From an optimization exercise on the open Yosys and OpenROAD flow, aimed at a short achievable clock period and few clock cycles; shortcuts taken in it are not production practice. Where RTL was checked, it was by simulation tests only, not by an equivalence proof against the original. The series may have gaps, and a smaller design here may also do less where the tests do not look. No functional check of the RTL was part of run 2. No activity file was given, so power comes from the tool's default toggle rates.

<file path="design/flow/design.v">
`timescale 1ns/1ns
module MIPS(input clk, rst,
	output [31:0] imem_addr, input [31:0] imem_data,
	output [31:0] dmem_addr, output [31:0] dmem_wdata, output dmem_we, input [31:0] dmem_rdata);
	localparam [5:0] OP_R = 6'd0, OP_ADDI = 6'd1, OP_SLTI = 6'd2, OP_LW = 6'd3, OP_SW = 6'd4,
	                 OP_BEQ = 6'd5, OP_J = 6'd6, OP_JR = 6'd7, OP_JAL = 6'd8;
	reg  [31:0] pc;
	reg  [31:0] regs [1:31];
	reg         x_valid;
	reg  [5:0]  x_op, x_func;
	reg  [4:0]  x_dst;
	reg         x_we, x_lw, x_sw, x_beq, x_jr, x_jal, x_useimm, x_sub, x_slt;
	reg  [2:0]  x_logic;           
	reg  [15:0] x_imm;
	reg  [31:0] x_pc4, x_a, x_b;
	reg         x_fma, x_fmb, x_fwa, x_fwb;   
	reg         m_we, m_lw, m_sw;
	reg  [4:0]  m_dst;
	reg  [31:0] m_res, m_sdata;
	reg         w_we;
	reg  [4:0]  w_dst;
	reg  [31:0] w_data;
	wire [5:0]  f_op = imem_data[31:26];
	wire [4:0]  f_rs = imem_data[25:21];
	wire [4:0]  f_rt = imem_data[20:16];
	wire [4:0]  f_rd = imem_data[15:11];
	wire [5:0]  f_func = imem_data[5:0];
	wire [31:0] f_pc4 = pc + 32'd4;
	wire f_isR    = f_op == OP_R;
	wire f_uses_rs = f_isR | f_op == OP_ADDI | f_op == OP_SLTI | f_op == OP_LW | f_op == OP_SW | f_op == OP_BEQ | f_op == OP_JR;
	wire f_uses_rt = f_isR | f_op == OP_SW | f_op == OP_BEQ;
	wire f_jump   = f_op == OP_J | f_op == OP_JAL;
	wire [31:0] f_a = (f_rs == 5'd0) ? 32'd0 : regs[f_rs];
	wire [31:0] f_b = (f_rt == 5'd0) ? 32'd0 : regs[f_rt];
	reg  [4:0]  f_dst;
	reg         f_we;
	always @(*) begin
		f_dst = 5'd0; f_we = 1'b0;
		case (f_op)
			OP_R:                  begin f_dst = f_rd;  f_we = 1'b1; end
			OP_ADDI, OP_SLTI, OP_LW: begin f_dst = f_rt;  f_we = 1'b1; end
			OP_JAL:                begin f_dst = 5'd31; f_we = 1'b1; end
			default: ;
		endcase
		if (f_dst == 5'd0) f_we = 1'b0;
	end
	wire stall = x_valid & x_lw &
	             ((f_uses_rs & f_rs == x_dst) | (f_uses_rt & f_rt == x_dst));
	wire [31:0] xa = x_fma ? m_res : x_fwa ? w_data : x_a;
	wire [31:0] xb = x_fmb ? m_res : x_fwb ? w_data : x_b;
	wire [31:0] x_sext = {{16{x_imm[15]}}, x_imm};
	wire [31:0] opb = x_useimm ? x_sext : xb;
	wire [31:0] sum = xa + (x_sub ? ~opb : opb) + {31'd0, x_sub};
	wire        ltu = xa < opb;
	reg  [31:0] x_res;
	always @(*) begin
		if (x_jal)             x_res = x_pc4;
		else if (x_slt)        x_res = {31'd0, ltu};
		else if (x_logic[0])   x_res = xa & opb;
		else if (x_logic[1])   x_res = xa | opb;
		else if (x_logic[2])   x_res = xa ^ opb;
		else                   x_res = sum;
	end
	wire        x_eq = xa == xb;
	wire [31:0] x_btarget = x_pc4 + {x_sext[29:0], 2'b00};
	wire        redirect = x_valid & ((x_beq & x_eq) | x_jr);
	wire [31:0] redirect_pc = x_jr ? xa : x_btarget;
	wire [31:0] f_jtarget = {f_pc4[31:28], imem_data[25:0], 2'b00};
	always @(posedge clk) begin
		if (rst)           pc <= 32'd0;
		else if (redirect) pc <= redirect_pc;
		else if (stall)    pc <= pc;
		else if (f_jump)   pc <= f_jtarget;
		else               pc <= f_pc4;
	end
	always @(posedge clk) begin
		if (rst | redirect | stall) x_valid <= 1'b0;
		else                        x_valid <= 1'b1;
		x_op   <= f_op;
		x_func <= f_func;
		x_dst  <= f_dst;
		x_we   <= f_we & ~(rst | redirect | stall);
		x_lw   <= f_op == OP_LW;
		x_sw   <= f_op == OP_SW;
		x_beq  <= f_op == OP_BEQ;
		x_jr   <= f_op == OP_JR;
		x_jal  <= f_op == OP_JAL;
		x_useimm <= f_op == OP_ADDI | f_op == OP_SLTI | f_op == OP_LW | f_op == OP_SW;
		x_sub  <= f_isR & f_func == 6'd1;
		x_slt  <= (f_isR & f_func == 6'd5) | f_op == OP_SLTI;
		x_logic <= {f_isR & f_func == 6'd4, f_isR & f_func == 6'd3, f_isR & f_func == 6'd2};
		x_imm  <= imem_data[15:0];
		x_pc4  <= f_pc4;
		x_a    <= f_a;
		x_b    <= f_b;
		x_fma  <= x_we & f_rs == x_dst;
		x_fmb  <= x_we & f_rt == x_dst;
		x_fwa  <= m_we & f_rs == m_dst;
		x_fwb  <= m_we & f_rt == m_dst;
	end
	always @(posedge clk) begin
		m_we    <= x_we & x_valid & ~rst;
		m_lw    <= x_lw & x_valid;
		m_sw    <= x_sw & x_valid & ~rst;
		m_dst   <= x_dst;
		m_res   <= x_res;
		m_sdata <= xb;
	end
	assign imem_addr  = pc;
	assign dmem_addr  = m_res;
	assign dmem_wdata = m_sdata;
	assign dmem_we    = m_sw;
	wire [31:0] m_wdata = m_lw ? dmem_rdata : m_res;
	integer i;
	always @(posedge clk) begin
		if (rst) begin
			for (i = 1; i < 32; i = i + 1) regs[i] <= 32'd0;
		end else if (m_we) begin
			regs[m_dst] <= m_wdata;
		end
	end
	always @(posedge clk) begin
		w_we   <= m_we & ~rst;
		w_dst  <= m_dst;
		w_data <= m_wdata;
	end
endmodule
</file>
<file path="design/flow/run.sh">
#!/bin/bash
# synth_recipe.tcl (not shown) runs the flow's synth.tcl, then flattens the netlist and writes it again
# the make line also repeats each setting of config.mk as NAME=value (left out here)
make -C /OpenROAD-flow-scripts/flow DESIGN_CONFIG=/design/flow/config.mk WORK_HOME=/design/flow/orfs CLKGATE_MAP_FILE= SYNTH_SCRIPT=/design/flow/synth_recipe.tcl finish
</file>
<file path="design/flow/config.mk">
export PLATFORM = sky130hd
export DESIGN_NAME = MIPS
export DESIGN_NICKNAME = MIPS
export VERILOG_FILES = /design/flow/design.v
export SDC_FILE = /design/flow/constraint.sdc
export NUM_CORES = 4
export LEC_CHECK = 0
export CAP_MARGIN = 20
export CORE_MARGIN = 2
export CORE_UTILIZATION = 40
export SLEW_MARGIN = 20
</file>
<file path="design/flow/constraint.sdc">
create_clock -name core_clock -period 10.5 [get_ports {clk}]
set_input_delay 2.1000 -clock core_clock [delete_from_list [all_inputs] [get_ports {clk}]]
set_output_delay 2.1000 -clock core_clock [all_outputs]
set_load 0.01 [all_outputs]
</file>
Run 1, clock wiring as the flow saved it:
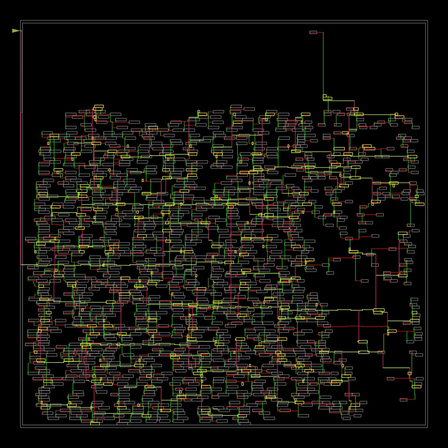
P_clk: 5.12 mW
Seq Cell Count: 1294
total clock sinks: 1294
TritonCTS buffer count: 148
Clock Latency Late Sink: 0.81 ns

Run 1, where the registers sit:
The bar under the picture is 100 um long.
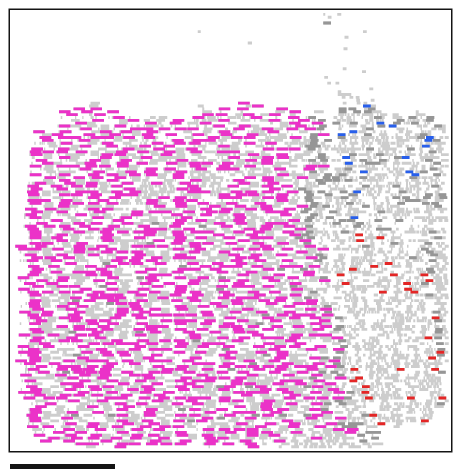
legend:
  red:
    name_in_the_netlist: m_res
    placed_flops: 32
  magenta:
    name_in_the_netlist: regs
    placed_flops: 1024
  blue:
    name_in_the_netlist: x_imm
    placed_flops: 16
not coloured: 222

==> impl_metrics.toml, run 1 <==
[run_status]
status = "complete, no violations"

[yosys]
synth_xor_area_share_pct = 1.96
yosys_warnings = 1
ys_types = 84
synth-compound-area-share_pct = 4.48
synth.area.top_cells = "edfxtp_1 45%, mux4_2 21%, dfxtp_1 7.8%"
async_reset_ff_share_pct = 0
synth_cells = 5235
yosysTopAreaCellShare_pct = 44.6
yosys-top-cells-count = "1197 x nor2_1, 1024 x edfxtp_1, 640 x mux4_2"
synth_fa_ha_area_share_pct = 3.53
ys_seq_area_share_pct = 52.5

[worst_setup_path]
startpoint_type = "flip-flop"
reg2reg_slack_ns = 5.00
crit_start = "x_fwb"
crit_path_max_fanout = 32
cp_num_cells = 16
worstPathArrival_ns = 6.18
cp_common_cell = "o21ai_0"

[clocking]
clk_pin_slew_ns = 0.07
cts_hold_buf = 0
cts_resized = 0
cts_max_level = 4

[cells_and_area]
buffers_excl_clock = 298
final_layout_size_suffix_gt1_share_pct = 21.5
seqCellArea_um2 = 36200
multi_input_gates = 3325
buffer_area_share_pct = 3.80
multi_input_area_share_pct = 39.5
nets = 5492
final_util_pct = 45.7
clk_share_pct = 6.06
final_common_cell = "nor2_1"
largest_cell_class = "registers"

[min_path]
hp-start = "pc[0]"
holdPathStages = 0

[die]
die_h_um = 419
taps = 2310
core-area_um2 = 171000

[routing]
wl_met1_um = 91200
viasPerCell = 6.15
top_layer = "met5"
drt_first_pass_iters = 6
drc_errors = 0

[sta]
hold_ws_ns = 0.399
timing.final.crit_share_pct = 52.4
finalClockSkew_ns = 0.0405

[grt]
grt_pass1_vias = 46000
busiest_layer = "met2"
global_route.overflow_total = 0

[placed_design]
port_buffers = 162
hpwl_um = 156000

[pwr]
pwr_density_cell_nw_per_um2 = 186
max-vdd-ir-drop_mv = 0.145

[run]
drv_cap = 0
Testbench counts for the RTL of run 1, summed over its fixed seeds: cycles 73,646.
Run 1, finished layout with every layer on:
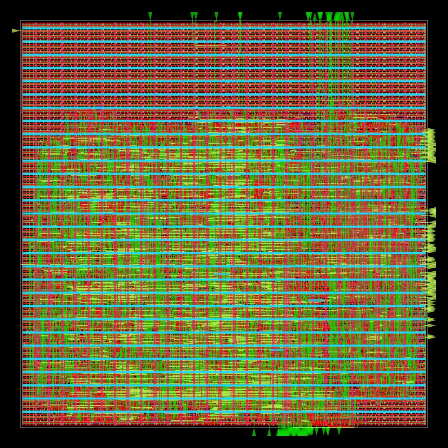
io pins: 163
die area: 176000 um^2
drt total wl: 245000 um
cell row count: 152

Run 1, M1 wires:
The bar under the picture is 100 um long. Cells faint in the background.
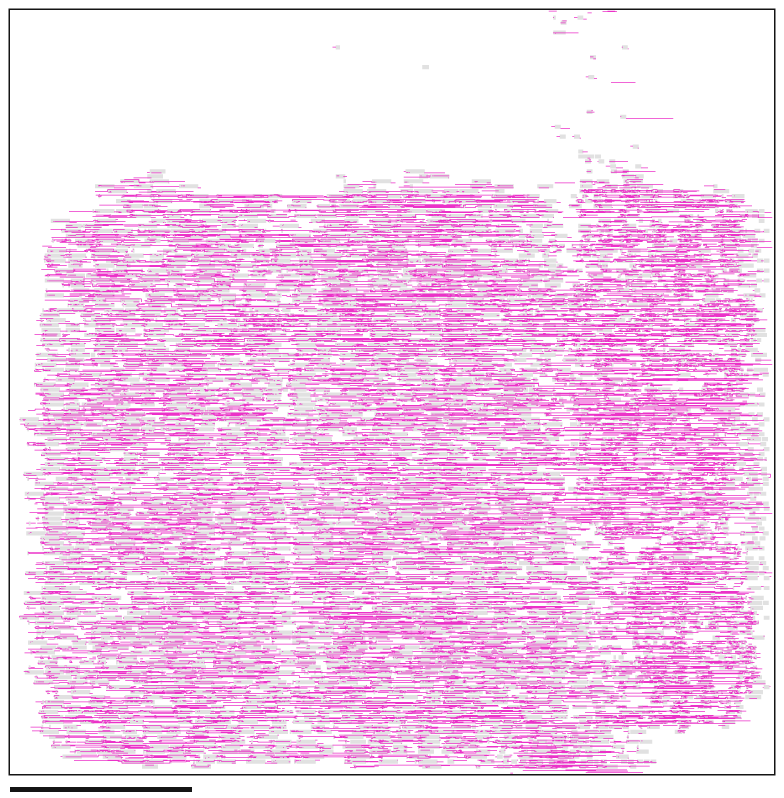
wire length on this layer: 91.2 mm
share of all routed wire: 37%
nets with wire on the layer: 5157
main direction: horizontal

-- run 1: logic make-up after synthesis --
kind of cell | after synthesis
buf+inv | 616
flops | 1294
compound gates | 477
fa+ha+maj | 193
mux | 860
xor+xnor | 154
simple gates | 1641
-- run 1: report_power, final --
| part | switching [mW] | internal, mW |
|---|---|---|
| combinational | 2.03 | 1.16 |
| clock | 2.23 | 2.89 |
| sequential | 0.363 | 5.86 |
-- run 1: state kept, by name, indices dropped and copies added, names as in the netlist, 3 cells and up --
register  flops
regs       1024
m_res        32
m_sdata      32
pc           32
w_data       32
x_a          32
x_b          32
x_pc4        32
x_imm        16
m_dst         5
x_dst         5
x_logic       3
-- run 1: per-stage QoR --
step	setup slack [ns]	total power, mW	std cells	area [um^2]
2_1_floorplan	5.84	7.90	5235	68900
3_3_place_gp	4.63	9.28	7375	73200
3_5_place_dp	4.65	9.34	7380	73300
4_1_cts	4.79	14.4	7655	78000
5_1_grt	4.68	15.0	7669	78300
6_report	5.00	14.5	7670	78300
==> run 2: a larger rewrite; changed files in full <==
==> design/flow/design.v <==
`timescale 1ns/1ns
module MIPS(input clk, rst,
	output [31:0] imem_addr, input [31:0] imem_data,
	output [31:0] dmem_addr, output [31:0] dmem_wdata, output dmem_we, input [31:0] dmem_rdata);
	wire Is_SV, MemtoReg, Reg_Write, Mem_Read, Mem_Write ,  Branch, ALUsrc, ld;
	wire [1:0] regDst, writeDst, Jump;
	wire [2:0] ALUOp;
	wire [3:0] ALUOperation;
	wire [5:0] func, opcode;
	Data_path DP(clk , rst  , MemtoReg , Reg_Write , Mem_Read, Mem_Write , Branch , ALUsrc ,  ld , regDst ,   writeDst , Jump , ALUOperation, func, opcode,
		imem_addr, imem_data, dmem_addr, dmem_wdata, dmem_we, dmem_rdata);
	controller CU(opcode , MemtoReg , Reg_Write , Mem_Read ,Mem_Write ,  Branch , ALUsrc , ld , regDst ,  writeDst , Jump , ALUOp);
	ALU_control ALU_CU(func , ALUOp , ALUOperation);
endmodule
`timescale 1ns/1ns
module Data_path (input clk , reset , MemtoReg , Reg_Write , Mem_Read, Mem_Write  , Branch , ALUsrc ,  ld ,input [1:0] regDst ,   writeDst , Jump , input[3:0] ALUOperation, output [5:0]func, opcode,
  output [31:0] imem_addr, input [31:0] imem_data, output [31:0] dmem_addr, output [31:0] dmem_wdata, output dmem_we, input [31:0] dmem_rdata);
  wire [31:0] adrToPC, PC_out, PC_inc_out, Extend_data, instruction, WritetoReg_data,
  high_out, low_out, write_data, Read_data1, Read_data2, Operand_data2, branch_data
  , Mem_read_value , shifted_ext , adr_inc_out , concated;
  wire [63:0] ALU_result;
  wire Zero;
  wire [4:0] write_reg;
  wire [27:0] shifted_inst;
  PC CUT_PC(clk , reset, adrToPC , PC_out);
  PC_inc CUT_PCinc(PC_out, PC_inc_out);
  Sign_extend CUT_SE(instruction[15:0] , Extend_data);
  assign imem_addr = PC_out;
  assign instruction = imem_data;
  Mux4to1_32bit CUT_mux4_32( WritetoReg_data , PC_inc_out, high_out , low_out , writeDst , write_data);
  Mux3to1_5bit CUT_mux3_5( instruction[20:16] , instruction[15:11], 5'b11111, regDst , write_reg);
  Register_file CUT_RF(clk , reset ,  instruction[25:21] , instruction[20:16] , write_reg , write_data , Reg_Write , Read_data1 ,Read_data2);
  Mux2to1_32bit CUT_mux2_32( Read_data2 ,Extend_data , ALUsrc , Operand_data2);
  Shl2_32 CUT_shl2(Extend_data , shifted_ext);
  address_inc CUT_inc_adr( PC_inc_out, shifted_ext , adr_inc_out);
  assign can_branch = Zero & Branch;
  Mux2to1_32bit CUT3_mux2_32( PC_inc_out , adr_inc_out ,can_branch , branch_data);
  Shl2_26 CUT2_shl2( instruction[25:0] , shifted_inst);
  assign concated = {PC_inc_out[31:28], shifted_inst};
  Mux3to1_32bit CUT2_mux3_32( branch_data , concated, Read_data1 , Jump, adrToPC);
  ALU_32bit CUT_ALU(Read_data1, Operand_data2 , ALUOperation , ALU_result, Zero);
  REG32 High(reset, clk, ld, ALU_result[63:32], high_out);
  REG32 Low(reset, clk, ld, ALU_result[31:0], low_out);
  assign dmem_addr = ALU_result[31:0];
  assign dmem_wdata = Read_data2;
  assign dmem_we = Mem_Write;
  assign Mem_read_value = dmem_rdata;
  Mux2to1_32bit CUT2_mux2_32( ALU_result[31:0] , Mem_read_value ,MemtoReg , WritetoReg_data);
  assign func = instruction[5:0];
  assign opcode = instruction[31:26];
 endmodule
module controller (input [5:0] opcode , output reg MemtoReg , Reg_Write , Mem_Read , Mem_Write ,  Branch , ALUsrc , ld ,output reg [1:0] regDst ,  writeDst , Jump , output reg  [2:0] ALUOp);
	parameter [5:0] R_TYPE = 6'b000000;
	parameter [5:0] ADD_IMEDIATE = 6'b000001;  
	parameter [5:0] SLT_IMEDIATE = 6'b000010;  
	parameter [5:0] LOAD_WORD = 6'b000011;  
	parameter [5:0] SAVE_WORD = 6'b000100;  
	parameter [5:0] BRANCH_EQUAL = 6'b000101;  
	parameter [5:0] JUMP = 6'b000110;  
	parameter [5:0] JUMP_REG = 6'b000111;  
	parameter [5:0] JUMP_AND_LINK = 6'b001000;  
	always @ (*)
	begin 
		{MemtoReg , Reg_Write , Mem_Read , Branch , ALUsrc , ld, regDst , writeDst , Mem_Write ,  Jump , ALUOp} = 16'b0;
		Mem_Write = 1'b0;
		case (opcode)
		R_TYPE: begin  
			{regDst, Reg_Write, ALUsrc, MemtoReg, writeDst, Jump} = 9'b011000000;
			ALUOp = 3'b101;
		end
		ADD_IMEDIATE: begin  
			{regDst, Reg_Write, ALUsrc, MemtoReg, writeDst, Jump} = 9'b001100000;
			ALUOp = 3'b000;
		end
		SLT_IMEDIATE: begin  
			{regDst, Reg_Write, ALUsrc, MemtoReg, writeDst, Jump} = 9'b001100000;
			ALUOp = 3'b011;
		end	
		LOAD_WORD: begin  
			{regDst, MemtoReg, Reg_Write, Mem_Read, ALUsrc, writeDst, Jump} = 10'b0011110000;
			ALUOp = 3'b000;
			end	
		SAVE_WORD:begin  
			{ALUsrc, Mem_Write ,Jump} = 4'b1100;
			ALUOp = 3'b000;
			end
		BRANCH_EQUAL:begin  
			{Branch, Jump} = 3'b100;
			ALUOp = 3'b001;
		end
		JUMP:begin  
			{Jump} = 2'b01;
			end	
		JUMP_AND_LINK:begin  
			{Reg_Write, regDst, writeDst, Jump} = 7'b1100101;
			end
		JUMP_REG:begin  
			{Jump} = 2'b10;
			end		
		endcase
	end
endmodule 
module ALU_control(input [5:0] func , input [2:0] ALUop , output reg [3:0] ALUoperation);  
always @ (*)
	begin 
	  ALUoperation = 4'b0000;
	  case(ALUop)
	    0: ALUoperation = 4'b0000;  
	    1: ALUoperation = 4'b0111;  
	    2: ALUoperation = 4'b1000;  
	    3: ALUoperation = 4'b0110;  
	    4: ALUoperation = 4'b0010;  
	    5: case(func)
	         0: ALUoperation = 4'b0000;  
	         1: ALUoperation = 4'b0001;  
	         2: ALUoperation = 4'b0011;  
	         3: ALUoperation = 4'b0100;  
	         4: ALUoperation = 4'b0101;  
	         5: ALUoperation = 4'b0110;  
	         default: ALUoperation = 4'b0000;
	         endcase
	    default: ALUoperation = 4'b0000;
	     endcase
  end
endmodule
module ALU_32bit( input [31:0] In1 ,In2 , input [3:0] ALU_Sel ,output [63:0] Out, output Zero);
  reg [63:0] ALU_Result;
  reg temp_zero;
  always @(*)
  begin
      ALU_Result = 64'b0;
      temp_zero = 1'b0;
      case(ALU_Sel)
      4'b0000:  
       ALU_Result = In1 + In2; 
      4'b0001:  
       ALU_Result = In1 - In2;
      4'b0011:  
       ALU_Result = In1 & In2;
      4'b0100:  
       ALU_Result = In1 | In2;
      4'b0101:  
       ALU_Result = In1 ^ In2;
      4'b0110:  
       ALU_Result = ( In1 < In2 ) ? 32'd1 : 32'd0;
      4'b0111:  
       temp_zero = ( In1 == In2 ) ? 1'd1 : 1'd0  ;
      4'b1000:  
       temp_zero =  ( In1 == In2 ) ? 1'd0 : 1'd1;
        default: ALU_Result = 64'b0 ; 
      endcase
  end
  assign Out = ALU_Result;
  assign Zero = temp_zero;
endmodule
`timescale 1ns/1ns
module Register_file ( input clk, reset , input [4:0] Read_reg1 , Read_reg2 , write_reg ,  input [31:0] write_data , input reg_write ,output [31:0] Read_data1 ,Read_data2 );
	reg [31:0] Reg_data [0:31];
 	wire [31:0] test;
	assign test = Reg_data[9];
	integer i;
	assign Read_data1 = Reg_data[Read_reg1];
	assign Read_data2 = Reg_data[Read_reg2];
	always @ (posedge clk)
	begin 
		if ( reset )
			begin
				for ( i=0 ; i < 32 ; i = i+1)
					Reg_data [i] <= 0;
			end
		else 
			begin 
				if ( reg_write )
					if ( write_reg != 5'b0 )
						Reg_data[write_reg] <= write_data;
					else
					  Reg_data[write_reg] <= Reg_data[write_reg];
			end
	end
endmodule
`timescale 1ns/1ns
module REG32(input rst, clk, ld, input [31:0]data, output reg [31:0]out);
  always @(posedge clk) begin
      if(rst) out<=32'b0;
      else if(ld==1) out<=data;
      else out<=out;
  end
endmodule
`timescale 1ns/1ns
module PC(input clk , reset,  input [31:0] PC , 	output reg [31:0] PC_out);
	always @(posedge clk) begin
		if (reset)
			PC_out <=32'b0;
		else 
			PC_out <= PC;
	end
endmodule
module PC_inc ( input [31:0] PC , output [31:0] PC_inc_out);
	assign PC_inc_out = PC + 4;
endmodule
module address_inc( input [31:0] In1 , In2 , output [31:0] adr_inc_out);
	assign adr_inc_out = In1 + In2;
endmodule	
module Mux2to1_32bit( input [31:0] In1 , In2 ,input Sel , output [31:0]Out);
	assign Out = (Sel == 1'b0) ? In1 : 
	             (Sel == 1'b1) ? In2 : 32'bx;
endmodule
module Mux3to1_5bit( input [4:0] In1 , In2, In3 , input [1:0]Sel , output [4:0]Out);
	assign Out = (Sel == 2'b00) ? In1 : 
	             (Sel == 2'b01) ? In2 : 
	             (Sel == 2'b10) ? In3 : 5'bx;
endmodule
module Mux3to1_32bit( input [31:0] In1 , In2, In3 , input [1:0]Sel , output [31:0]Out);
	assign Out = (Sel == 2'b00) ? In1 : 
	             (Sel == 2'b01) ? In2 : 
	             (Sel == 2'b10) ? In3 : 32'bx;
endmodule
module Mux4to1_32bit( input [31:0] In1 , In2, In3 , In4 , input [1:0]Sel , output [31:0]Out);
	assign Out = (Sel == 2'b00) ? In1 : 
	             (Sel == 2'b01) ? In2 : 
	             (Sel == 2'b10) ? In3 : 
	             (Sel == 2'b11) ? In4 : 32'bx;
endmodule
module Sign_extend ( input [15:0] In , output reg [31:0] Out);
	integer i;
	always @ (*)
	begin 
		for ( i=16 ; i<32 ; i = i+1 )
		begin 
			Out [i] = In[15];
			Out [i-16] = In[i-16];
		end
	end
endmodule
module Shl2_32(input [31:0] In , 	output [31:0] Out);
    assign Out = {In[29:0], 2'b00};
endmodule
module Shl2_26(input [25:0] In , 	output [27:0] Out);
    assign Out = {In, 2'b00};
endmodule
Run 2, drive-strength map:
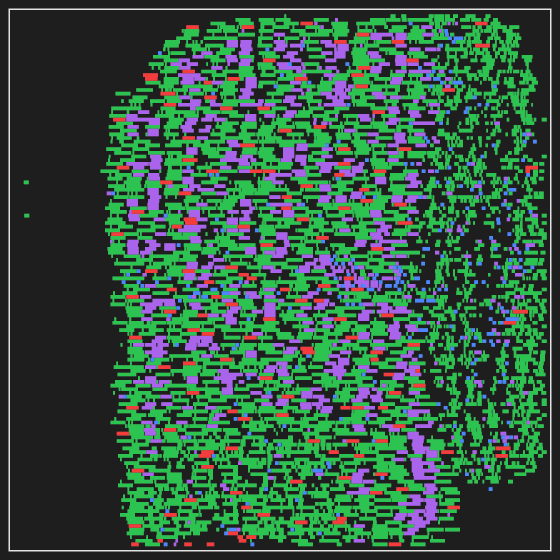
legend:
  purple:
    size: x2
    cells: 782
  blue:
    size: x3 and x4
    cells: 275
  red:
    size: x6 and larger
    cells: 153
  green:
    size: x1 and smaller
    cells: 3925

Run 2, layout detail:
Window x 273 to 323, y 74 to 124 um. Cells in grey, sequential cells in the stronger grey; small squares are vias.
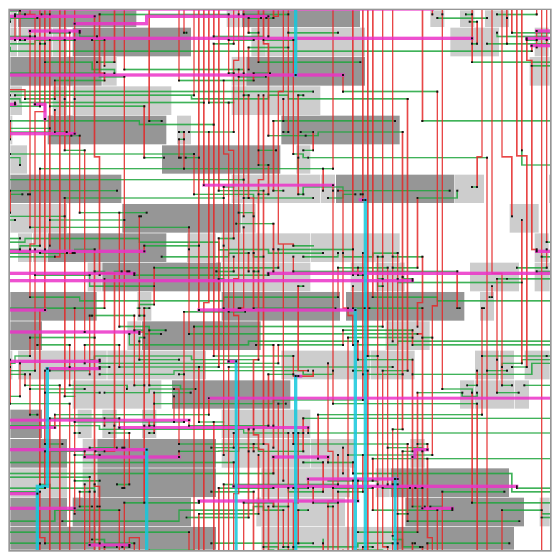
legend:
  green:
    layer: M1
  red:
    layer: M2
  cyan:
    layer: M4
  magenta:
    layer: M3
cells with their middle in the window: 93
sequential cells in the window: 26
most frequent: nor2_1 (29), edfxtp_1 (26), mux4_2 (13)
netlist names of flops here include: DP.CUT_RF.Reg_data (26)

==> run 2 against run 1 <==
Still clean on timing, DRC and antenna. Clock skew shrank 0.0054 ns. Register-to-register slack got worse by 1.3 ns. Worst hold slack gained 0.17 ns. Die area down 10%. Wire length increased by 4.5%. Largest cell class unchanged.
==> impl_metrics.toml, run 2 <==
[run]
drv_cap = 0

[pwr]
combPwrFrac_pct = 28.6
p_seq_mw = 4.85
p_switching_mw = 4.12
power-top-group = "registers"
power.share.sequential_pct = 39.8
max-vdd-ir-drop_mv = 0.127
power_frac_clock_pct = 31.7
internal-power_mw = 8.07
p_clk_mw = 3.86

[worst_setup_path]
worstPathArrival_ns = 8.14
crit_path_max_fanout = 43
cp_common_cell = "buf_4"
cp_num_cells = 21

[yosys]
yosys-top-cells-count = "1141 x nor2_1, 1024 x edfxtp_1, 548 x mux4_2"
async_reset_ff_share_pct = 0
synth_cells = 4894
synth_xor_area_share_pct = 0.877
yosysTopAreaCellShare_pct = 49.6
synth.area.top_cells = "edfxtp_1 50%, mux4_2 20%, nor2_1 6.9%"
ys_seq_area_share_pct = 50.7
synth_fa_ha_area_share_pct = 2.60
yosys_warnings = 8
synth-compound-area-share_pct = 7.57

[min_path]
holdPathStages = 2

[routing]
drc_errors = 0
routed_wl_um = 256000
drt_first_pass_iters = 6

[sta]
finalClockSkew_ns = 0.0351
fin_ws_ns = 0.263
hold_ws_ns = 0.572
timing.final.crit_share_pct = 97.5

[cells_and_area]
final_util_pct = 45.9
final_cell_area_um2 = 70600
largest_reg_flops = 1024
final_common_cell = "nor2_1"
nets = 5243
reg_top3 = "DP.CUT_RF.Reg_data x1024, DP.CUT_PC.PC_out x32"
final_cells = 7180

[die]
fp.dieArea_um2 = 158000
ios = 163
die_h_um = 398
core-area_um2 = 154000

[clocking]
cts_hold_buf = 0
clk_pin_slew_ns = 0.06
clk_latency_ns = 0.75
numCtsBuffers = 108
cts_max_level = 3

[grt]
grt_pass1_vias = 46300
global_route.overflow_total = 0

[placed_design]
postPlaceCellArea_um2 = 67200
place_ws_ns = 0.217
hpwl_um = 162000

[run_status]
status = "complete, no violations"
Run 2, where the registers sit:
The bar under the picture is 100 um long.
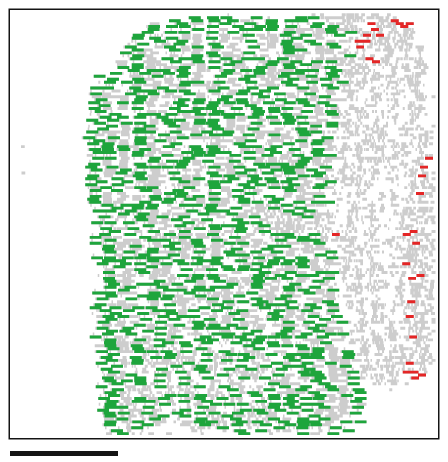
legend:
  red:
    name_in_the_netlist: DP.CUT_PC.PC_out
    placed_flops: 32
    where: a vertical strip on the right
  green:
    name_in_the_netlist: DP.CUT_RF.Reg_data
    placed_flops: 1024

-- run 2: changes by cell type in the layout (fill, tap and decap cells not counted), sizes merged, moves of 79 or more --
cell   change
dfxtp    -238
buf      +147
a22oi     +94
mux4      -92
a21oi     +79
-- run 2: final timing paths --
check                                                from                   endpoint  slack (ns)
worst max-delay path                        imem_data[21]              dmem_addr[17]        0.26
worst min register to register        DP.CUT_PC.PC_out[1]        DP.CUT_PC.PC_out[1]        0.57
worst min-delay path                  DP.CUT_PC.PC_out[1]        DP.CUT_PC.PC_out[1]        0.57
worst max register to register  DP.CUT_RF.Reg_data[19][7]  DP.CUT_RF.Reg_data[5][27]        3.65
-- run 2: area by class of cell --
cell class | count | area (um^2)
clock inverter | 58 | 515
timing repair buffer | 443 | 4020
fill | 13800 | 83300
tap | 2044 | 2560
multi-input combinational | 3320 | 28800
sequential | 1056 | 31400
clock buffer | 137 | 2880
antenna | 1 | 2.50
inverter | 121 | 454
-- run 2: metal layers --
layer  wire (um)  part of all wire, %
met5         128                0.050
met1       90200                   35
met4       16200                  6.3
met2      116000                   45
met3       33700                   13
-- run 2: repair_timing --
item	in CTS	in global routing
setup endpoints to repair	0	5
hold endpoints to repair	0	0
gates resized for setup	0	3
--- run 3 (changed files replaced; the others as in run 2) ---
removed: design/flow/run.sh
==> design/flow/design.v <==
`timescale 1ns/1ns
module ks_add #(parameter W = 32) (input [W-1:0] a, b, input cin, output [W-1:0] s, output cout);
	reg [W-1:0] g, p, ng, np, c;
	integer d, i;
	always @(*) begin
		g = a & b;
		p = a ^ b;
		for (d = 1; d < W; d = d * 2) begin
			ng = g; np = p;
			for (i = d; i < W; i = i + 1) begin
				ng[i] = g[i] | (p[i] & g[i-d]);
				np[i] = p[i] & p[i-d];
			end
			g = ng; p = np;
		end
		c[0] = cin;
		for (i = 1; i < W; i = i + 1) c[i] = g[i-1] | (p[i-1] & cin);
	end
	assign s = a ^ b ^ c;
	assign cout = g[W-1] | (p[W-1] & cin);
endmodule
module rf_read(input [991:0] r, input [31:1] oh, output reg [31:0] q);
	integer k;
	always @(*) begin
		q = 32'd0;
		for (k = 1; k < 32; k = k + 1)
			q = q | (r[32*(k-1) +: 32] & {32{oh[k]}});
	end
endmodule
module br_target(input [31:0] pc4, input [15:0] imm, output [31:0] t);
	wire [15:0] lo;
	wire        c;
	ks_add #(16) u_lo (.a(pc4[17:2]), .b(imm), .cin(1'b0), .s(lo), .cout(c));
	wire [13:0] hi   = pc4[31:18];
	wire [13:0] hi_p = hi + 14'd1;
	wire [13:0] hi_m = hi - 14'd1;
	wire        s0 = c == imm[15];
	wire        sp = c & ~imm[15];
	wire        sm = ~c & imm[15];
	assign t = {({14{s0}} & hi) | ({14{sp}} & hi_p) | ({14{sm}} & hi_m), lo, pc4[1:0]};
endmodule
module alu(input [31:0] a, b, link, input s_add, s_sub, s_and, s_or, s_xor, s_slt, s_link,
	output [31:0] res, output [31:0] sum);
	wire [31:0] dif;
	wire        c;
	ks_add #(32) u_add (.a(a), .b(b),  .cin(1'b0), .s(sum), .cout());
	ks_add #(32) u_sub (.a(a), .b(~b), .cin(1'b1), .s(dif), .cout(c));
	assign res = ({32{s_add}} & sum) | ({32{s_sub}} & dif) |
	             ({32{s_and}} & (a & b)) | ({32{s_or}} & (a | b)) |
	             ({32{s_xor}} & (a ^ b)) | {31'd0, s_slt & ~c} |
	             ({32{s_link}} & link);
endmodule
module MIPS(input clk, rst,
	output [31:0] imem_addr, input [31:0] imem_data,
	output [31:0] dmem_addr, output [31:0] dmem_wdata, output dmem_we, input [31:0] dmem_rdata);
	localparam [5:0] OP_R = 6'd0, OP_ADDI = 6'd1, OP_SLTI = 6'd2, OP_LW = 6'd3, OP_SW = 6'd4,
	                 OP_BEQ = 6'd5, OP_J = 6'd6, OP_JR = 6'd7, OP_JAL = 6'd8;
	reg  [31:0] pc;
	reg  [31:0] ras;               
	reg  [31:0] regs [1:31];
	reg         d_valid;
	reg  [31:0] d_ir, d_pc4, d_pred;
	reg  [31:1] d_rsoh, d_rtoh;    
	reg         x_valid;
	reg  [4:0]  x_dst;
	reg         x_we, x_lw, x_sw, x_beq, x_jr;
	reg  [15:0] x_imm;
	reg  [31:0] x_pc4, x_pred;
	reg  [31:0] x_a, x_b, x_o;     
	reg         x_rAdd, x_rSub, x_rAnd, x_rOr, x_rXor, x_rSlt, x_rLink;
	reg         m_we, m_lw;
	reg  [4:0]  m_dst;
	reg  [31:0] m_res;
	reg  [31:0] m_addr, m_sdata;   
	reg         m_sw;
	wire [31:0] r_add, x_res;
	alu u_alu (.a(x_a), .b(x_o), .link(x_pc4), .s_add(x_rAdd), .s_sub(x_rSub), .s_and(x_rAnd),
		.s_or(x_rOr), .s_xor(x_rXor), .s_slt(x_rSlt), .s_link(x_rLink), .res(x_res), .sum(r_add));
	wire        x_eq   = x_a == x_b;
	wire        x_jrok = x_a == x_pred;
	wire [31:0] x_btarget;
	ks_add #(30) u_xbt (.a(x_pc4[31:2]), .b({{14{x_imm[15]}}, x_imm}), .cin(1'b0), .s(x_btarget[31:2]), .cout());
	assign x_btarget[1:0] = x_pc4[1:0];
	wire        xr = x_valid & ((x_beq & x_eq) | (x_jr & ~x_jrok));
	wire [31:0] xr_pc = ({32{x_jr}} & x_a) | ({32{~x_jr}} & x_btarget);
	wire [31:0] m_wdata = ({32{m_lw}} & dmem_rdata) | ({32{~m_lw}} & m_res);
	wire [5:0]  d_op   = d_ir[31:26];
	wire [4:0]  d_rs   = d_ir[25:21];
	wire [4:0]  d_rt   = d_ir[20:16];
	wire [4:0]  d_rd   = d_ir[15:11];
	wire [5:0]  d_func = d_ir[5:0];
	wire [15:0] d_imm  = d_ir[15:0];
	wire d_isR    = d_op == OP_R;
	wire d_isBeq  = d_op == OP_BEQ;
	wire d_bsame  = d_isBeq & (d_rs == d_rt);       
	wire d_useimm = d_op == OP_ADDI | d_op == OP_SLTI | d_op == OP_LW | d_op == OP_SW;
	wire d_uses_rs = d_isR | d_useimm | (d_isBeq & ~d_bsame) | d_op == OP_JR;
	wire d_uses_rt = d_isR | d_op == OP_SW | (d_isBeq & ~d_bsame);
	wire d_isJal  = d_op == OP_JAL;
	reg  [4:0]  d_dst;
	reg         d_we;
	always @(*) begin
		d_dst = 5'd0; d_we = 1'b0;
		case (d_op)
			OP_R:                    begin d_dst = d_rd;  d_we = 1'b1; end
			OP_ADDI, OP_SLTI, OP_LW: begin d_dst = d_rt;  d_we = 1'b1; end
			OP_JAL:                  begin d_dst = 5'd31; d_we = 1'b1; end
			default: ;
		endcase
		if (d_dst == 5'd0) d_we = 1'b0;
	end
	wire [991:0] rflat;
	genvar gi;
	generate for (gi = 1; gi < 32; gi = gi + 1) begin : g_rf
		assign rflat[32*(gi-1) +: 32] = regs[gi];
	end endgenerate
	wire [31:0] d_a, d_b;
	rf_read u_rfa (.r(rflat), .oh(d_rsoh), .q(d_a));
	rf_read u_rfb (.r(rflat), .oh(d_rtoh), .q(d_b));
	wire xwe = x_we & x_valid;
	wire a_fx = xwe & d_rs == x_dst;
	wire a_fm = ~a_fx & m_we & d_rs == m_dst;
	wire a_fr = ~a_fx & ~a_fm;
	wire b_fx = xwe & d_rt == x_dst;
	wire b_fm = ~b_fx & m_we & d_rt == m_dst;
	wire b_fr = ~b_fx & ~b_fm;
	wire a_fl = a_fm & m_lw, a_fa = a_fm & ~m_lw;
	wire b_fl = b_fm & m_lw, b_fa = b_fm & ~m_lw;
	wire [31:0] d_av = ({32{a_fx}} & x_res) | ({32{a_fa}} & m_res) | ({32{a_fl}} & dmem_rdata) |
	                   ({32{a_fr}} & d_a);
	wire [31:0] d_bv = ({32{b_fx}} & x_res) | ({32{b_fa}} & m_res) | ({32{b_fl}} & dmem_rdata) |
	                   ({32{b_fr}} & d_b);
	wire [31:0] d_ov = ({32{~d_useimm & b_fx}} & x_res) | ({32{~d_useimm & b_fa}} & m_res) |
	                   ({32{~d_useimm & b_fl}} & dmem_rdata) | ({32{~d_useimm & b_fr}} & d_b) |
	                   ({32{d_useimm}} & {{16{d_imm[15]}}, d_imm});
	wire stall = d_valid & ~xr & xwe & x_lw &
	             ((d_uses_rs & d_rs == x_dst) | (d_uses_rt & d_rt == x_dst));
	wire dr = d_valid & ~xr & d_bsame;
	wire [31:0] dr_pc;
	br_target u_dbt (.pc4(d_pc4), .imm(d_imm), .t(dr_pc));
	wire [5:0]  f_op   = imem_data[31:26];
	wire        f_jump = f_op == OP_J | f_op == OP_JAL;
	wire        f_isJr = f_op == OP_JR;
	wire [31:0] f_pc4  = pc + 32'd4;
	wire [31:0] f_jtarget = {f_pc4[31:28], imem_data[25:0], 2'b00};
	wire        f_go = ~xr & ~dr & ~stall;
	wire [31:0] early_pc = xr ? xr_pc : dr ? dr_pc : pc;
	wire s_e = ~f_go;
	wire s_j = f_go & f_jump;
	wire s_r = f_go & f_isJr;
	wire s_n = f_go & ~f_jump & ~f_isJr;
	wire [31:0] f_next = ({32{s_e}} & early_pc) | ({32{s_j}} & f_jtarget) |
	                     ({32{s_r}} & ras) | ({32{s_n}} & f_pc4);
	always @(posedge clk) begin
		if (rst) pc <= 32'd0;
		else     pc <= f_next;
	end
	always @(posedge clk) begin
		if (rst)                    ras <= 32'd0;
		else if (d_valid & d_isJal) ras <= d_pc4;
	end
	integer k;
	always @(posedge clk) begin
		if (rst | xr | dr) d_valid <= 1'b0;
		else if (~stall)   d_valid <= 1'b1;
		if (~stall) begin
			d_ir   <= imem_data;
			d_pc4  <= f_pc4;
			d_pred <= ras;
			for (k = 1; k < 32; k = k + 1) begin
				d_rsoh[k] <= imem_data[25:21] == k[4:0];
				d_rtoh[k] <= imem_data[20:16] == k[4:0];
			end
		end
	end
	always @(posedge clk) begin
		x_valid <= d_valid & ~rst & ~xr & ~stall;
		x_dst  <= d_dst;
		x_we   <= d_we;
		x_lw   <= d_op == OP_LW;
		x_sw   <= d_op == OP_SW;
		x_beq  <= d_isBeq & ~d_bsame;
		x_jr   <= d_op == OP_JR;
		x_imm  <= d_imm;
		x_pc4  <= d_pc4;
		x_pred <= d_pred;
		x_a    <= d_av;
		x_b    <= d_bv;
		x_o    <= d_ov;
		x_rSub <= d_isR & d_func == 6'd1;
		x_rAnd <= d_isR & d_func == 6'd2;
		x_rOr  <= d_isR & d_func == 6'd3;
		x_rXor <= d_isR & d_func == 6'd4;
		x_rSlt <= (d_isR & d_func == 6'd5) | d_op == OP_SLTI;
		x_rLink <= d_isJal;
		x_rAdd <= ~((d_isR & (d_func == 6'd1 | d_func == 6'd2 | d_func == 6'd3 | d_func == 6'd4 |
		                      d_func == 6'd5)) | d_op == OP_SLTI | d_isJal);
	end
	always @(posedge clk) begin
		m_we    <= xwe & ~rst;
		m_lw    <= x_lw;
		m_dst   <= x_dst;
		m_res   <= x_res;
		m_sw    <= x_sw & x_valid & ~rst;
		m_addr  <= r_add;
		m_sdata <= x_b;
	end
	assign imem_addr  = pc;
	assign dmem_addr  = m_addr;
	assign dmem_wdata = m_sdata;
	assign dmem_we    = m_sw;
	reg rst_q;
	always @(posedge clk) rst_q <= rst;
	integer i;
	always @(posedge clk) begin
		if (rst_q) begin
			for (i = 1; i < 32; i = i + 1) regs[i] <= 32'd0;
		end else if (m_we) begin
			regs[m_dst] <= m_wdata;
		end
	end
endmodule
==> design/flow/flow/run.sh <==
#!/bin/bash
# Layout flow: the standard flow (its synthesis unchanged), with
# repair_timing aiming for setup slack beyond the design's clock period and
# the port buffers made from buf cells that the resizer can size.
set -o pipefail
bash standard.sh SETUP_SLACK_MARGIN=7.3 "BUFFER_PORTS_ARGS=-buffer_cell sky130_fd_sc_hd__buf_8" finish > standard.log 2>&1
==> design/flow/standard.sh <==
#!/bin/bash
# synth_recipe.tcl (not shown) runs the flow's synth.tcl, then flattens the netlist and writes it again
# the make line also repeats each setting of config.mk as NAME=value (left out here)
make -C /OpenROAD-flow-scripts/flow DESIGN_CONFIG=/design/flow/config.mk WORK_HOME=/design/flow/orfs CLKGATE_MAP_FILE= SYNTH_SCRIPT=/design/flow/synth_recipe.tcl "${@:-finish}"
==> design/flow/config.mk <==
export PLATFORM = sky130hd
export DESIGN_NAME = MIPS
export DESIGN_NICKNAME = MIPS
export VERILOG_FILES = /design/flow/design.v
export SDC_FILE = /design/flow/constraint.sdc
export NUM_CORES = 4
export LEC_CHECK = 0
export ABC_CLOCK_PERIOD_IN_PS = 1000
export CAP_MARGIN = 20
export CORE_MARGIN = 2
export CORE_UTILIZATION = 30
export SLEW_MARGIN = 20
export SYNTH_HIERARCHICAL = 1
Run 3, layout detail:
Window x 349 to 399, y 100 to 150 um. Cells in grey, sequential cells in the stronger grey; small squares are vias.
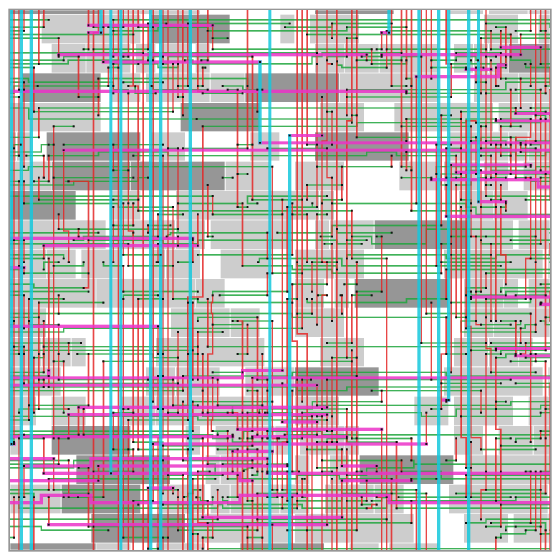
legend:
  red:
    layer: M2
  cyan:
    layer: M4
  magenta:
    layer: M3
  green:
    layer: M1
netlist names of flops here include: x_o (6), x_b (5), m_sdata (3)
most frequent: a22oi_1 (17), inv_1 (15), xor2_1 (11)
sequential cells in the window: 18
cells with their middle in the window: 149

Run 3, where the registers sit:
The bar under the picture is 100 um long.
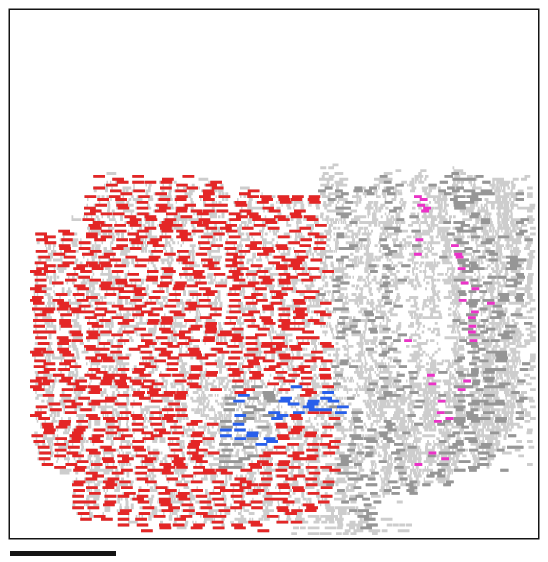
legend:
  blue:
    name_in_the_netlist: d_rtoh
    placed_flops: 31
    where: bottom centre
  magenta:
    name_in_the_netlist: x_pred
    placed_flops: 32
  red:
    name_in_the_netlist: regs
    placed_flops: 992

Run 3, finished layout with every layer on:
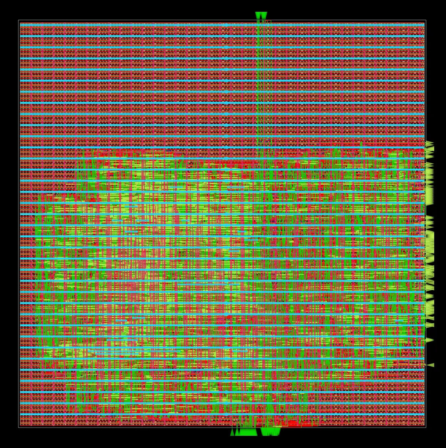
fin util: 36.3%
die area: 248000 um^2
final instance area: 88300 um^2
Die Span Y: 498 um

==> run 3 against run 2 <==
Still clean. Worst setup slack improved by 6.8 ns. Critical path depth fell by 20. Cell count rose by 41%. Final area rose by 25%. Wire length rose by 26%. Fmax rose to 2.9 times the previous value. Via count rose by 30%. Area after synthesis rose by 18%. Sequential share of layout area rose by 3.3 points. Non-clock buffer count rose by 70. Global-route usage fell by 7.4 points. Largest cell class unchanged. Largest power group unchanged.
==> impl_metrics.toml, run 3 <==
[run_status]
status = "complete, no violations"

[worst_setup_path]
reg2reg_slack_ns = 7.12
endpoint = "dmem_wdata[31]"
r2r-start = "d_rsoh[7]"
crit_start = "m_sdata[31]"

[cells_and_area]
nets = 7032
multi_input_gates = 4458
seqCellArea_um2 = 42200
largest_reg_flops = 992
fill_cells = 23600
multi_input_area_share_pct = 34.9
n_antenna_cell = 20

[run]
drv_cap = 0

[routing]
routed_wl_um = 323000
route.met3.wl_um = 45100

[yosys]
synth_cells = 6636
yosys_warnings = 11

[pwr]
internal-power_mw = 11.1
p_switching_mw = 5.45
power.share.sequential_pct = 43.2
max-vdd-ir-drop_mv = 0.191

[placed_design]
place_ws_ns = 5.78

[grt]
global_route.overflow_total = 0

[clocking]
cts_hold_buf = 0
cts_max_level = 4

[die]
ios = 163
core-area_um2 = 243000

[sta]
fin_ws_ns = 7.02
Testbench counts for the RTL of run 3, summed over its fixed seeds: cycles 73,030.
==> run 3: routing by layer <==
layer | GRT usage, % | up-vias
met1 | 31.3 | 30400
met4 | 14.1 | 38
li1 | - | 25400
met2 | 36.3 | 4725
met5 | 0.0965 | -
met3 | 8.41 | 875
==> run 3: worst min path at each step <==
stage | startpoint | to | slack (ns) | cells after the start
6_report | d_pred[20] | x_pred[20] | 0.35 | 0
4_1_cts | d_pred[13] | x_pred[13] | 0.35 | 0
3_3_place_gp | d_pred[17] | x_pred[17] | 0.33 | 0
5_1_grt | x_b[11] | m_sdata[11] | 0.36 | 0
2_1_floorplan | d_pred[0] | x_pred[0] | 0.32 | 0
3_5_place_dp | d_pred[17] | x_pred[17] | 0.33 | 0
==> run 3: power by group through the flow <==
stage	Combinational, mW	Sequential (mW)	Clock [mW]
after detailed placement	3.26	7.27	0
after global routing	3.90	7.20	5.86
after global placement	3.25	7.25	0
after CTS	3.48	7.16	5.63
after floorplan	1.65	7.11	0
final	3.80	7.18	5.62
==> run 4, diff against run 3 <==
--- a/design/flow/design.v
+++ b/design/flow/design.v
@@ -167,10 +167,10 @@
 			d_ir   <= imem_data;
 			d_pc4  <= f_pc4;
 			d_pred <= ras;
-			for (k = 1; k < 32; k = k + 1) begin
-				d_rsoh[k] <= imem_data[25:21] == k[4:0];
-				d_rtoh[k] <= imem_data[20:16] == k[4:0];
-			end
+		end
+		for (k = 1; k < 32; k = k + 1) begin
+			d_rsoh[k] <= (stall ? d_rs : imem_data[25:21]) == k[4:0];
+			d_rtoh[k] <= (stall ? d_rt : imem_data[20:16]) == k[4:0];
 		end
 	end
 	always @(posedge clk) begin
--- a/design/flow/config.mk
+++ b/design/flow/config.mk
@@ -8,6 +8,6 @@
 export ABC_CLOCK_PERIOD_IN_PS = 1000
 export CAP_MARGIN = 20
 export CORE_MARGIN = 2
-export CORE_UTILIZATION = 30
+export CORE_UTILIZATION = 40
 export SLEW_MARGIN = 20
 export SYNTH_HIERARCHICAL = 1
Run 4, finished layout with every layer on:
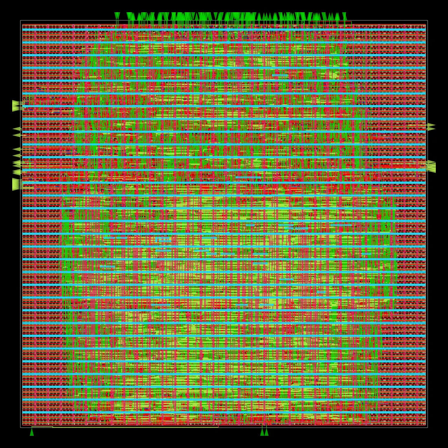
final instance area: 88000 um^2
non-filler instance count after layout: 9586
die width: 434 um
die area: 189000 um^2

Run 4, where the registers sit:
The bar under the picture is 100 um long.
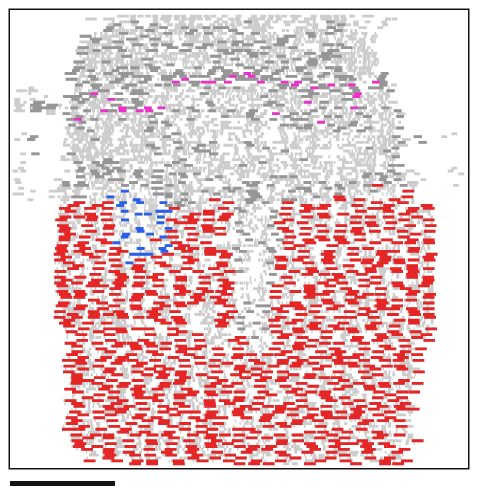
legend:
  red:
    name_in_the_netlist: regs
    placed_flops: 992
  magenta:
    name_in_the_netlist: x_pred
    placed_flops: 32
  blue:
    name_in_the_netlist: d_rtoh
    placed_flops: 31
not coloured: 459

Run 4, layout detail:
Window x 301 to 351, y 84 to 134 um. Cells in grey, sequential cells in the stronger grey; small squares are vias.
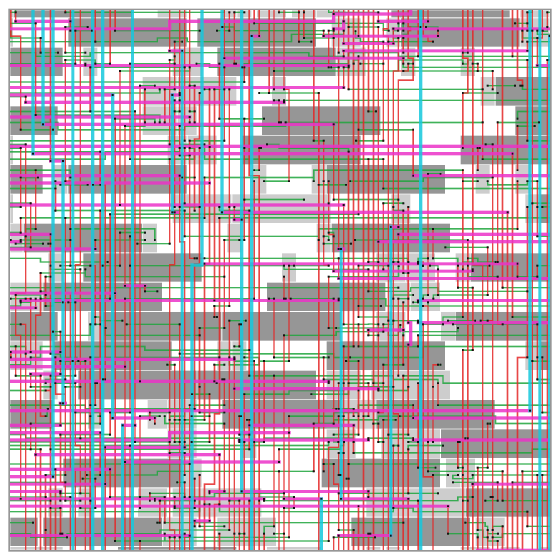
legend:
  magenta:
    layer: M3
  red:
    layer: M2
  green:
    layer: M1
  cyan:
    layer: M4
sequential cells in the window: 30
most frequent: nor2_1 (32), edfxtp_1 (30), a22oi_1 (14)
cells with their middle in the window: 99
netlist names of flops here include: regs (30)

==> run 4 against run 3 <==
Critical path depth stayed put. Power increased by 0.70%. Critical endpoint is now imem_addr[1]. Highest routed layer unchanged. Die area down 24%.
==> impl_metrics.toml, run 4 <==
[run_status]
status = "complete, no violations"

[pwr]
p_leak_nw = 32.9
p_seq_mw = 7.13
p_switching_mw = 5.45
power.share.sequential_pct = 42.7
combPwrFrac_pct = 23.2
power_mw = 16.7
power-top-group = "registers"
max-vdd-ir-drop_mv = 0.145
comb-power_mw = 3.87
internal-power_mw = 11.3
p_clk_mw = 5.71

[grt]
global_route.overflow_total = 0
grt_pass1_vias = 57600
grt_pass1_wl_um = 440000

[routing]
routed_wl_um = 322000
drtIter0Drc = 10300
ant_nets = 0
routedWlPerCell_um = 33.6

[placed_design]
placed_cells = 9105
hpwl_um = 204000
postPlaceCellArea_um2 = 78900
place_ws_ns = 5.43

[worst_setup_path]
worst_ep_required_time_ns = 8.40
r2r-start = "d_rtoh[2]"
worstPathArrival_ns = 1.34
reg2reg_slack_ns = 7.07
crit_slowest_cell = "dfxtp_4"
worst-path-buf-inv = 1
crit_chain = "buf_8"
crit_start = "pc[1]"
r2r_cells = 9
cp_num_cells = 1
endpoint = "imem_addr[1]"
path_class = "reg2out"
crit_path_max_fanout = 2

[yosys]
synth_area_um2 = 74000
synth_cells = 6868
yosys_warnings = 11

[clocking]
cts_max_level = 4
cts_root_buf = "clkbuf_16"
cts_hold_buf = 0
clock_tree.buffer_depth = 3
cts_tree = "done"

[run]
drv_cap = 0

[cells_and_area]
largest_reg_flops = 992
final_common_cell = "nor2_1"
layout_common_cells = "1181 x nor2_1, 1088 x edfxtp_1, 858 x a22oi_1"
nets = 7222
final_util_pct = 47.9

[sta]
finalClockSkew_ns = 0.0372
relSlewSlack_pct = 31.1
hold_ws_ns = 0.338
fin_crit_ns = 3.44
fin_ws_ns = 7.06
final_max_slew_viol_count = 0

[die]
ios = 163
core-area_um2 = 183000

[min_path]
hp-start = "d_pred[20]"
Testbench counts for the RTL of run 4, summed over its fixed seeds: cycles 73,030.
run 4: per-layer routing:
| metal | up-vias | track usage (%) | share of wire (%) |
|---|---|---|---|
| met2 | 4393 | 47.0 | 42 |
| met4 | 50 | 20.0 | 6.9 |
| met5 | - | 0 | 0.10 |
| met1 | 30700 | 42.6 | 37 |
| li1 | 26000 | - | - |
| met3 | 869 | 12.2 | 14 |
run 4: worst min-delay path by stage:
| stage | cells past startpoint | end | slack (ns) |
|---|---|---|---|
| 2_1_floorplan | 0 | x_pred[0] | 0.32 |
| 3_3_place_gp | 0 | x_pred[24] | 0.33 |
| 3_5_place_dp | 0 | x_pred[2] | 0.33 |
| 4_1_cts | 0 | x_pred[2] | 0.34 |
| 5_1_grt | 0 | x_pred[20] | 0.35 |
| 6_report | 0 | x_pred[20] | 0.34 |
run 4: final cells by class:
| cell class | instances | area [um^2] |
|---|---|---|
| diodes | 17 | 42.5 |
| multi-input cells | 4641 | 32100 |
| fillers | 16500 | 95500 |
| flip-flops and latches | 1514 | 41600 |
| well taps | 2464 | 3080 |
| clock inverters | 85 | 761 |
| clock buffers | 211 | 4420 |
| inverters | 154 | 588 |
| repair buffers | 500 | 5340 |
==> run 5, diff against run 4 <==
--- a/design/flow/design.v
+++ b/design/flow/design.v
@@ -58,7 +58,15 @@
 	reg  [31:0] pc;
 	reg  [31:0] ras;               
 	reg  [31:0] regs [1:31];
+	reg  [3:0]  bt_v;
+	reg  [7:0]  bt_tag [0:3];
+	reg  [31:0] bt_tgt [0:3];
+	reg  [1:0]  bt_ctr [0:3];
 	reg         d_valid;
+	reg         d_bp;              
+	reg  [31:0] d_bpt;
+	reg  [1:0]  d_bidx;
+	reg  [7:0]  d_btag;
 	reg  [31:0] d_ir, d_pc4, d_pred;
 	reg  [31:1] d_rsoh, d_rtoh;    
 	reg         x_valid;
@@ -68,6 +76,11 @@
 	reg  [31:0] x_pc4, x_pred;
 	reg  [31:0] x_a, x_b, x_o;     
 	reg         x_rAdd, x_rSub, x_rAnd, x_rOr, x_rXor, x_rSlt, x_rLink;
+	reg         x_bany, x_bsame;   
+	reg         x_bp;
+	reg  [31:0] x_bpt, x_btarget;
+	reg  [1:0]  x_bidx;
+	reg  [7:0]  x_btag;
 	reg         m_we, m_lw;
 	reg  [4:0]  m_dst;
 	reg  [31:0] m_res;
@@ -78,11 +91,12 @@
 		.s_or(x_rOr), .s_xor(x_rXor), .s_slt(x_rSlt), .s_link(x_rLink), .res(x_res), .sum(r_add));
 	wire        x_eq   = x_a == x_b;
 	wire        x_jrok = x_a == x_pred;
-	wire [31:0] x_btarget;
-	ks_add #(30) u_xbt (.a(x_pc4[31:2]), .b({{14{x_imm[15]}}, x_imm}), .cin(1'b0), .s(x_btarget[31:2]), .cout());
-	assign x_btarget[1:0] = x_pc4[1:0];
-	wire        xr = x_valid & ((x_beq & x_eq) | (x_jr & ~x_jrok));
-	wire [31:0] xr_pc = ({32{x_jr}} & x_a) | ({32{~x_jr}} & x_btarget);
+	wire        x_taken = x_bany & (x_bsame | x_eq);
+	wire        x_bpok  = x_taken & (x_bpt == x_btarget);
+	wire        xr = x_valid & ((x_bp & ~x_bpok) | (~x_bp & x_beq & x_eq) | (x_jr & ~x_jrok));
+	wire        xr_seq = x_bp & ~x_taken;
+	wire [31:0] xr_pc = ({32{x_jr}} & x_a) | ({32{~x_jr & xr_seq}} & x_pc4) |
+	                    ({32{~x_jr & ~xr_seq}} & x_btarget);
 	wire [31:0] m_wdata = ({32{m_lw}} & dmem_rdata) | ({32{~m_lw}} & m_res);
 	wire [5:0]  d_op   = d_ir[31:26];
 	wire [4:0]  d_rs   = d_ir[25:21];
@@ -135,7 +149,7 @@
 	                   ({32{d_useimm}} & {{16{d_imm[15]}}, d_imm});
 	wire stall = d_valid & ~xr & xwe & x_lw &
 	             ((d_uses_rs & d_rs == x_dst) | (d_uses_rt & d_rt == x_dst));
-	wire dr = d_valid & ~xr & d_bsame;
+	wire dr = d_valid & ~xr & d_bsame & ~d_bp;
 	wire [31:0] dr_pc;
 	br_target u_dbt (.pc4(d_pc4), .imm(d_imm), .t(dr_pc));
 	wire [5:0]  f_op   = imem_data[31:26];
@@ -145,12 +159,17 @@
 	wire [31:0] f_jtarget = {f_pc4[31:28], imem_data[25:0], 2'b00};
 	wire        f_go = ~xr & ~dr & ~stall;
 	wire [31:0] early_pc = xr ? xr_pc : dr ? dr_pc : pc;
+	wire [1:0]  f_bidx = pc[3:2];
+	wire [7:0]  f_btag = pc[11:4];
+	wire        f_bhit = bt_v[f_bidx] & bt_tag[f_bidx] == f_btag & bt_ctr[f_bidx][1];
+	wire [31:0] f_bt   = bt_tgt[f_bidx];
 	wire s_e = ~f_go;
 	wire s_j = f_go & f_jump;
-	wire s_r = f_go & f_isJr;
-	wire s_n = f_go & ~f_jump & ~f_isJr;
+	wire s_r = f_go & ~f_jump & f_isJr;
+	wire s_b = f_go & ~f_jump & ~f_isJr & f_bhit;
+	wire s_n = f_go & ~f_jump & ~f_isJr & ~f_bhit;
 	wire [31:0] f_next = ({32{s_e}} & early_pc) | ({32{s_j}} & f_jtarget) |
-	                     ({32{s_r}} & ras) | ({32{s_n}} & f_pc4);
+	                     ({32{s_r}} & ras) | ({32{s_b}} & f_bt) | ({32{s_n}} & f_pc4);
 	always @(posedge clk) begin
 		if (rst) pc <= 32'd0;
 		else     pc <= f_next;
@@ -167,10 +186,14 @@
 			d_ir   <= imem_data;
 			d_pc4  <= f_pc4;
 			d_pred <= ras;
-		end
-		for (k = 1; k < 32; k = k + 1) begin
-			d_rsoh[k] <= (stall ? d_rs : imem_data[25:21]) == k[4:0];
-			d_rtoh[k] <= (stall ? d_rt : imem_data[20:16]) == k[4:0];
+			d_bp   <= ~f_jump & ~f_isJr & f_bhit;
+			d_bpt  <= f_bt;
+			d_bidx <= f_bidx;
+			d_btag <= f_btag;
+			for (k = 1; k < 32; k = k + 1) begin
+				d_rsoh[k] <= imem_data[25:21] == k[4:0];
+				d_rtoh[k] <= imem_data[20:16] == k[4:0];
+			end
 		end
 	end
 	always @(posedge clk) begin
@@ -193,6 +216,13 @@
 		x_rXor <= d_isR & d_func == 6'd4;
 		x_rSlt <= (d_isR & d_func == 6'd5) | d_op == OP_SLTI;
 		x_rLink <= d_isJal;
+		x_bany <= d_isBeq;
+		x_bsame <= d_bsame;
+		x_bp   <= d_bp;
+		x_bpt  <= d_bpt;
+		x_btarget <= dr_pc;
+		x_bidx <= d_bidx;
+		x_btag <= d_btag;
 		x_rAdd <= ~((d_isR & (d_func == 6'd1 | d_func == 6'd2 | d_func == 6'd3 | d_func == 6'd4 |
 		                      d_func == 6'd5)) | d_op == OP_SLTI | d_isJal);
 	end
@@ -205,6 +235,25 @@
 		m_addr  <= r_add;
 		m_sdata <= x_b;
 	end
+	wire x_bmatch = bt_v[x_bidx] & bt_tag[x_bidx] == x_btag;
+	integer e;
+	always @(posedge clk) begin
+		if (rst) begin
+			bt_v <= 4'd0;
+		end else if (x_valid & x_bany) begin
+			if (x_taken) begin
+				bt_v[x_bidx]   <= 1'b1;
+				bt_tag[x_bidx] <= x_btag;
+				bt_tgt[x_bidx] <= x_btarget;
+				if (x_bmatch & (bt_tgt[x_bidx] == x_btarget))
+					bt_ctr[x_bidx] <= (bt_ctr[x_bidx] == 2'd3) ? 2'd3 : bt_ctr[x_bidx] + 2'd1;
+				else
+					bt_ctr[x_bidx] <= 2'd2;
+			end else if (x_bmatch) begin
+				bt_ctr[x_bidx] <= (bt_ctr[x_bidx] == 2'd0) ? 2'd0 : bt_ctr[x_bidx] - 2'd1;
+			end
+		end
+	end
 	assign imem_addr  = pc;
 	assign dmem_addr  = m_addr;
 	assign dmem_wdata = m_sdata;
--- a/design/flow/config.mk
+++ b/design/flow/config.mk
@@ -8,6 +8,6 @@
 export ABC_CLOCK_PERIOD_IN_PS = 1000
 export CAP_MARGIN = 20
 export CORE_MARGIN = 2
-export CORE_UTILIZATION = 40
+export CORE_UTILIZATION = 30
 export SLEW_MARGIN = 20
 export SYNTH_HIERARCHICAL = 1
Run 5, where the registers sit:
The bar under the picture is 200 um long.
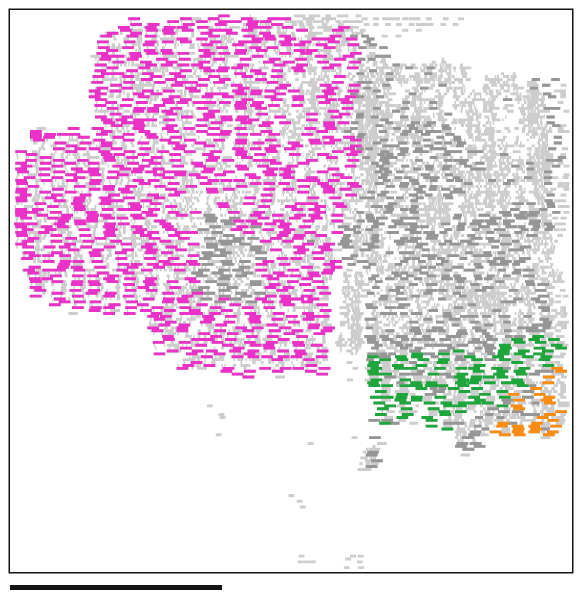
legend:
  green:
    name_in_the_netlist: bt_tgt
    placed_flops: 128
  orange:
    name_in_the_netlist: bt_tag
    placed_flops: 32
    where: lower right
  magenta:
    name_in_the_netlist: regs
    placed_flops: 992
not coloured: 638

Run 5, layout detail:
Window x 372 to 422, y 107 to 157 um. Cells in grey, sequential cells in the stronger grey; small squares are vias.
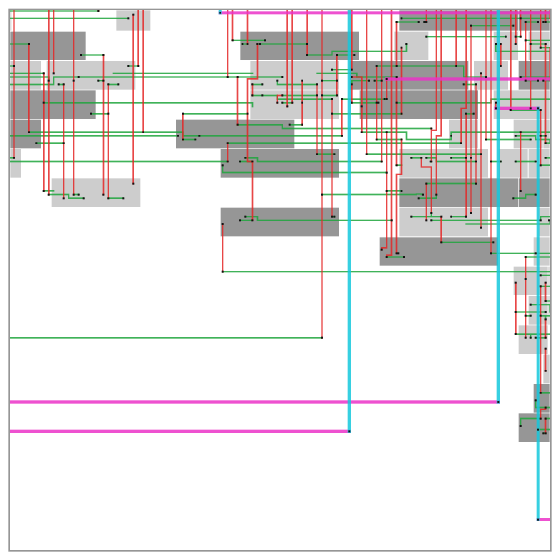
legend:
  red:
    layer: M2
  green:
    layer: M1
  cyan:
    layer: M4
  magenta:
    layer: M3
most frequent: edfxtp_1 (11), mux4_2 (6), buf_4 (4)
cells with their middle in the window: 31
sequential cells in the window: 11
netlist names of flops here include: bt_tgt (10), d_bidx (1)

Run 5, finished layout with every layer on:
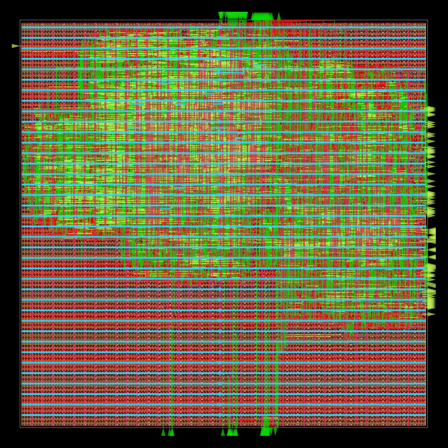
fin util: 37.1%
die area: 280000 um^2
final instance area: 102000 um^2

==> run 5 against run 4 <==
Critical path type unchanged. Sequential power up 19%. Non-clock buffer count up 132. Global-route usage down 7.9 points. Combinational power up 13%. Still clean. Area after synthesis up 12%.
==> impl_metrics.toml, run 5 <==
[yosys]
yosys_warnings = 10
synth_area_um2 = 82700

[sta]
finalClockSkew_ns = 0.0850
fin_ws_ns = 6.88
hold_ws_ns = 0.339
relSlewSlack_pct = 27.3
final_max_slew_viol_count = 0
fin_crit_ns = 3.62

[worst_setup_path]
path_class = "reg2out"
cp_num_cells = 2
crit_start = "pc[2]"
r2r_cells = 14
crit_path_max_fanout = 3
r2r-start = "x_o[0]"
worst-path-buf-inv = 2
endpoint = "imem_addr[2]"
reg2reg_slack_ns = 6.96
worstPathArrival_ns = 1.52

[cells_and_area]
multi_input_area_um2 = 33800
fill_cells = 26200
final_cells = 11100
largest_reg_flops = 992
nets = 7542
final_common_cell = "edfxtp_1"
layout_common_cells = "1361 x edfxtp_1, 1133 x nor2_1, 851 x a22oi_1"

[pwr]
combPwrFrac_pct = 22.5
p_leak_nw = 37.0
power.share.sequential_pct = 43.5
power_mw = 19.5
p_switching_mw = 6.22
internal-power_mw = 13.3

[grt]
grt_pass1_wl_um = 499000
use_met2_pct = 38.0
busiest_layer = "met2"
grt_pass1_vias = 62300
global_route.overflow_total = 0

[clocking]
cts_tree = "done"
cts_root_buf = "clkbuf_16"
clock_tree.buffer_depth = 4

[min_path]
holdPathEnd = "x_bidx[0]"

[placed_design]
place_ws_ns = 5.18
postPlaceCellArea_um2 = 89300
placed_cells = 10400

[routing]
route.met3.wl_um = 49100
wl_met1_um = 132000
wl_met2_um = 161000
routedWlPerCell_um = 33.3
routed_wl_um = 369000
top_layer = "met5"

[run]
drv_cap = 0

[run_status]
status = "complete, no violations"

[die]
core-area_um2 = 274000
ios = 163
Testbench counts for the RTL of run 5, summed over its fixed seeds: cycles 70,701.
-- run 5: power groups by stage --
stage	registers [mW]	logic, mW	clock network [mW]
4_1_cts	8.47	3.86	6.66
2_1_floorplan	8.39	1.74	0
6_report	8.49	4.39	6.65
3_3_place_gp	8.59	3.42	0
3_5_place_dp	8.60	3.42	0
5_1_grt	8.51	4.47	6.94
-- run 5: repair_timing --
| item | in CTS | in global routing |
|---|---|---|
| setup endpoints to repair | 926 | 730 |
| hold endpoints to repair | 0 | 0 |
| pin swaps | 130 | 132 |
| buffers inserted | 184 | 97 |
| resized for setup | 598 | 349 |
| cloned | 15 | 4 |
-- run 5: area by class of cell --
cell class / count / share of cell area, %
clock inverters: 99 / 0.743
inverters: 135 / 0.530
repair buffers: 632 / 6.71
diodes: 34 / 0.0838
well taps: 3589 / 4.42
multi-input cells: 4573 / 33.3
clock buffers: 240 / 5.09
flip-flops and latches: 1790 / 49.1
-- run 5: worst register-to-register path, delay by kind of cell, from the launching register on --
kind,cells,cell delay [ns]
AO/OA/AOI/OAI,8,2.01
XOR/XNOR,1,0.18
adder cells (fa/ha/maj),1,0.21
buffers and inverters,1,0.05
flip-flops,1,0.39
multiplexers,1,0.29
AND/OR/NAND/NOR,2,0.35
==> run 6, diff against run 5 <==
--- a/design/flow/config.mk
+++ b/design/flow/config.mk
@@ -8,6 +8,6 @@
 export ABC_CLOCK_PERIOD_IN_PS = 1000
 export CAP_MARGIN = 20
 export CORE_MARGIN = 2
-export CORE_UTILIZATION = 30
+export CORE_UTILIZATION = 40
 export SLEW_MARGIN = 20
 export SYNTH_HIERARCHICAL = 1
Run 6, finished layout with every layer on:
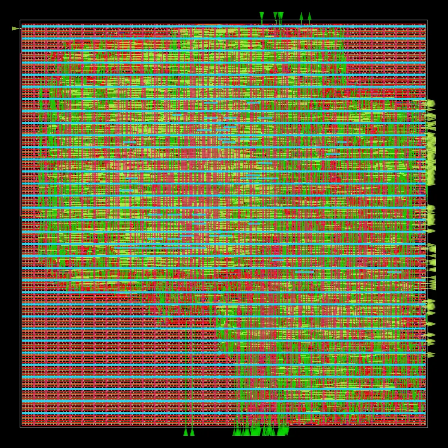
cell row count: 166
fin util: 48.9%
drt total wl: 361000 um

Run 6, layout detail:
Window x 319 to 369, y 90 to 140 um. Cells in grey, sequential cells in the stronger grey; small squares are vias.
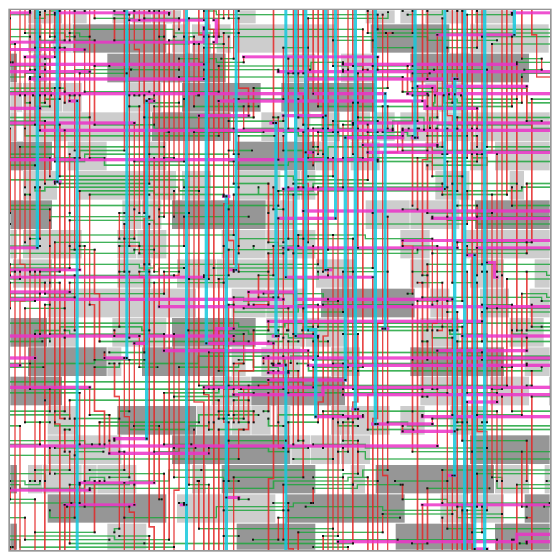
legend:
  magenta:
    layer: M3
  green:
    layer: M1
  red:
    layer: M2
  cyan:
    layer: M4
netlist names of flops here include: pc (9), x_btarget (5), d_bpt (3)
most frequent: nand2_1 (13), buf_4 (11)
cells with their middle in the window: 133
sequential cells in the window: 27

Run 6, where the registers sit:
The bar under the picture is 100 um long.
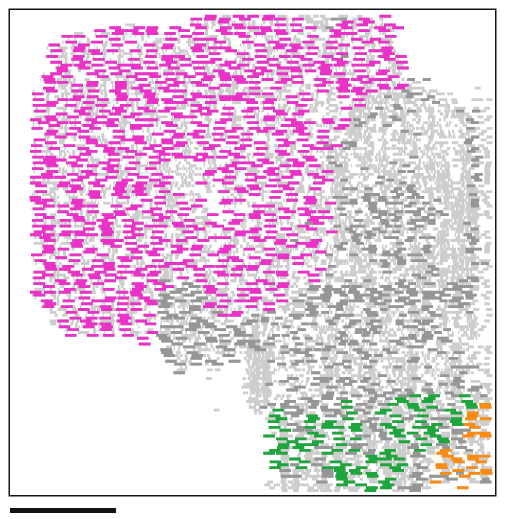
legend:
  magenta:
    name_in_the_netlist: regs
    placed_flops: 992
  green:
    name_in_the_netlist: bt_tgt
    placed_flops: 128
  orange:
    name_in_the_netlist: bt_tag
    placed_flops: 32
    where: lower right
not coloured: 638

==> run 6 against run 5 <==
Highest routed layer unchanged. Clock power up 2%. Largest cell class unchanged. Power up 0.16%. Synthesized cell count unchanged. Fmax up 1.2%. Still clean.
==> impl_metrics.toml, run 6 <==
[routing]
routedWlPerCell_um = 35.4
drc_errors = 0
viasPerCell = 6.61
ant_nets = 0

[grt]
use_met2_pct = 48.6
global_route.overflow_total = 0
grt_pass1_wl_um = 492000
grt_pass1_vias = 62300
busiest_layer = "met2"

[worst_setup_path]
crit_start = "pc[2]"
worstPathArrival_ns = 1.48
reg2reg_slack_ns = 7.05
r2r-start = "x_o[0]"
crit_path_max_fanout = 3
path_class = "reg2out"
endpoint = "imem_addr[2]"
r2r_cells = 15

[yosys]
synth_cells = 7045
yosys_warnings = 10
synth_area_um2 = 82700

[cells_and_area]
final_cells = 10200
nets = 7527
layout_common_cells = "1361 x edfxtp_1, 1134 x nor2_1, 855 x a22oi_1"
final_cell_area_um2 = 100000
largest_reg_flops = 992
final_common_cell = "edfxtp_1"

[clocking]
cts_tree = "done"
cts_sinks = 1790
clock_tree.buffer_depth = 3
cts_root_buf = "clkbuf_16"
clk_pin_slew_ns = 0.06

[sta]
fin_crit_ns = 3.58
fin_ws_ns = 6.92
finalClockSkew_ns = 0.0782
relSlewSlack_pct = 22.6
final_max_slew_viol_count = 0
hold_ws_ns = 0.297

[pwr]
p_leak_nw = 36.7
power_mw = 19.6
power-top-group = "registers"
comb-power_mw = 4.29
p_clk_mw = 6.81
p_switching_mw = 6.12
internal-power_mw = 13.4
netSwitchingFraction_pct = 31.3
power.share.sequential_pct = 43.3
p_seq_mw = 8.46
combPwrFrac_pct = 21.9

[die]
ios = 163
core-area_um2 = 205000
fp.dieArea_um2 = 210000

[run_status]
status = "complete, no violations"

[placed_design]
place_ws_ns = 5.43
postPlaceCellArea_um2 = 88200
placed_cells = 9516

[min_path]
holdPathEnd = "x_bpt[27]"

[run]
drv_cap = 0
[run 6: changes by cell type in the layout (fill, tap and decap cells not counted), sizes merged, moves of 2 or more]
| cell | delta |
|---|---|
| clkbuf | +11 |
| diode | -6 |
| clkinvlp | -2 |
| bufinv | +2 |
| buf | -9 |
[run 6: final cells by class]
cell class / instances / area (um^2)
well taps: 2688 / 3360
fillers: 18000 / 105000
clock buffers: 253 / 5270
diodes: 28 / 70.1
flip-flops and latches: 1790 / 49900
repair buffers: 620 / 6690
multi-input cells: 4573 / 33400
inverters: 135 / 552
clock inverters: 99 / 968
[run 6: per-layer routing]
| metal | wire length (um) | vias to the layer above |
|---|---|---|
| li1 | - | 27400 |
| met1 | 129000 | 33300 |
| met2 | 153000 | 5432 |
| met3 | 49900 | 1229 |
| met4 | 28900 | 70 |
| met5 | 553 | - |
[run 6: what timing repair did]
action | CTS | global route
pin swaps | 135 | 138
gates resized for setup | 546 | 282
endpoints found under the setup margin | 1114 | 465
cloned | 16 | 1
setup buffers | 163 | 109
[run 6: critical path, stage by stage (launching register included)]
cell and delay (ns):
dfxtp_4 0.38, buf_16 0.13, buf_8 0.11
Run 6, M1 wires:
The bar under the picture is 100 um long. Cells faint in the background.
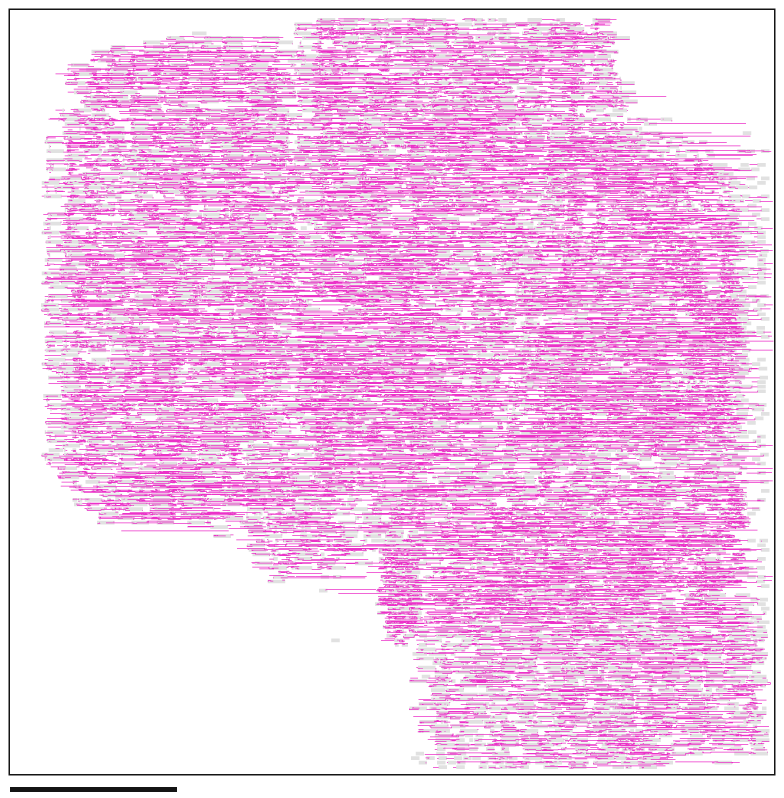

==> run 7, diff against run 6 <==
--- a/design/flow/design.v
+++ b/design/flow/design.v
@@ -59,14 +59,14 @@
 	reg  [31:0] ras;               
 	reg  [31:0] regs [1:31];
 	reg  [3:0]  bt_v;
-	reg  [7:0]  bt_tag [0:3];
+	reg  [9:0]  bt_tag [0:3];
 	reg  [31:0] bt_tgt [0:3];
 	reg  [1:0]  bt_ctr [0:3];
+	reg  [1:0]  bt_rr;
 	reg         d_valid;
 	reg         d_bp;              
 	reg  [31:0] d_bpt;
-	reg  [1:0]  d_bidx;
-	reg  [7:0]  d_btag;
+	reg  [9:0]  d_btag;
 	reg  [31:0] d_ir, d_pc4, d_pred;
 	reg  [31:1] d_rsoh, d_rtoh;    
 	reg         x_valid;
@@ -79,8 +79,7 @@
 	reg         x_bany, x_bsame;   
 	reg         x_bp;
 	reg  [31:0] x_bpt, x_btarget;
-	reg  [1:0]  x_bidx;
-	reg  [7:0]  x_btag;
+	reg  [9:0]  x_btag;
 	reg         m_we, m_lw;
 	reg  [4:0]  m_dst;
 	reg  [31:0] m_res;
@@ -159,10 +158,18 @@
 	wire [31:0] f_jtarget = {f_pc4[31:28], imem_data[25:0], 2'b00};
 	wire        f_go = ~xr & ~dr & ~stall;
 	wire [31:0] early_pc = xr ? xr_pc : dr ? dr_pc : pc;
-	wire [1:0]  f_bidx = pc[3:2];
-	wire [7:0]  f_btag = pc[11:4];
-	wire        f_bhit = bt_v[f_bidx] & bt_tag[f_bidx] == f_btag & bt_ctr[f_bidx][1];
-	wire [31:0] f_bt   = bt_tgt[f_bidx];
+	wire [9:0]  f_btag = pc[11:2];
+	reg  [3:0]  f_bpv;
+	reg  [31:0] f_bt;
+	integer j;
+	always @(*) begin
+		f_bt = 32'd0;
+		for (j = 0; j < 4; j = j + 1) begin
+			f_bpv[j] = bt_v[j] & bt_tag[j] == f_btag & bt_ctr[j][1];
+			f_bt = f_bt | ({32{f_bpv[j]}} & bt_tgt[j]);
+		end
+	end
+	wire        f_bhit = |f_bpv;
 	wire s_e = ~f_go;
 	wire s_j = f_go & f_jump;
 	wire s_r = f_go & ~f_jump & f_isJr;
@@ -188,12 +195,11 @@
 			d_pred <= ras;
 			d_bp   <= ~f_jump & ~f_isJr & f_bhit;
 			d_bpt  <= f_bt;
-			d_bidx <= f_bidx;
 			d_btag <= f_btag;
-			for (k = 1; k < 32; k = k + 1) begin
-				d_rsoh[k] <= imem_data[25:21] == k[4:0];
-				d_rtoh[k] <= imem_data[20:16] == k[4:0];
-			end
+		end
+		for (k = 1; k < 32; k = k + 1) begin
+			d_rsoh[k] <= (stall ? d_rs : imem_data[25:21]) == k[4:0];
+			d_rtoh[k] <= (stall ? d_rt : imem_data[20:16]) == k[4:0];
 		end
 	end
 	always @(posedge clk) begin
@@ -221,7 +227,6 @@
 		x_bp   <= d_bp;
 		x_bpt  <= d_bpt;
 		x_btarget <= dr_pc;
-		x_bidx <= d_bidx;
 		x_btag <= d_btag;
 		x_rAdd <= ~((d_isR & (d_func == 6'd1 | d_func == 6'd2 | d_func == 6'd3 | d_func == 6'd4 |
 		                      d_func == 6'd5)) | d_op == OP_SLTI | d_isJal);
@@ -235,22 +240,28 @@
 		m_addr  <= r_add;
 		m_sdata <= x_b;
 	end
-	wire x_bmatch = bt_v[x_bidx] & bt_tag[x_bidx] == x_btag;
+	reg  [3:0] x_bm;
 	integer e;
+	always @(*) for (e = 0; e < 4; e = e + 1) x_bm[e] = bt_v[e] & bt_tag[e] == x_btag;
 	always @(posedge clk) begin
 		if (rst) begin
-			bt_v <= 4'd0;
+			bt_v  <= 4'd0;
+			bt_rr <= 2'd0;
 		end else if (x_valid & x_bany) begin
-			if (x_taken) begin
-				bt_v[x_bidx]   <= 1'b1;
-				bt_tag[x_bidx] <= x_btag;
-				bt_tgt[x_bidx] <= x_btarget;
-				if (x_bmatch & (bt_tgt[x_bidx] == x_btarget))
-					bt_ctr[x_bidx] <= (bt_ctr[x_bidx] == 2'd3) ? 2'd3 : bt_ctr[x_bidx] + 2'd1;
-				else
-					bt_ctr[x_bidx] <= 2'd2;
-			end else if (x_bmatch) begin
-				bt_ctr[x_bidx] <= (bt_ctr[x_bidx] == 2'd0) ? 2'd0 : bt_ctr[x_bidx] - 2'd1;
+			if (x_bm == 4'd0) begin
+				if (x_taken) begin
+					bt_v[bt_rr]   <= 1'b1;
+					bt_tag[bt_rr] <= x_btag;
+					bt_tgt[bt_rr] <= x_btarget;
+					bt_ctr[bt_rr] <= 2'd2;
+					bt_rr <= bt_rr + 2'd1;
+				end
+			end else begin
+				for (e = 0; e < 4; e = e + 1) if (x_bm[e]) begin
+					bt_tgt[e] <= x_btarget;
+					if (x_taken) bt_ctr[e] <= (bt_ctr[e] == 2'd3) ? 2'd3 : bt_ctr[e] + 2'd1;
+					else         bt_ctr[e] <= (bt_ctr[e] == 2'd0) ? 2'd0 : bt_ctr[e] - 2'd1;
+				end
 			end
 		end
 	end
Run 7, M1 wires:
The bar under the picture is 100 um long. Cells faint in the background.
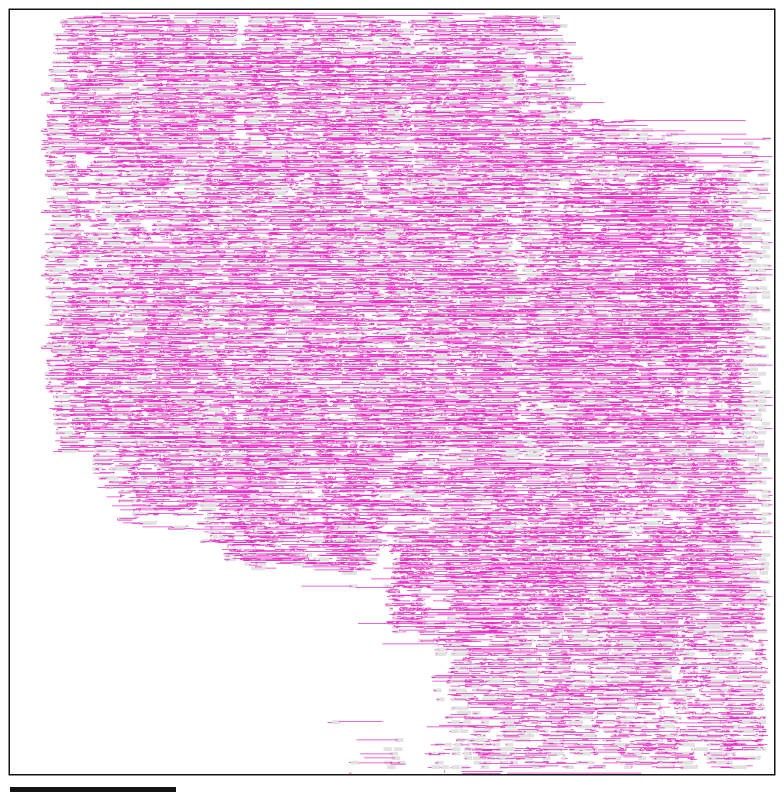
wire length on this layer: 130 mm
longest straight run: 96.6 um
nets with wire on the layer: 7294
share of all routed wire: 37%
main direction: horizontal

Run 7, where the registers sit:
The bar under the picture is 100 um long.
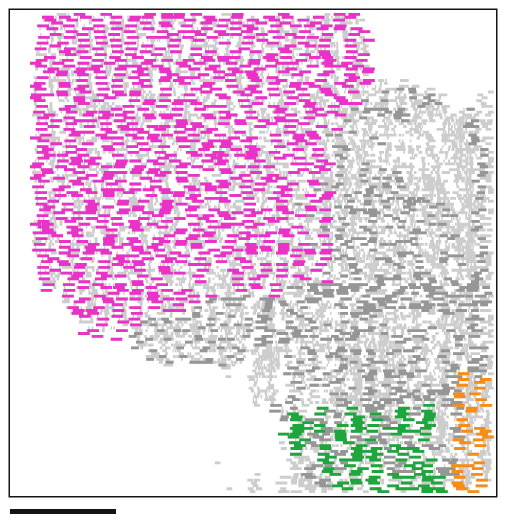
legend:
  green:
    name_in_the_netlist: bt_tgt
    placed_flops: 128
    where: lower right
  orange:
    name_in_the_netlist: bt_tag
    placed_flops: 40
    where: lower right
  magenta:
    name_in_the_netlist: regs
    placed_flops: 992
not coloured: 640

==> run 7 against run 6 <==
Still clean on timing, DRC and antenna. Power decreased by 4.2%. Combinational power is 11% lower. Non-clock buffer count is 61 lower. Cell count up 1.7%. Final area is 1.6% lower. Utilization down 1.2 points.
==> impl_metrics.toml, run 7 <==
[run_status]
status = "complete, no violations"

[die]
ios = 163

[cells_and_area]
final_common_cell = "edfxtp_1"
final_cell_area_um2 = 98600
final_util_pct = 47.7
nets = 7716
largest_reg_flops = 992
layout_common_cells = "1307 x edfxtp_1, 1092 x nor2_1, 915 x a22oi_1"

[worst_setup_path]
cp_num_cells = 13
crit_path_max_fanout = 5
worstPathArrival_ns = 4.47
reg2reg_slack_ns = 7.06
r2r-start = "d_pc4[5]"
crit_slowest_cell = "or3b_4"
r2r_cells = 15
endpoint = "pc[10]"

[routing]
routed_wl_um = 350000
top_layer = "met5"
routedWlPerCell_um = 33.7

[grt]
use_met2_pct = 47.6
busiest_layer = "met2"
grt_pass1_vias = 62200

[yosys]
synth_cells = 7320

[sta]
finalClockSkew_ns = 0.0948
fin_crit_ns = 3.72

[pwr]
power_mw = 18.7

[clocking]
clock_tree.buffer_depth = 3
cts_sinks = 1800

[placed_design]
placed_cells = 9784
Testbench counts for the RTL of run 7, summed over its fixed seeds: cycles 70,391.
Run 7, finished layout with every layer on:
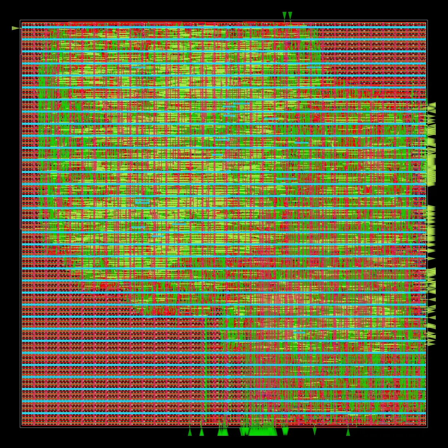
cell row count: 167
non-filler instance count after layout: 10400

run 7: how the worst min path moves through the flow:
stage,slack (ns),start,cells after the start,endpoint
global route,0.34,d_bpt[15],0,x_bpt[15]
detailed placement,0.33,d_btag[1],0,x_btag[1]
global placement,0.32,d_btag[5],0,x_btag[5]
floorplan,0.32,d_bpt[0],0,x_bpt[0]
CTS,0.33,d_bpt[15],0,x_bpt[15]
finish,0.32,d_bpt[15],0,x_bpt[15]
run 7: cell type report:
cell class                      count  share of cell area (%)
Timing Repair Buffer              559                    6.05
Clock buffer                      273                    5.37
Sequential cell                  1800                    50.2
Antenna cell                       15                  0.0381
Clock inverter                     68                   0.598
Inverter                          144                   0.574
Tap cell                         2704                    3.43
Timing Repair inverter              1                  0.0165
Multi-Input combinational cell   4797                    33.7
run 7: timing repair:
| action | CTS | global route |
|---|---|---|
| setup buffers | 135 | 71 |
| endpoints found under the setup margin | 822 | 583 |
| pin swaps | 117 | 122 |
| resized for setup | 427 | 172 |
| gates cloned | 8 | 1 |
run 7: where the power goes:
group	total, mW	switching, mW	internal, mW
logic	3.81	2.43	1.37
registers	8.40	0.401	8.00
clock network	6.52	2.92	3.61
==> run 8, diff against run 7 <==
--- a/design/flow/design.v
+++ b/design/flow/design.v
@@ -49,6 +49,17 @@
 	             ({32{s_and}} & (a & b)) | ({32{s_or}} & (a | b)) |
 	             ({32{s_xor}} & (a ^ b)) | {31'd0, s_slt & ~c} |
 	             ({32{s_link}} & link);
+endmodule
+module f_sel(input [5:0] op, input go, output sj, sr, so, plain);
+	wire jump = op == 6'd6 | op == 6'd8;
+	wire jr   = op == 6'd7;
+	assign sj = go & jump;
+	assign sr = go & ~jump & jr;
+	assign so = ~(sj | sr);
+	assign plain = ~jump & ~jr;
+endmodule
+module pc_mux(input sj, sr, so, input [31:0] jt, ras, base, output [31:0] q);
+	assign q = ({32{sj}} & jt) | ({32{sr}} & ras) | ({32{so}} & base);
 endmodule
 module MIPS(input clk, rst,
 	output [31:0] imem_addr, input [31:0] imem_data,
@@ -152,8 +163,6 @@
 	wire [31:0] dr_pc;
 	br_target u_dbt (.pc4(d_pc4), .imm(d_imm), .t(dr_pc));
 	wire [5:0]  f_op   = imem_data[31:26];
-	wire        f_jump = f_op == OP_J | f_op == OP_JAL;
-	wire        f_isJr = f_op == OP_JR;
 	wire [31:0] f_pc4  = pc + 32'd4;
 	wire [31:0] f_jtarget = {f_pc4[31:28], imem_data[25:0], 2'b00};
 	wire        f_go = ~xr & ~dr & ~stall;
@@ -170,13 +179,12 @@
 		end
 	end
 	wire        f_bhit = |f_bpv;
-	wire s_e = ~f_go;
-	wire s_j = f_go & f_jump;
-	wire s_r = f_go & ~f_jump & f_isJr;
-	wire s_b = f_go & ~f_jump & ~f_isJr & f_bhit;
-	wire s_n = f_go & ~f_jump & ~f_isJr & ~f_bhit;
-	wire [31:0] f_next = ({32{s_e}} & early_pc) | ({32{s_j}} & f_jtarget) |
-	                     ({32{s_r}} & ras) | ({32{s_b}} & f_bt) | ({32{s_n}} & f_pc4);
+	wire [31:0] f_seq  = ({32{f_bhit}} & f_bt) | ({32{~f_bhit}} & f_pc4);
+	wire [31:0] f_base = ({32{f_go}} & f_seq) | ({32{~f_go}} & early_pc);
+	wire        s_j, s_r, s_o, f_plain;
+	f_sel  u_fsel (.op(f_op), .go(f_go), .sj(s_j), .sr(s_r), .so(s_o), .plain(f_plain));
+	wire [31:0] f_next;
+	pc_mux u_pcm (.sj(s_j), .sr(s_r), .so(s_o), .jt(f_jtarget), .ras(ras), .base(f_base), .q(f_next));
 	always @(posedge clk) begin
 		if (rst) pc <= 32'd0;
 		else     pc <= f_next;
@@ -193,7 +201,7 @@
 			d_ir   <= imem_data;
 			d_pc4  <= f_pc4;
 			d_pred <= ras;
-			d_bp   <= ~f_jump & ~f_isJr & f_bhit;
+			d_bp   <= f_plain & f_bhit;
 			d_bpt  <= f_bt;
 			d_btag <= f_btag;
 		end
--- a/design/flow/config.mk
+++ b/design/flow/config.mk
@@ -8,6 +8,6 @@
 export ABC_CLOCK_PERIOD_IN_PS = 1000
 export CAP_MARGIN = 20
 export CORE_MARGIN = 2
-export CORE_UTILIZATION = 40
+export CORE_UTILIZATION = 30
 export SLEW_MARGIN = 20
 export SYNTH_HIERARCHICAL = 1
Run 8, layout detail:
Window x 372 to 422, y 107 to 157 um. Cells in grey, sequential cells in the stronger grey; small squares are vias.
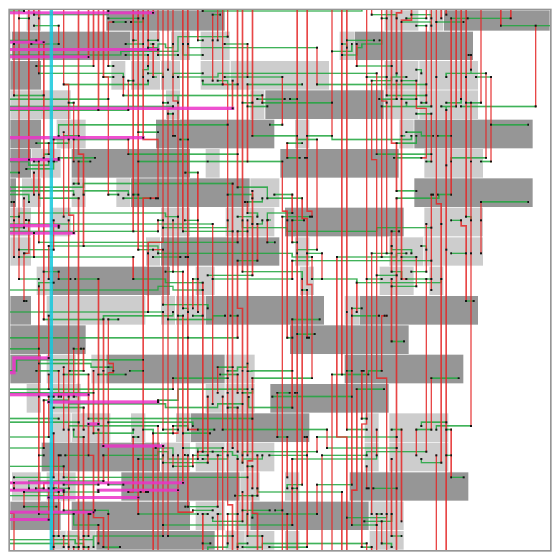
legend:
  cyan:
    layer: M4
  red:
    layer: M2
  green:
    layer: M1
  magenta:
    layer: M3
cells with their middle in the window: 110
most frequent: edfxtp_1 (28), nor2_1 (27), a22oi_1 (23)
netlist names of flops here include: regs (28)
sequential cells in the window: 28

Run 8, where the registers sit:
The bar under the picture is 200 um long.
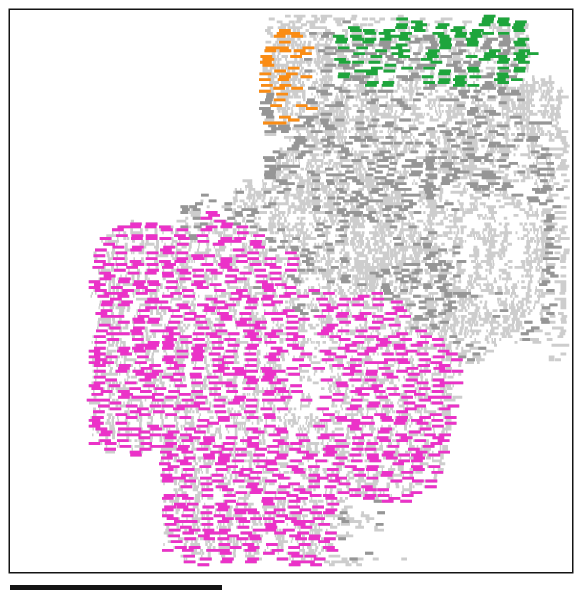
legend:
  green:
    name_in_the_netlist: bt_tgt
    placed_flops: 128
    where: upper right
  magenta:
    name_in_the_netlist: regs
    placed_flops: 992
  orange:
    name_in_the_netlist: bt_tag
    placed_flops: 40
    where: top centre
not coloured: 640

Run 8, clock wiring as the flow saved it:
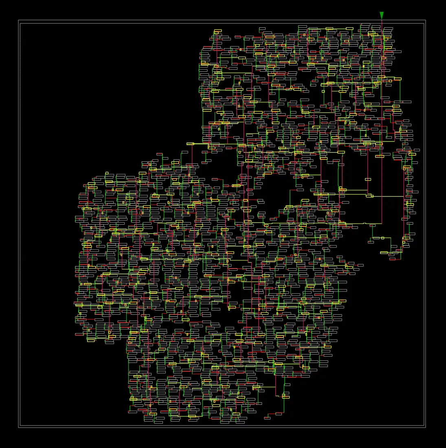
total clock sinks: 1800
clkbuf count: 260
Clock Latency Late Sink: 0.92 ns
final setup skew: 0.113 ns
P_clk: 6.86 mW

==> run 8 against run 7 <==
Area after synthesis is 0.35% lower. Critical path type is now reg2reg. Worst setup slack gained 0.058 ns. Register-to-register slack got worse by 0.22 ns. Clock-buffer cell count decreased by 13. Final area increased by 2.8%. Largest cell class unchanged.
==> impl_metrics.toml, run 8 <==
[cells_and_area]
buffer_area_share_pct = 6.52
seq_share_pct = 48.9
final_cell_area_um2 = 101000
largest_reg_flops = 992
nets = 7724
largest_cell_class = "registers"
multi_input_gates = 4696
final_util_pct = 37.0
clk_share_pct = 6.08
seq_cells = 1800
buffers_excl_clock = 622
final_cells = 11300
final_common_cell = "edfxtp_1"

[worst_setup_path]
crit_slowest_cell = "o41a_1"
r2r-start = "x_b[23]"
endpoint = "pc[16]"
r2r_cells = 16
reg2reg_slack_ns = 6.84
crit_path_max_fanout = 8
cp_num_cells = 16

[placed_design]
placed_cells = 10700

[min_path]
holdPathEnd = "m_sdata[11]"
holdPathStages = 0
hp-start = "x_b[11]"

[run_status]
status = "complete, no violations"

[grt]
grt_pass1_vias = 62700

[die]
ios = 163
taps = 3686
rows = 192

[routing]
routedWlPerCell_um = 31.7
routed_wl_um = 359000

[clocking]
clock_tree.buffer_depth = 4

[pwr]
power_mw = 19.5

[yosys]
synth_cells = 7247
Testbench counts for the RTL of run 8, summed over its fixed seeds: cycles 70,391.
-- run 8: changes by cell type in the layout (fill, tap and decap cells not counted), sizes merged, moves of 38 or more --
| cell | previous run | this run |
|---|---|---|
| inv | 148 | 190 |
| or2 | 46 | 6 |
| xnor2 | 143 | 188 |
| nand2 | 523 | 400 |
| mux2i | 124 | 86 |
| xor2 | 161 | 116 |
| o22ai | 7 | 68 |
| buf | 556 | 617 |
-- run 8: repair_timing --
item,4_1_cts,5_1_grt
setup endpoints to repair,784,909
gates resized for setup,578,254
pin swaps,147,127
gates cloned,9,10
buffers inserted,172,110
-- run 8: metal layers --
layer  routed length, um  global-route usage [%]  vias up
met1              133000                    31.3    33500
met3               44400                    6.31      933
li1                    -                       -    27800
met2              154000                    36.3     4795
met4               27700                    16.0       40
met5                 235                       0        -
-- run 8: power by group --
part / leakage, nW / internal, mW / switching, mW
registers: 17.6 / 8.01 / 0.421
logic: 16.9 / 1.44 / 2.74
clock network: 3.01 / 3.88 / 2.98
==> run 9, diff against run 8 <==
--- a/design/flow/config.mk
+++ b/design/flow/config.mk
@@ -8,6 +8,6 @@
 export ABC_CLOCK_PERIOD_IN_PS = 1000
 export CAP_MARGIN = 20
 export CORE_MARGIN = 2
-export CORE_UTILIZATION = 30
+export CORE_UTILIZATION = 40
 export SLEW_MARGIN = 20
 export SYNTH_HIERARCHICAL = 1
Run 9, finished layout with every layer on:
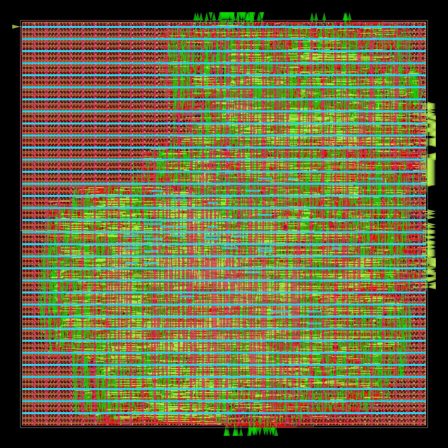
non-filler instance count after layout: 10400
drt total wl: 368000 um

Run 9, clock wiring as the flow saved it:
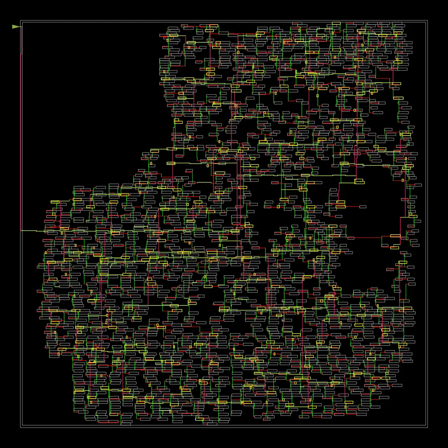
Clock Latency Late Sink: 0.91 ns
Seq Cell Count: 1800
clkbuf count: 277

==> run 9 against run 8 <==
Cell count shrank 8.1%. Clock-buffer cell count rose by 17. Utilization up 12 points. Register-to-register slack worse by 0.11 ns. Largest power group unchanged.
==> impl_metrics.toml, run 9 <==
[run_status]
status = "complete, no violations"

[sta]
finalClockSkew_ns = 0.0727
rsz0062_at_grt = "yes"
setup_viol = 0
hold_ws_ns = 0.323
worst_slew_pin_slew_ns = 1.18
relSlewSlack_pct = 21.3

[clocking]
cts_hold_buf = 0
clock_tree.buffer_depth = 3
cts_sinks = 1800
cts_root_buf = "clkbuf_16"
cts_tree = "done"

[die]
ios = 163
rows = 167

[min_path]
holdPathEnd = "x_bpt[1]"
holdPathStages = 0
hp-start = "d_bpt[1]"

[routing]
viasPerCell = 6.55
drt_first_pass_iters = 9
ant_nets = 0
routedWlPerCell_um = 35.3

[worst_setup_path]
path_class = "reg2reg"
endpoint = "d_ir[22]"
crit_path_max_fanout = 14
path_delay_family = "buffers and inverters"
cp_num_cells = 16
r2r_cells = 16
crit_slowest_cell = "o41a_1"
r2r-end = "d_ir[22]"
r2r-start = "x_b[8]"
reg2reg_slack_ns = 6.72

[pwr]
power-top-group = "registers"
combPwrFrac_pct = 21.7
internal-power_mw = 13.3
power_frac_clock_pct = 34.9
comb-power_mw = 4.22
p_clk_mw = 6.80
p_seq_mw = 8.44
power.share.sequential_pct = 43.4
p_switching_mw = 6.15
netSwitchingFraction_pct = 31.6

[cells_and_area]
final_common_cell = "edfxtp_1"
final_cell_area_um2 = 102000
final_util_pct = 49.3
nets = 7772
largest_reg_flops = 992
layout_common_cells = "1307 x edfxtp_1, 1116 x nor2_1, 909 x a22oi_1"
synthToLayoutAreaGrowth_pct = 22.9

[placed_design]
place_congestion = 0.999
place_ws_ns = 5.55
hpwl_um = 231000

[grt]
antenna_found_initial = 60
grt_pass1_vias = 63200
grt_usage_pct = 33.4

[yosys]
synth_cells = 7247
avgSynthCellArea_um2 = 11.4
yosys_warnings = 10
synth_area_um2 = 82800
Run 9, M1 wires:
The bar under the picture is 100 um long. Cells faint in the background.
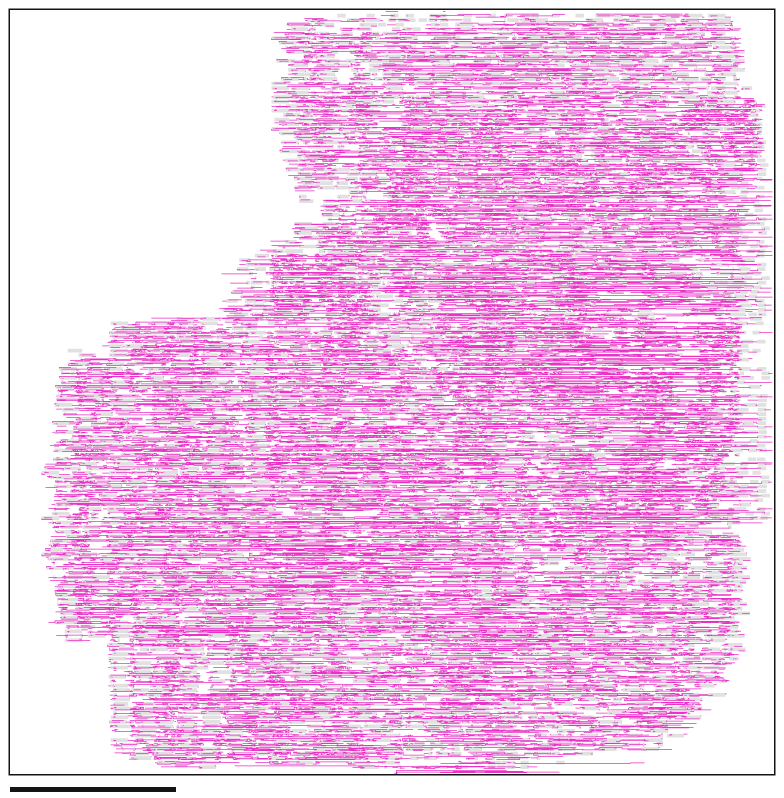
main direction: horizontal
share of all routed wire: 37%
wire length on this layer: 136 mm
nets with wire on the layer: 7327

-- run 9: repair_timing --
item / CTS / global route
setup endpoints to repair: 1175 / 793
setup buffers: 207 / 100
cloned: 18 / 23
hold endpoints to repair: 0 / 0
pin swaps: 146 / 137
resized for setup: 610 / 331
-- run 9: area by class of cell --
type / count / area, um^2
Antenna cell: 10 / 25.0
Clock buffer: 277 / 5410
Clock inverter: 75 / 813
Fill cell: 18000 / 105000
Inverter: 181 / 732
Multi-Input combinational cell: 4700 / 34100
Sequential cell: 1800 / 49500
Tap cell: 2704 / 3380
Timing Repair Buffer: 668 / 7540
Timing Repair inverter: 9 / 190
-- run 9: per-stage QoR --
| step | std cells | total power, mW |
|---|---|---|
| after floorplan | 7254 | 10.0 |
| after global placement | 9714 | 11.8 |
| after detailed placement | 9714 | 11.8 |
| after CTS | 10300 | 19.0 |
| after global routing | 10400 | 19.8 |
| final | 10400 | 19.5 |
-- run 9: layer usage --
metal	vias up	track usage [%]	wire (um)
met3	1033	10.1	50100
li1	27900	-	-
met2	5333	48.0	153000
met5	-	0	421
met1	33900	43.7	136000
met4	64	21.3	28200
==> run 10, diff against run 9 <==
--- a/design/flow/design.v
+++ b/design/flow/design.v
@@ -89,7 +89,8 @@
 	reg         x_rAdd, x_rSub, x_rAnd, x_rOr, x_rXor, x_rSlt, x_rLink;
 	reg         x_bany, x_bsame;   
 	reg         x_bp;
-	reg  [31:0] x_bpt, x_btarget;
+	reg  [31:0] x_btarget;
+	reg         x_tgtok;           
 	reg  [9:0]  x_btag;
 	reg         m_we, m_lw;
 	reg  [4:0]  m_dst;
@@ -102,7 +103,7 @@
 	wire        x_eq   = x_a == x_b;
 	wire        x_jrok = x_a == x_pred;
 	wire        x_taken = x_bany & (x_bsame | x_eq);
-	wire        x_bpok  = x_taken & (x_bpt == x_btarget);
+	wire        x_bpok  = x_taken & x_tgtok;
 	wire        xr = x_valid & ((x_bp & ~x_bpok) | (~x_bp & x_beq & x_eq) | (x_jr & ~x_jrok));
 	wire        xr_seq = x_bp & ~x_taken;
 	wire [31:0] xr_pc = ({32{x_jr}} & x_a) | ({32{~x_jr & xr_seq}} & x_pc4) |
@@ -233,7 +234,7 @@
 		x_bany <= d_isBeq;
 		x_bsame <= d_bsame;
 		x_bp   <= d_bp;
-		x_bpt  <= d_bpt;
+		x_tgtok <= d_bpt == dr_pc;
 		x_btarget <= dr_pc;
 		x_btag <= d_btag;
 		x_rAdd <= ~((d_isR & (d_func == 6'd1 | d_func == 6'd2 | d_func == 6'd3 | d_func == 6'd4 |
==> run 10 against run 9 <==
Power shrank 1.5%. Clock power is essentially flat. Final area shrank 2.1%. Clock skew grew 0.0059 ns. Die area shrank 0.21%. Critical path type unchanged. Highest routed layer unchanged.
==> impl_metrics.toml, run 10 <==
[run_status]
status = "complete, no violations"

[placed_design]
placed_cells = 9740
place_ws_ns = 6.06
place_congestion = 1.00
hpwl_um = 225000

[sta]
worst_slew_pin_slew_ns = 1.17
setup_viol = 0
finalClockSkew_ns = 0.0786
relSlewSlack_pct = 21.8
rsz0062_at_grt = "yes"
hold_ws_ns = 0.340

[grt]
use_met3_pct = 9.74
grt_pass1_vias = 63000
use_met2_pct = 48.3
grt_usage_pct = 32.0

[worst_setup_path]
crit_path_max_fanout = 6
reg2reg_slack_ns = 6.85
crit_slowest_cell = "edfxtp_1"
r2r-end = "pc[29]"

[cells_and_area]
final_cells = 10400
final_common_cell = "edfxtp_1"
largest_reg_flops = 992
synthToLayoutAreaGrowth_pct = 20.5
multi_input_area_um2 = 33900
final_util_pct = 48.6
seqCellArea_um2 = 48900
fill_cells = 18000
final_cell_area_um2 = 99600

[yosys]
yosys_warnings = 10
synth_cells = 7301

[routing]
wl_met1_um = 127000
ant_nets = 0
viasPerCell = 6.50

[min_path]
holdPathEnd = "x_btag[0]"
holdPathStages = 0

[clocking]
cts_root_buf = "clkbuf_16"
clock_tree.buffer_depth = 3

[pwr]
power_mw = 19.2
Testbench counts for the RTL of run 10, summed over its fixed seeds: cycles 70,391.
==> run 10: where the power goes <==
part / switching [mW] / internal (mW) / total [mW]
Combinational: 2.62 / 1.43 / 4.05
Clock: 3.01 / 3.80 / 6.81
Sequential: 0.419 / 7.89 / 8.31
==> run 10: cell type report <==
type,count,share of cell area (%)
Tap cell,2688,3.38
Timing Repair Buffer,607,6.38
Clock buffer,256,5.15
Sequential cell,1769,49.1
Clock inverter,88,1.11
Multi-Input combinational cell,4742,34.0
Inverter,206,0.795
Antenna cell,14,0.0352
Timing Repair inverter,1,0.00754
==> run 10: worst max-delay path by stage <==
stage	to	slack (ns)	depth (start not counted)
3_3_place_gp	d_rsoh[8]	6.16	10
2_1_floorplan	bt_tgt[0][0]	6.99	4
4_1_cts	imem_addr[4]	6.90	2
3_5_place_dp	d_rtoh[4]	6.06	10
5_1_grt	pc[29]	6.72	18
6_report	pc[29]	6.85	18
==> run 10: repair_timing <==
item / in CTS / in global routing
gates cloned: 10 / 4
pin swaps: 162 / 141
setup buffers: 185 / 74
hold endpoints to repair: 0 / 0
endpoints found under the setup margin: 1187 / 620
hold buffers: 0 / 0
resized for setup: 654 / 231
Run 10, where the registers sit:
The bar under the picture is 100 um long.
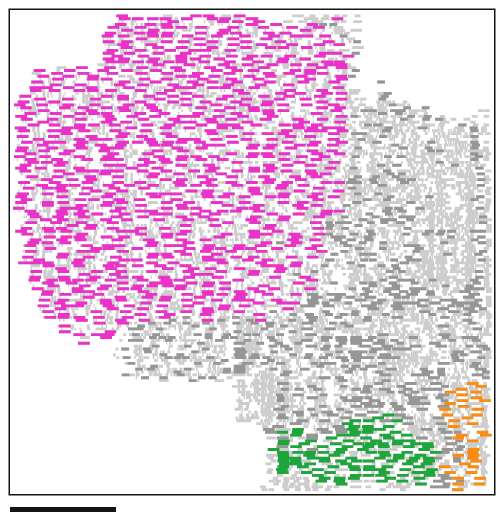
legend:
  green:
    name_in_the_netlist: bt_tgt
    placed_flops: 128
    where: lower right
  magenta:
    name_in_the_netlist: regs
    placed_flops: 992
  orange:
    name_in_the_netlist: bt_tag
    placed_flops: 40
    where: lower right

Run 10, M1 wires:
The bar under the picture is 100 um long. Cells faint in the background.
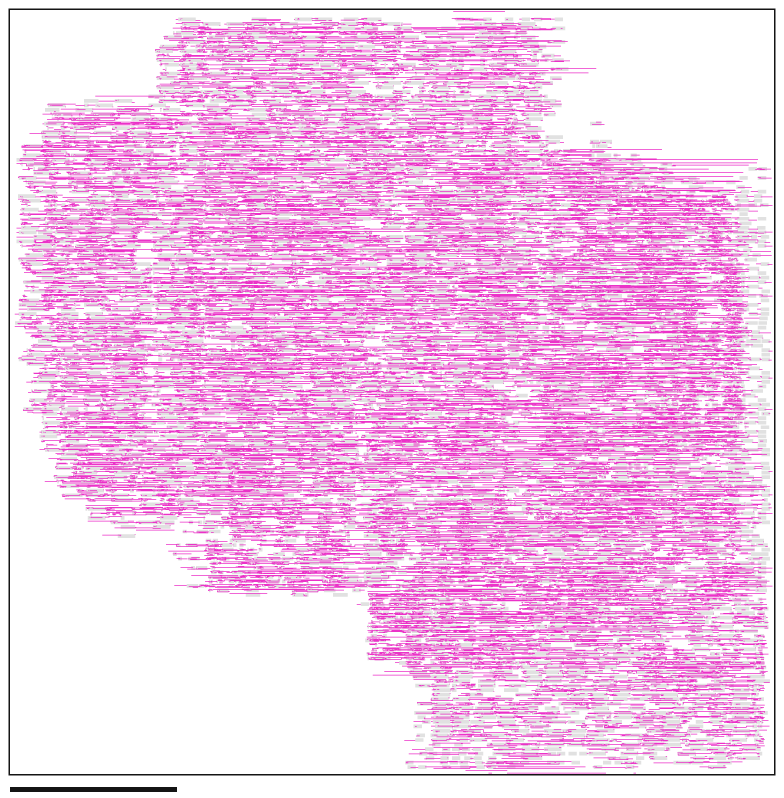
main direction: horizontal
nets with wire on the layer: 7321

Run 10, clock wiring as the flow saved it:
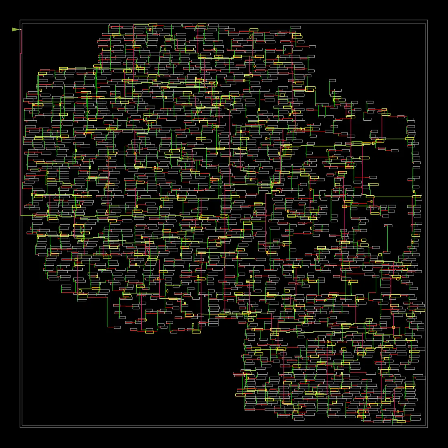
Seq Cell Count: 1769
Clock Latency Late Sink: 0.90 ns
total clock sinks: 1769
P_clk: 6.81 mW


## Gallery

M1 wires.
panel A
The bar under the picture is 200 um long. Cells faint in the background.
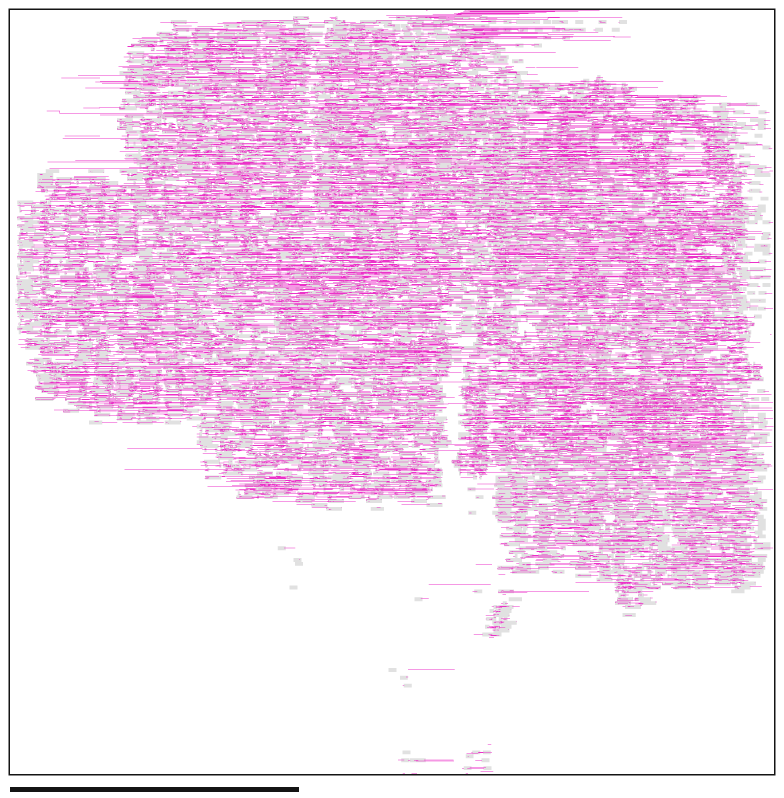
panel B
The bar under the picture is 100 um long. Cells faint in the background.
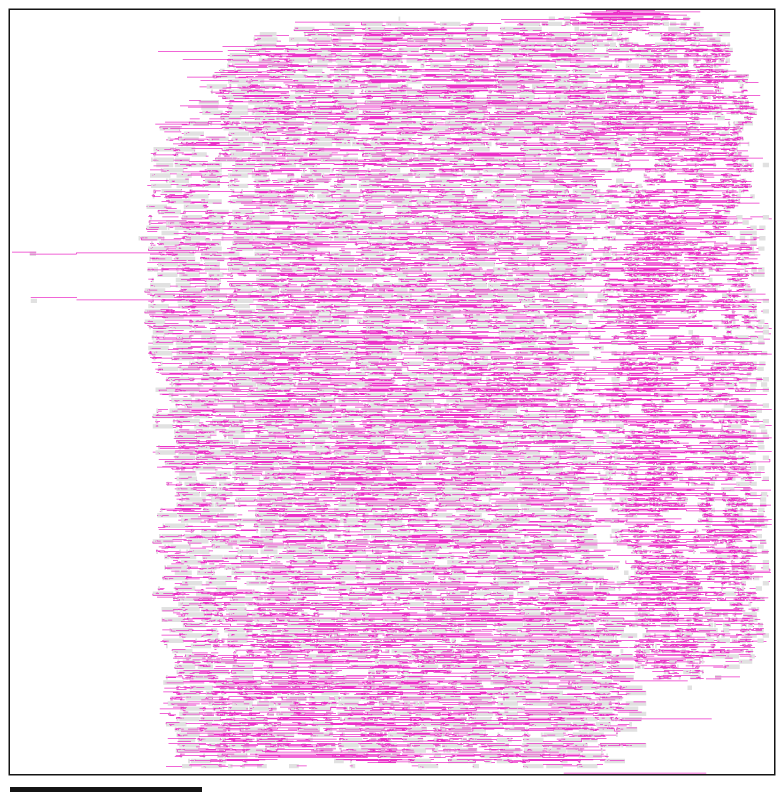
panel C
The bar under the picture is 100 um long. Cells faint in the background.
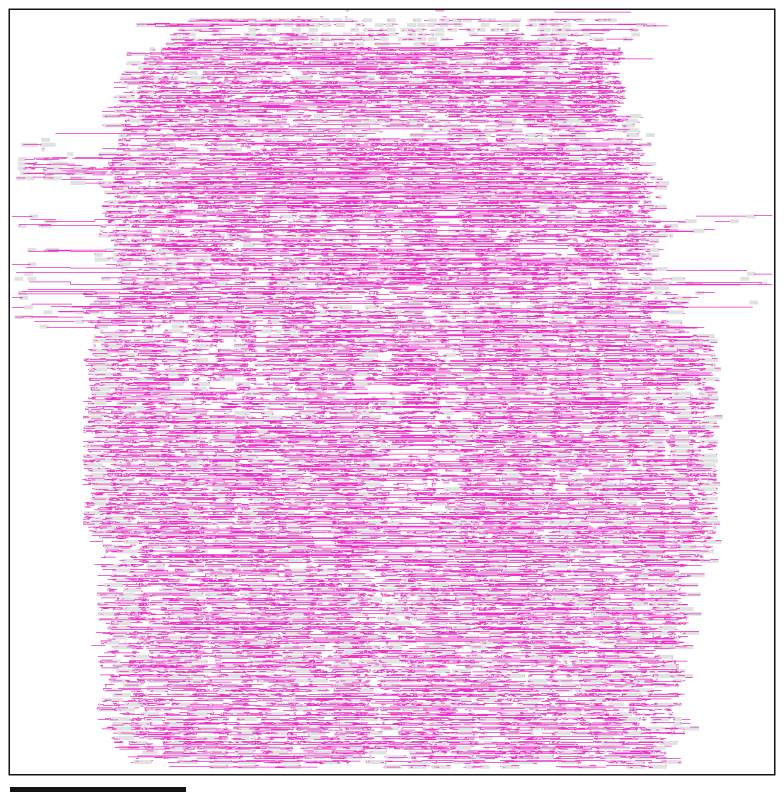
panel D
The bar under the picture is 100 um long. Cells faint in the background.
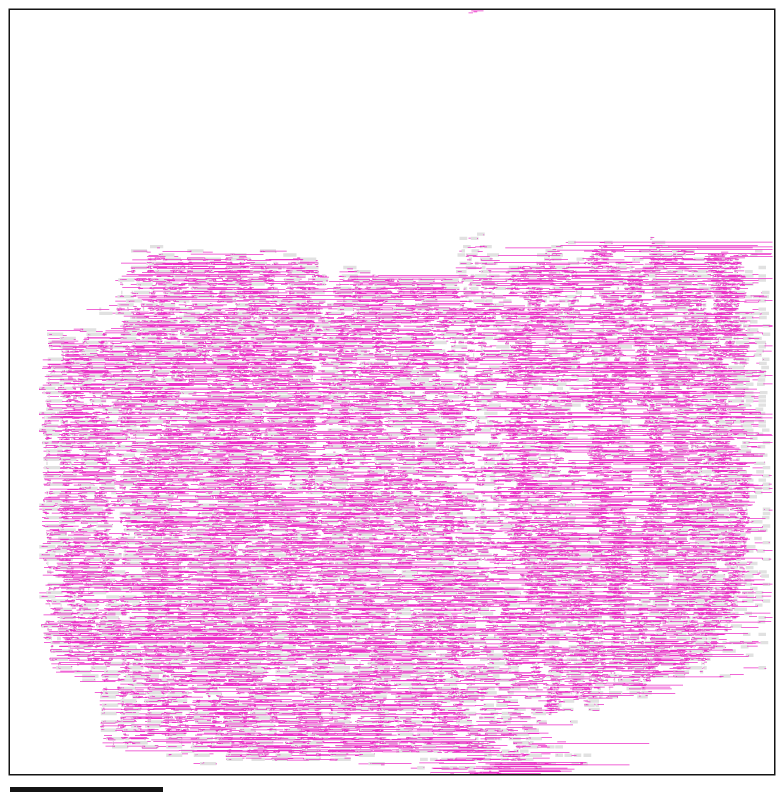
panel E
The bar under the picture is 200 um long. Cells faint in the background.
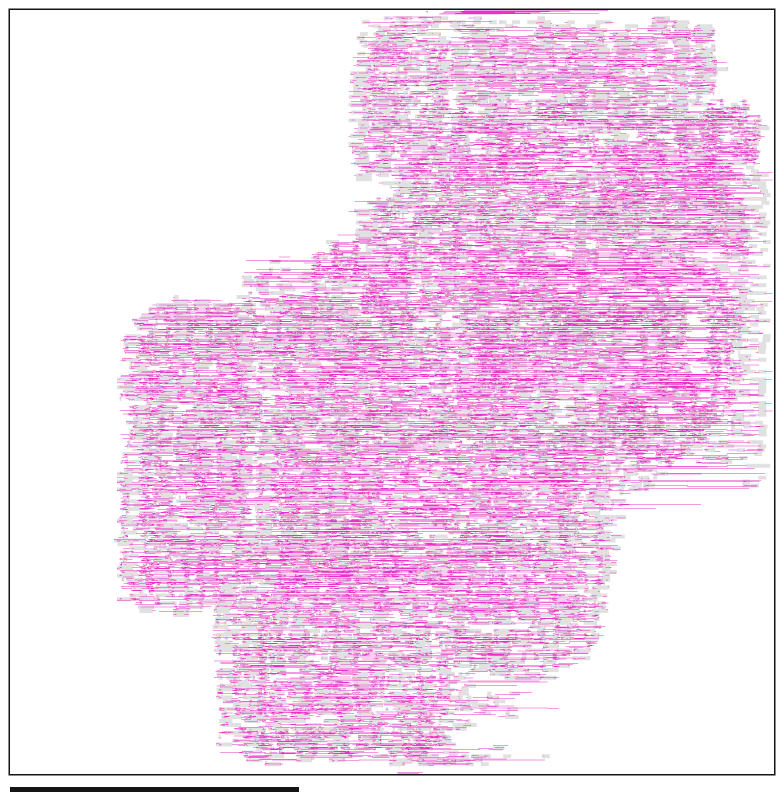
Of these, smallest die: panel B
run 5: panel A
run 4: panel C
run 2: panel B
run 3: panel D
run 8: panel E


==> gallery <==
Finished layout with every layer on.
Plate I
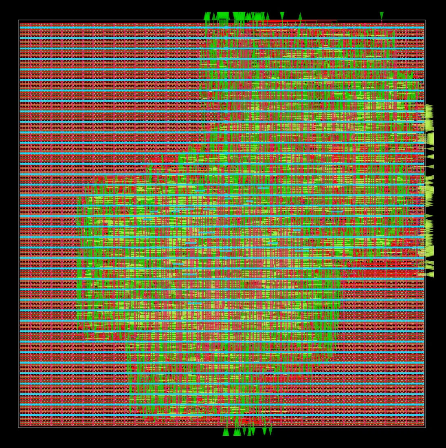
Plate II
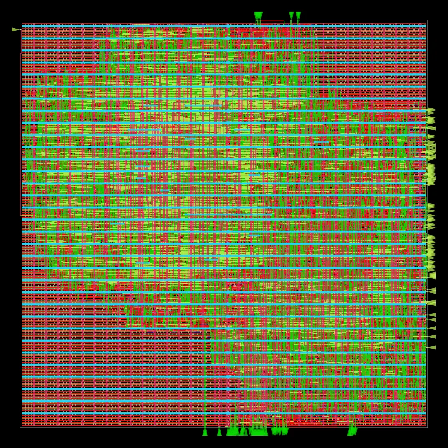
Plate III
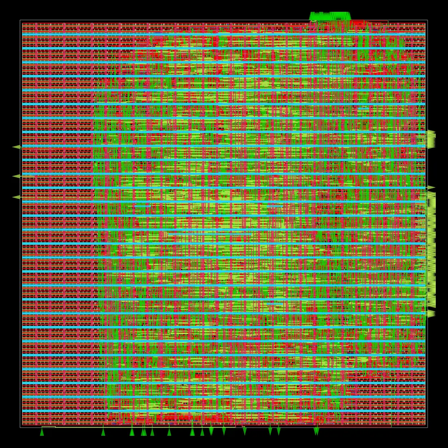
- fewest cells: Plate III
- largest die: Plate I
- run 8 = Plate I
- run 10 = Plate II
- run 2 = Plate III

==> afterwards: timing with drivers on the ports <==
No port has a modelled driver above. Below, the same layouts with a new extraction and two added sets of constraints.
Step 1 assumes that a clkbuf_16 drives the clock port and a buf_2 every other input.
Step 2 also shifts input and output timing later by t, the mid clock arrival at the registers, as if the neighbouring blocks saw the same clock.
Slacks: no drivers / after step 1 / after step 2; pairs: no drivers / after step 1.
run | shift t [ns] | setup WS [ns] | cell pins on the clock port's net
run 1 | 0.870 | 4.999 / 4.999 / 4.683 | 1
run 2 | 0.818 | 0.263 / 0.216 / 0.216 | 1
run 3 | 0.899 | 7.023 / 6.936 / 6.409 | 1
run 4 | 0.913 | 7.060 / 6.979 / 6.426 | 1
run 5 | 0.948 | 6.880 / 6.778 / 6.355 | 1
run 6 | 0.930 | 6.923 / 6.830 / 6.395 | 1
run 7 | 0.915 | 6.777 / 6.819 / 5.903 | 1
run 8 | 0.967 | 6.835 / 6.813 / 6.443 | 1
run 9 | 0.966 | 6.725 / 6.725 / 6.426 | 1
run 10 | 0.944 | 6.853 / 6.834 / 6.447 | 1
After both steps setup and hold are still met in every run listed. The setup slack of run 7, which loses most, moves by +0.042 ns with the drivers and by -0.874 ns with both steps.
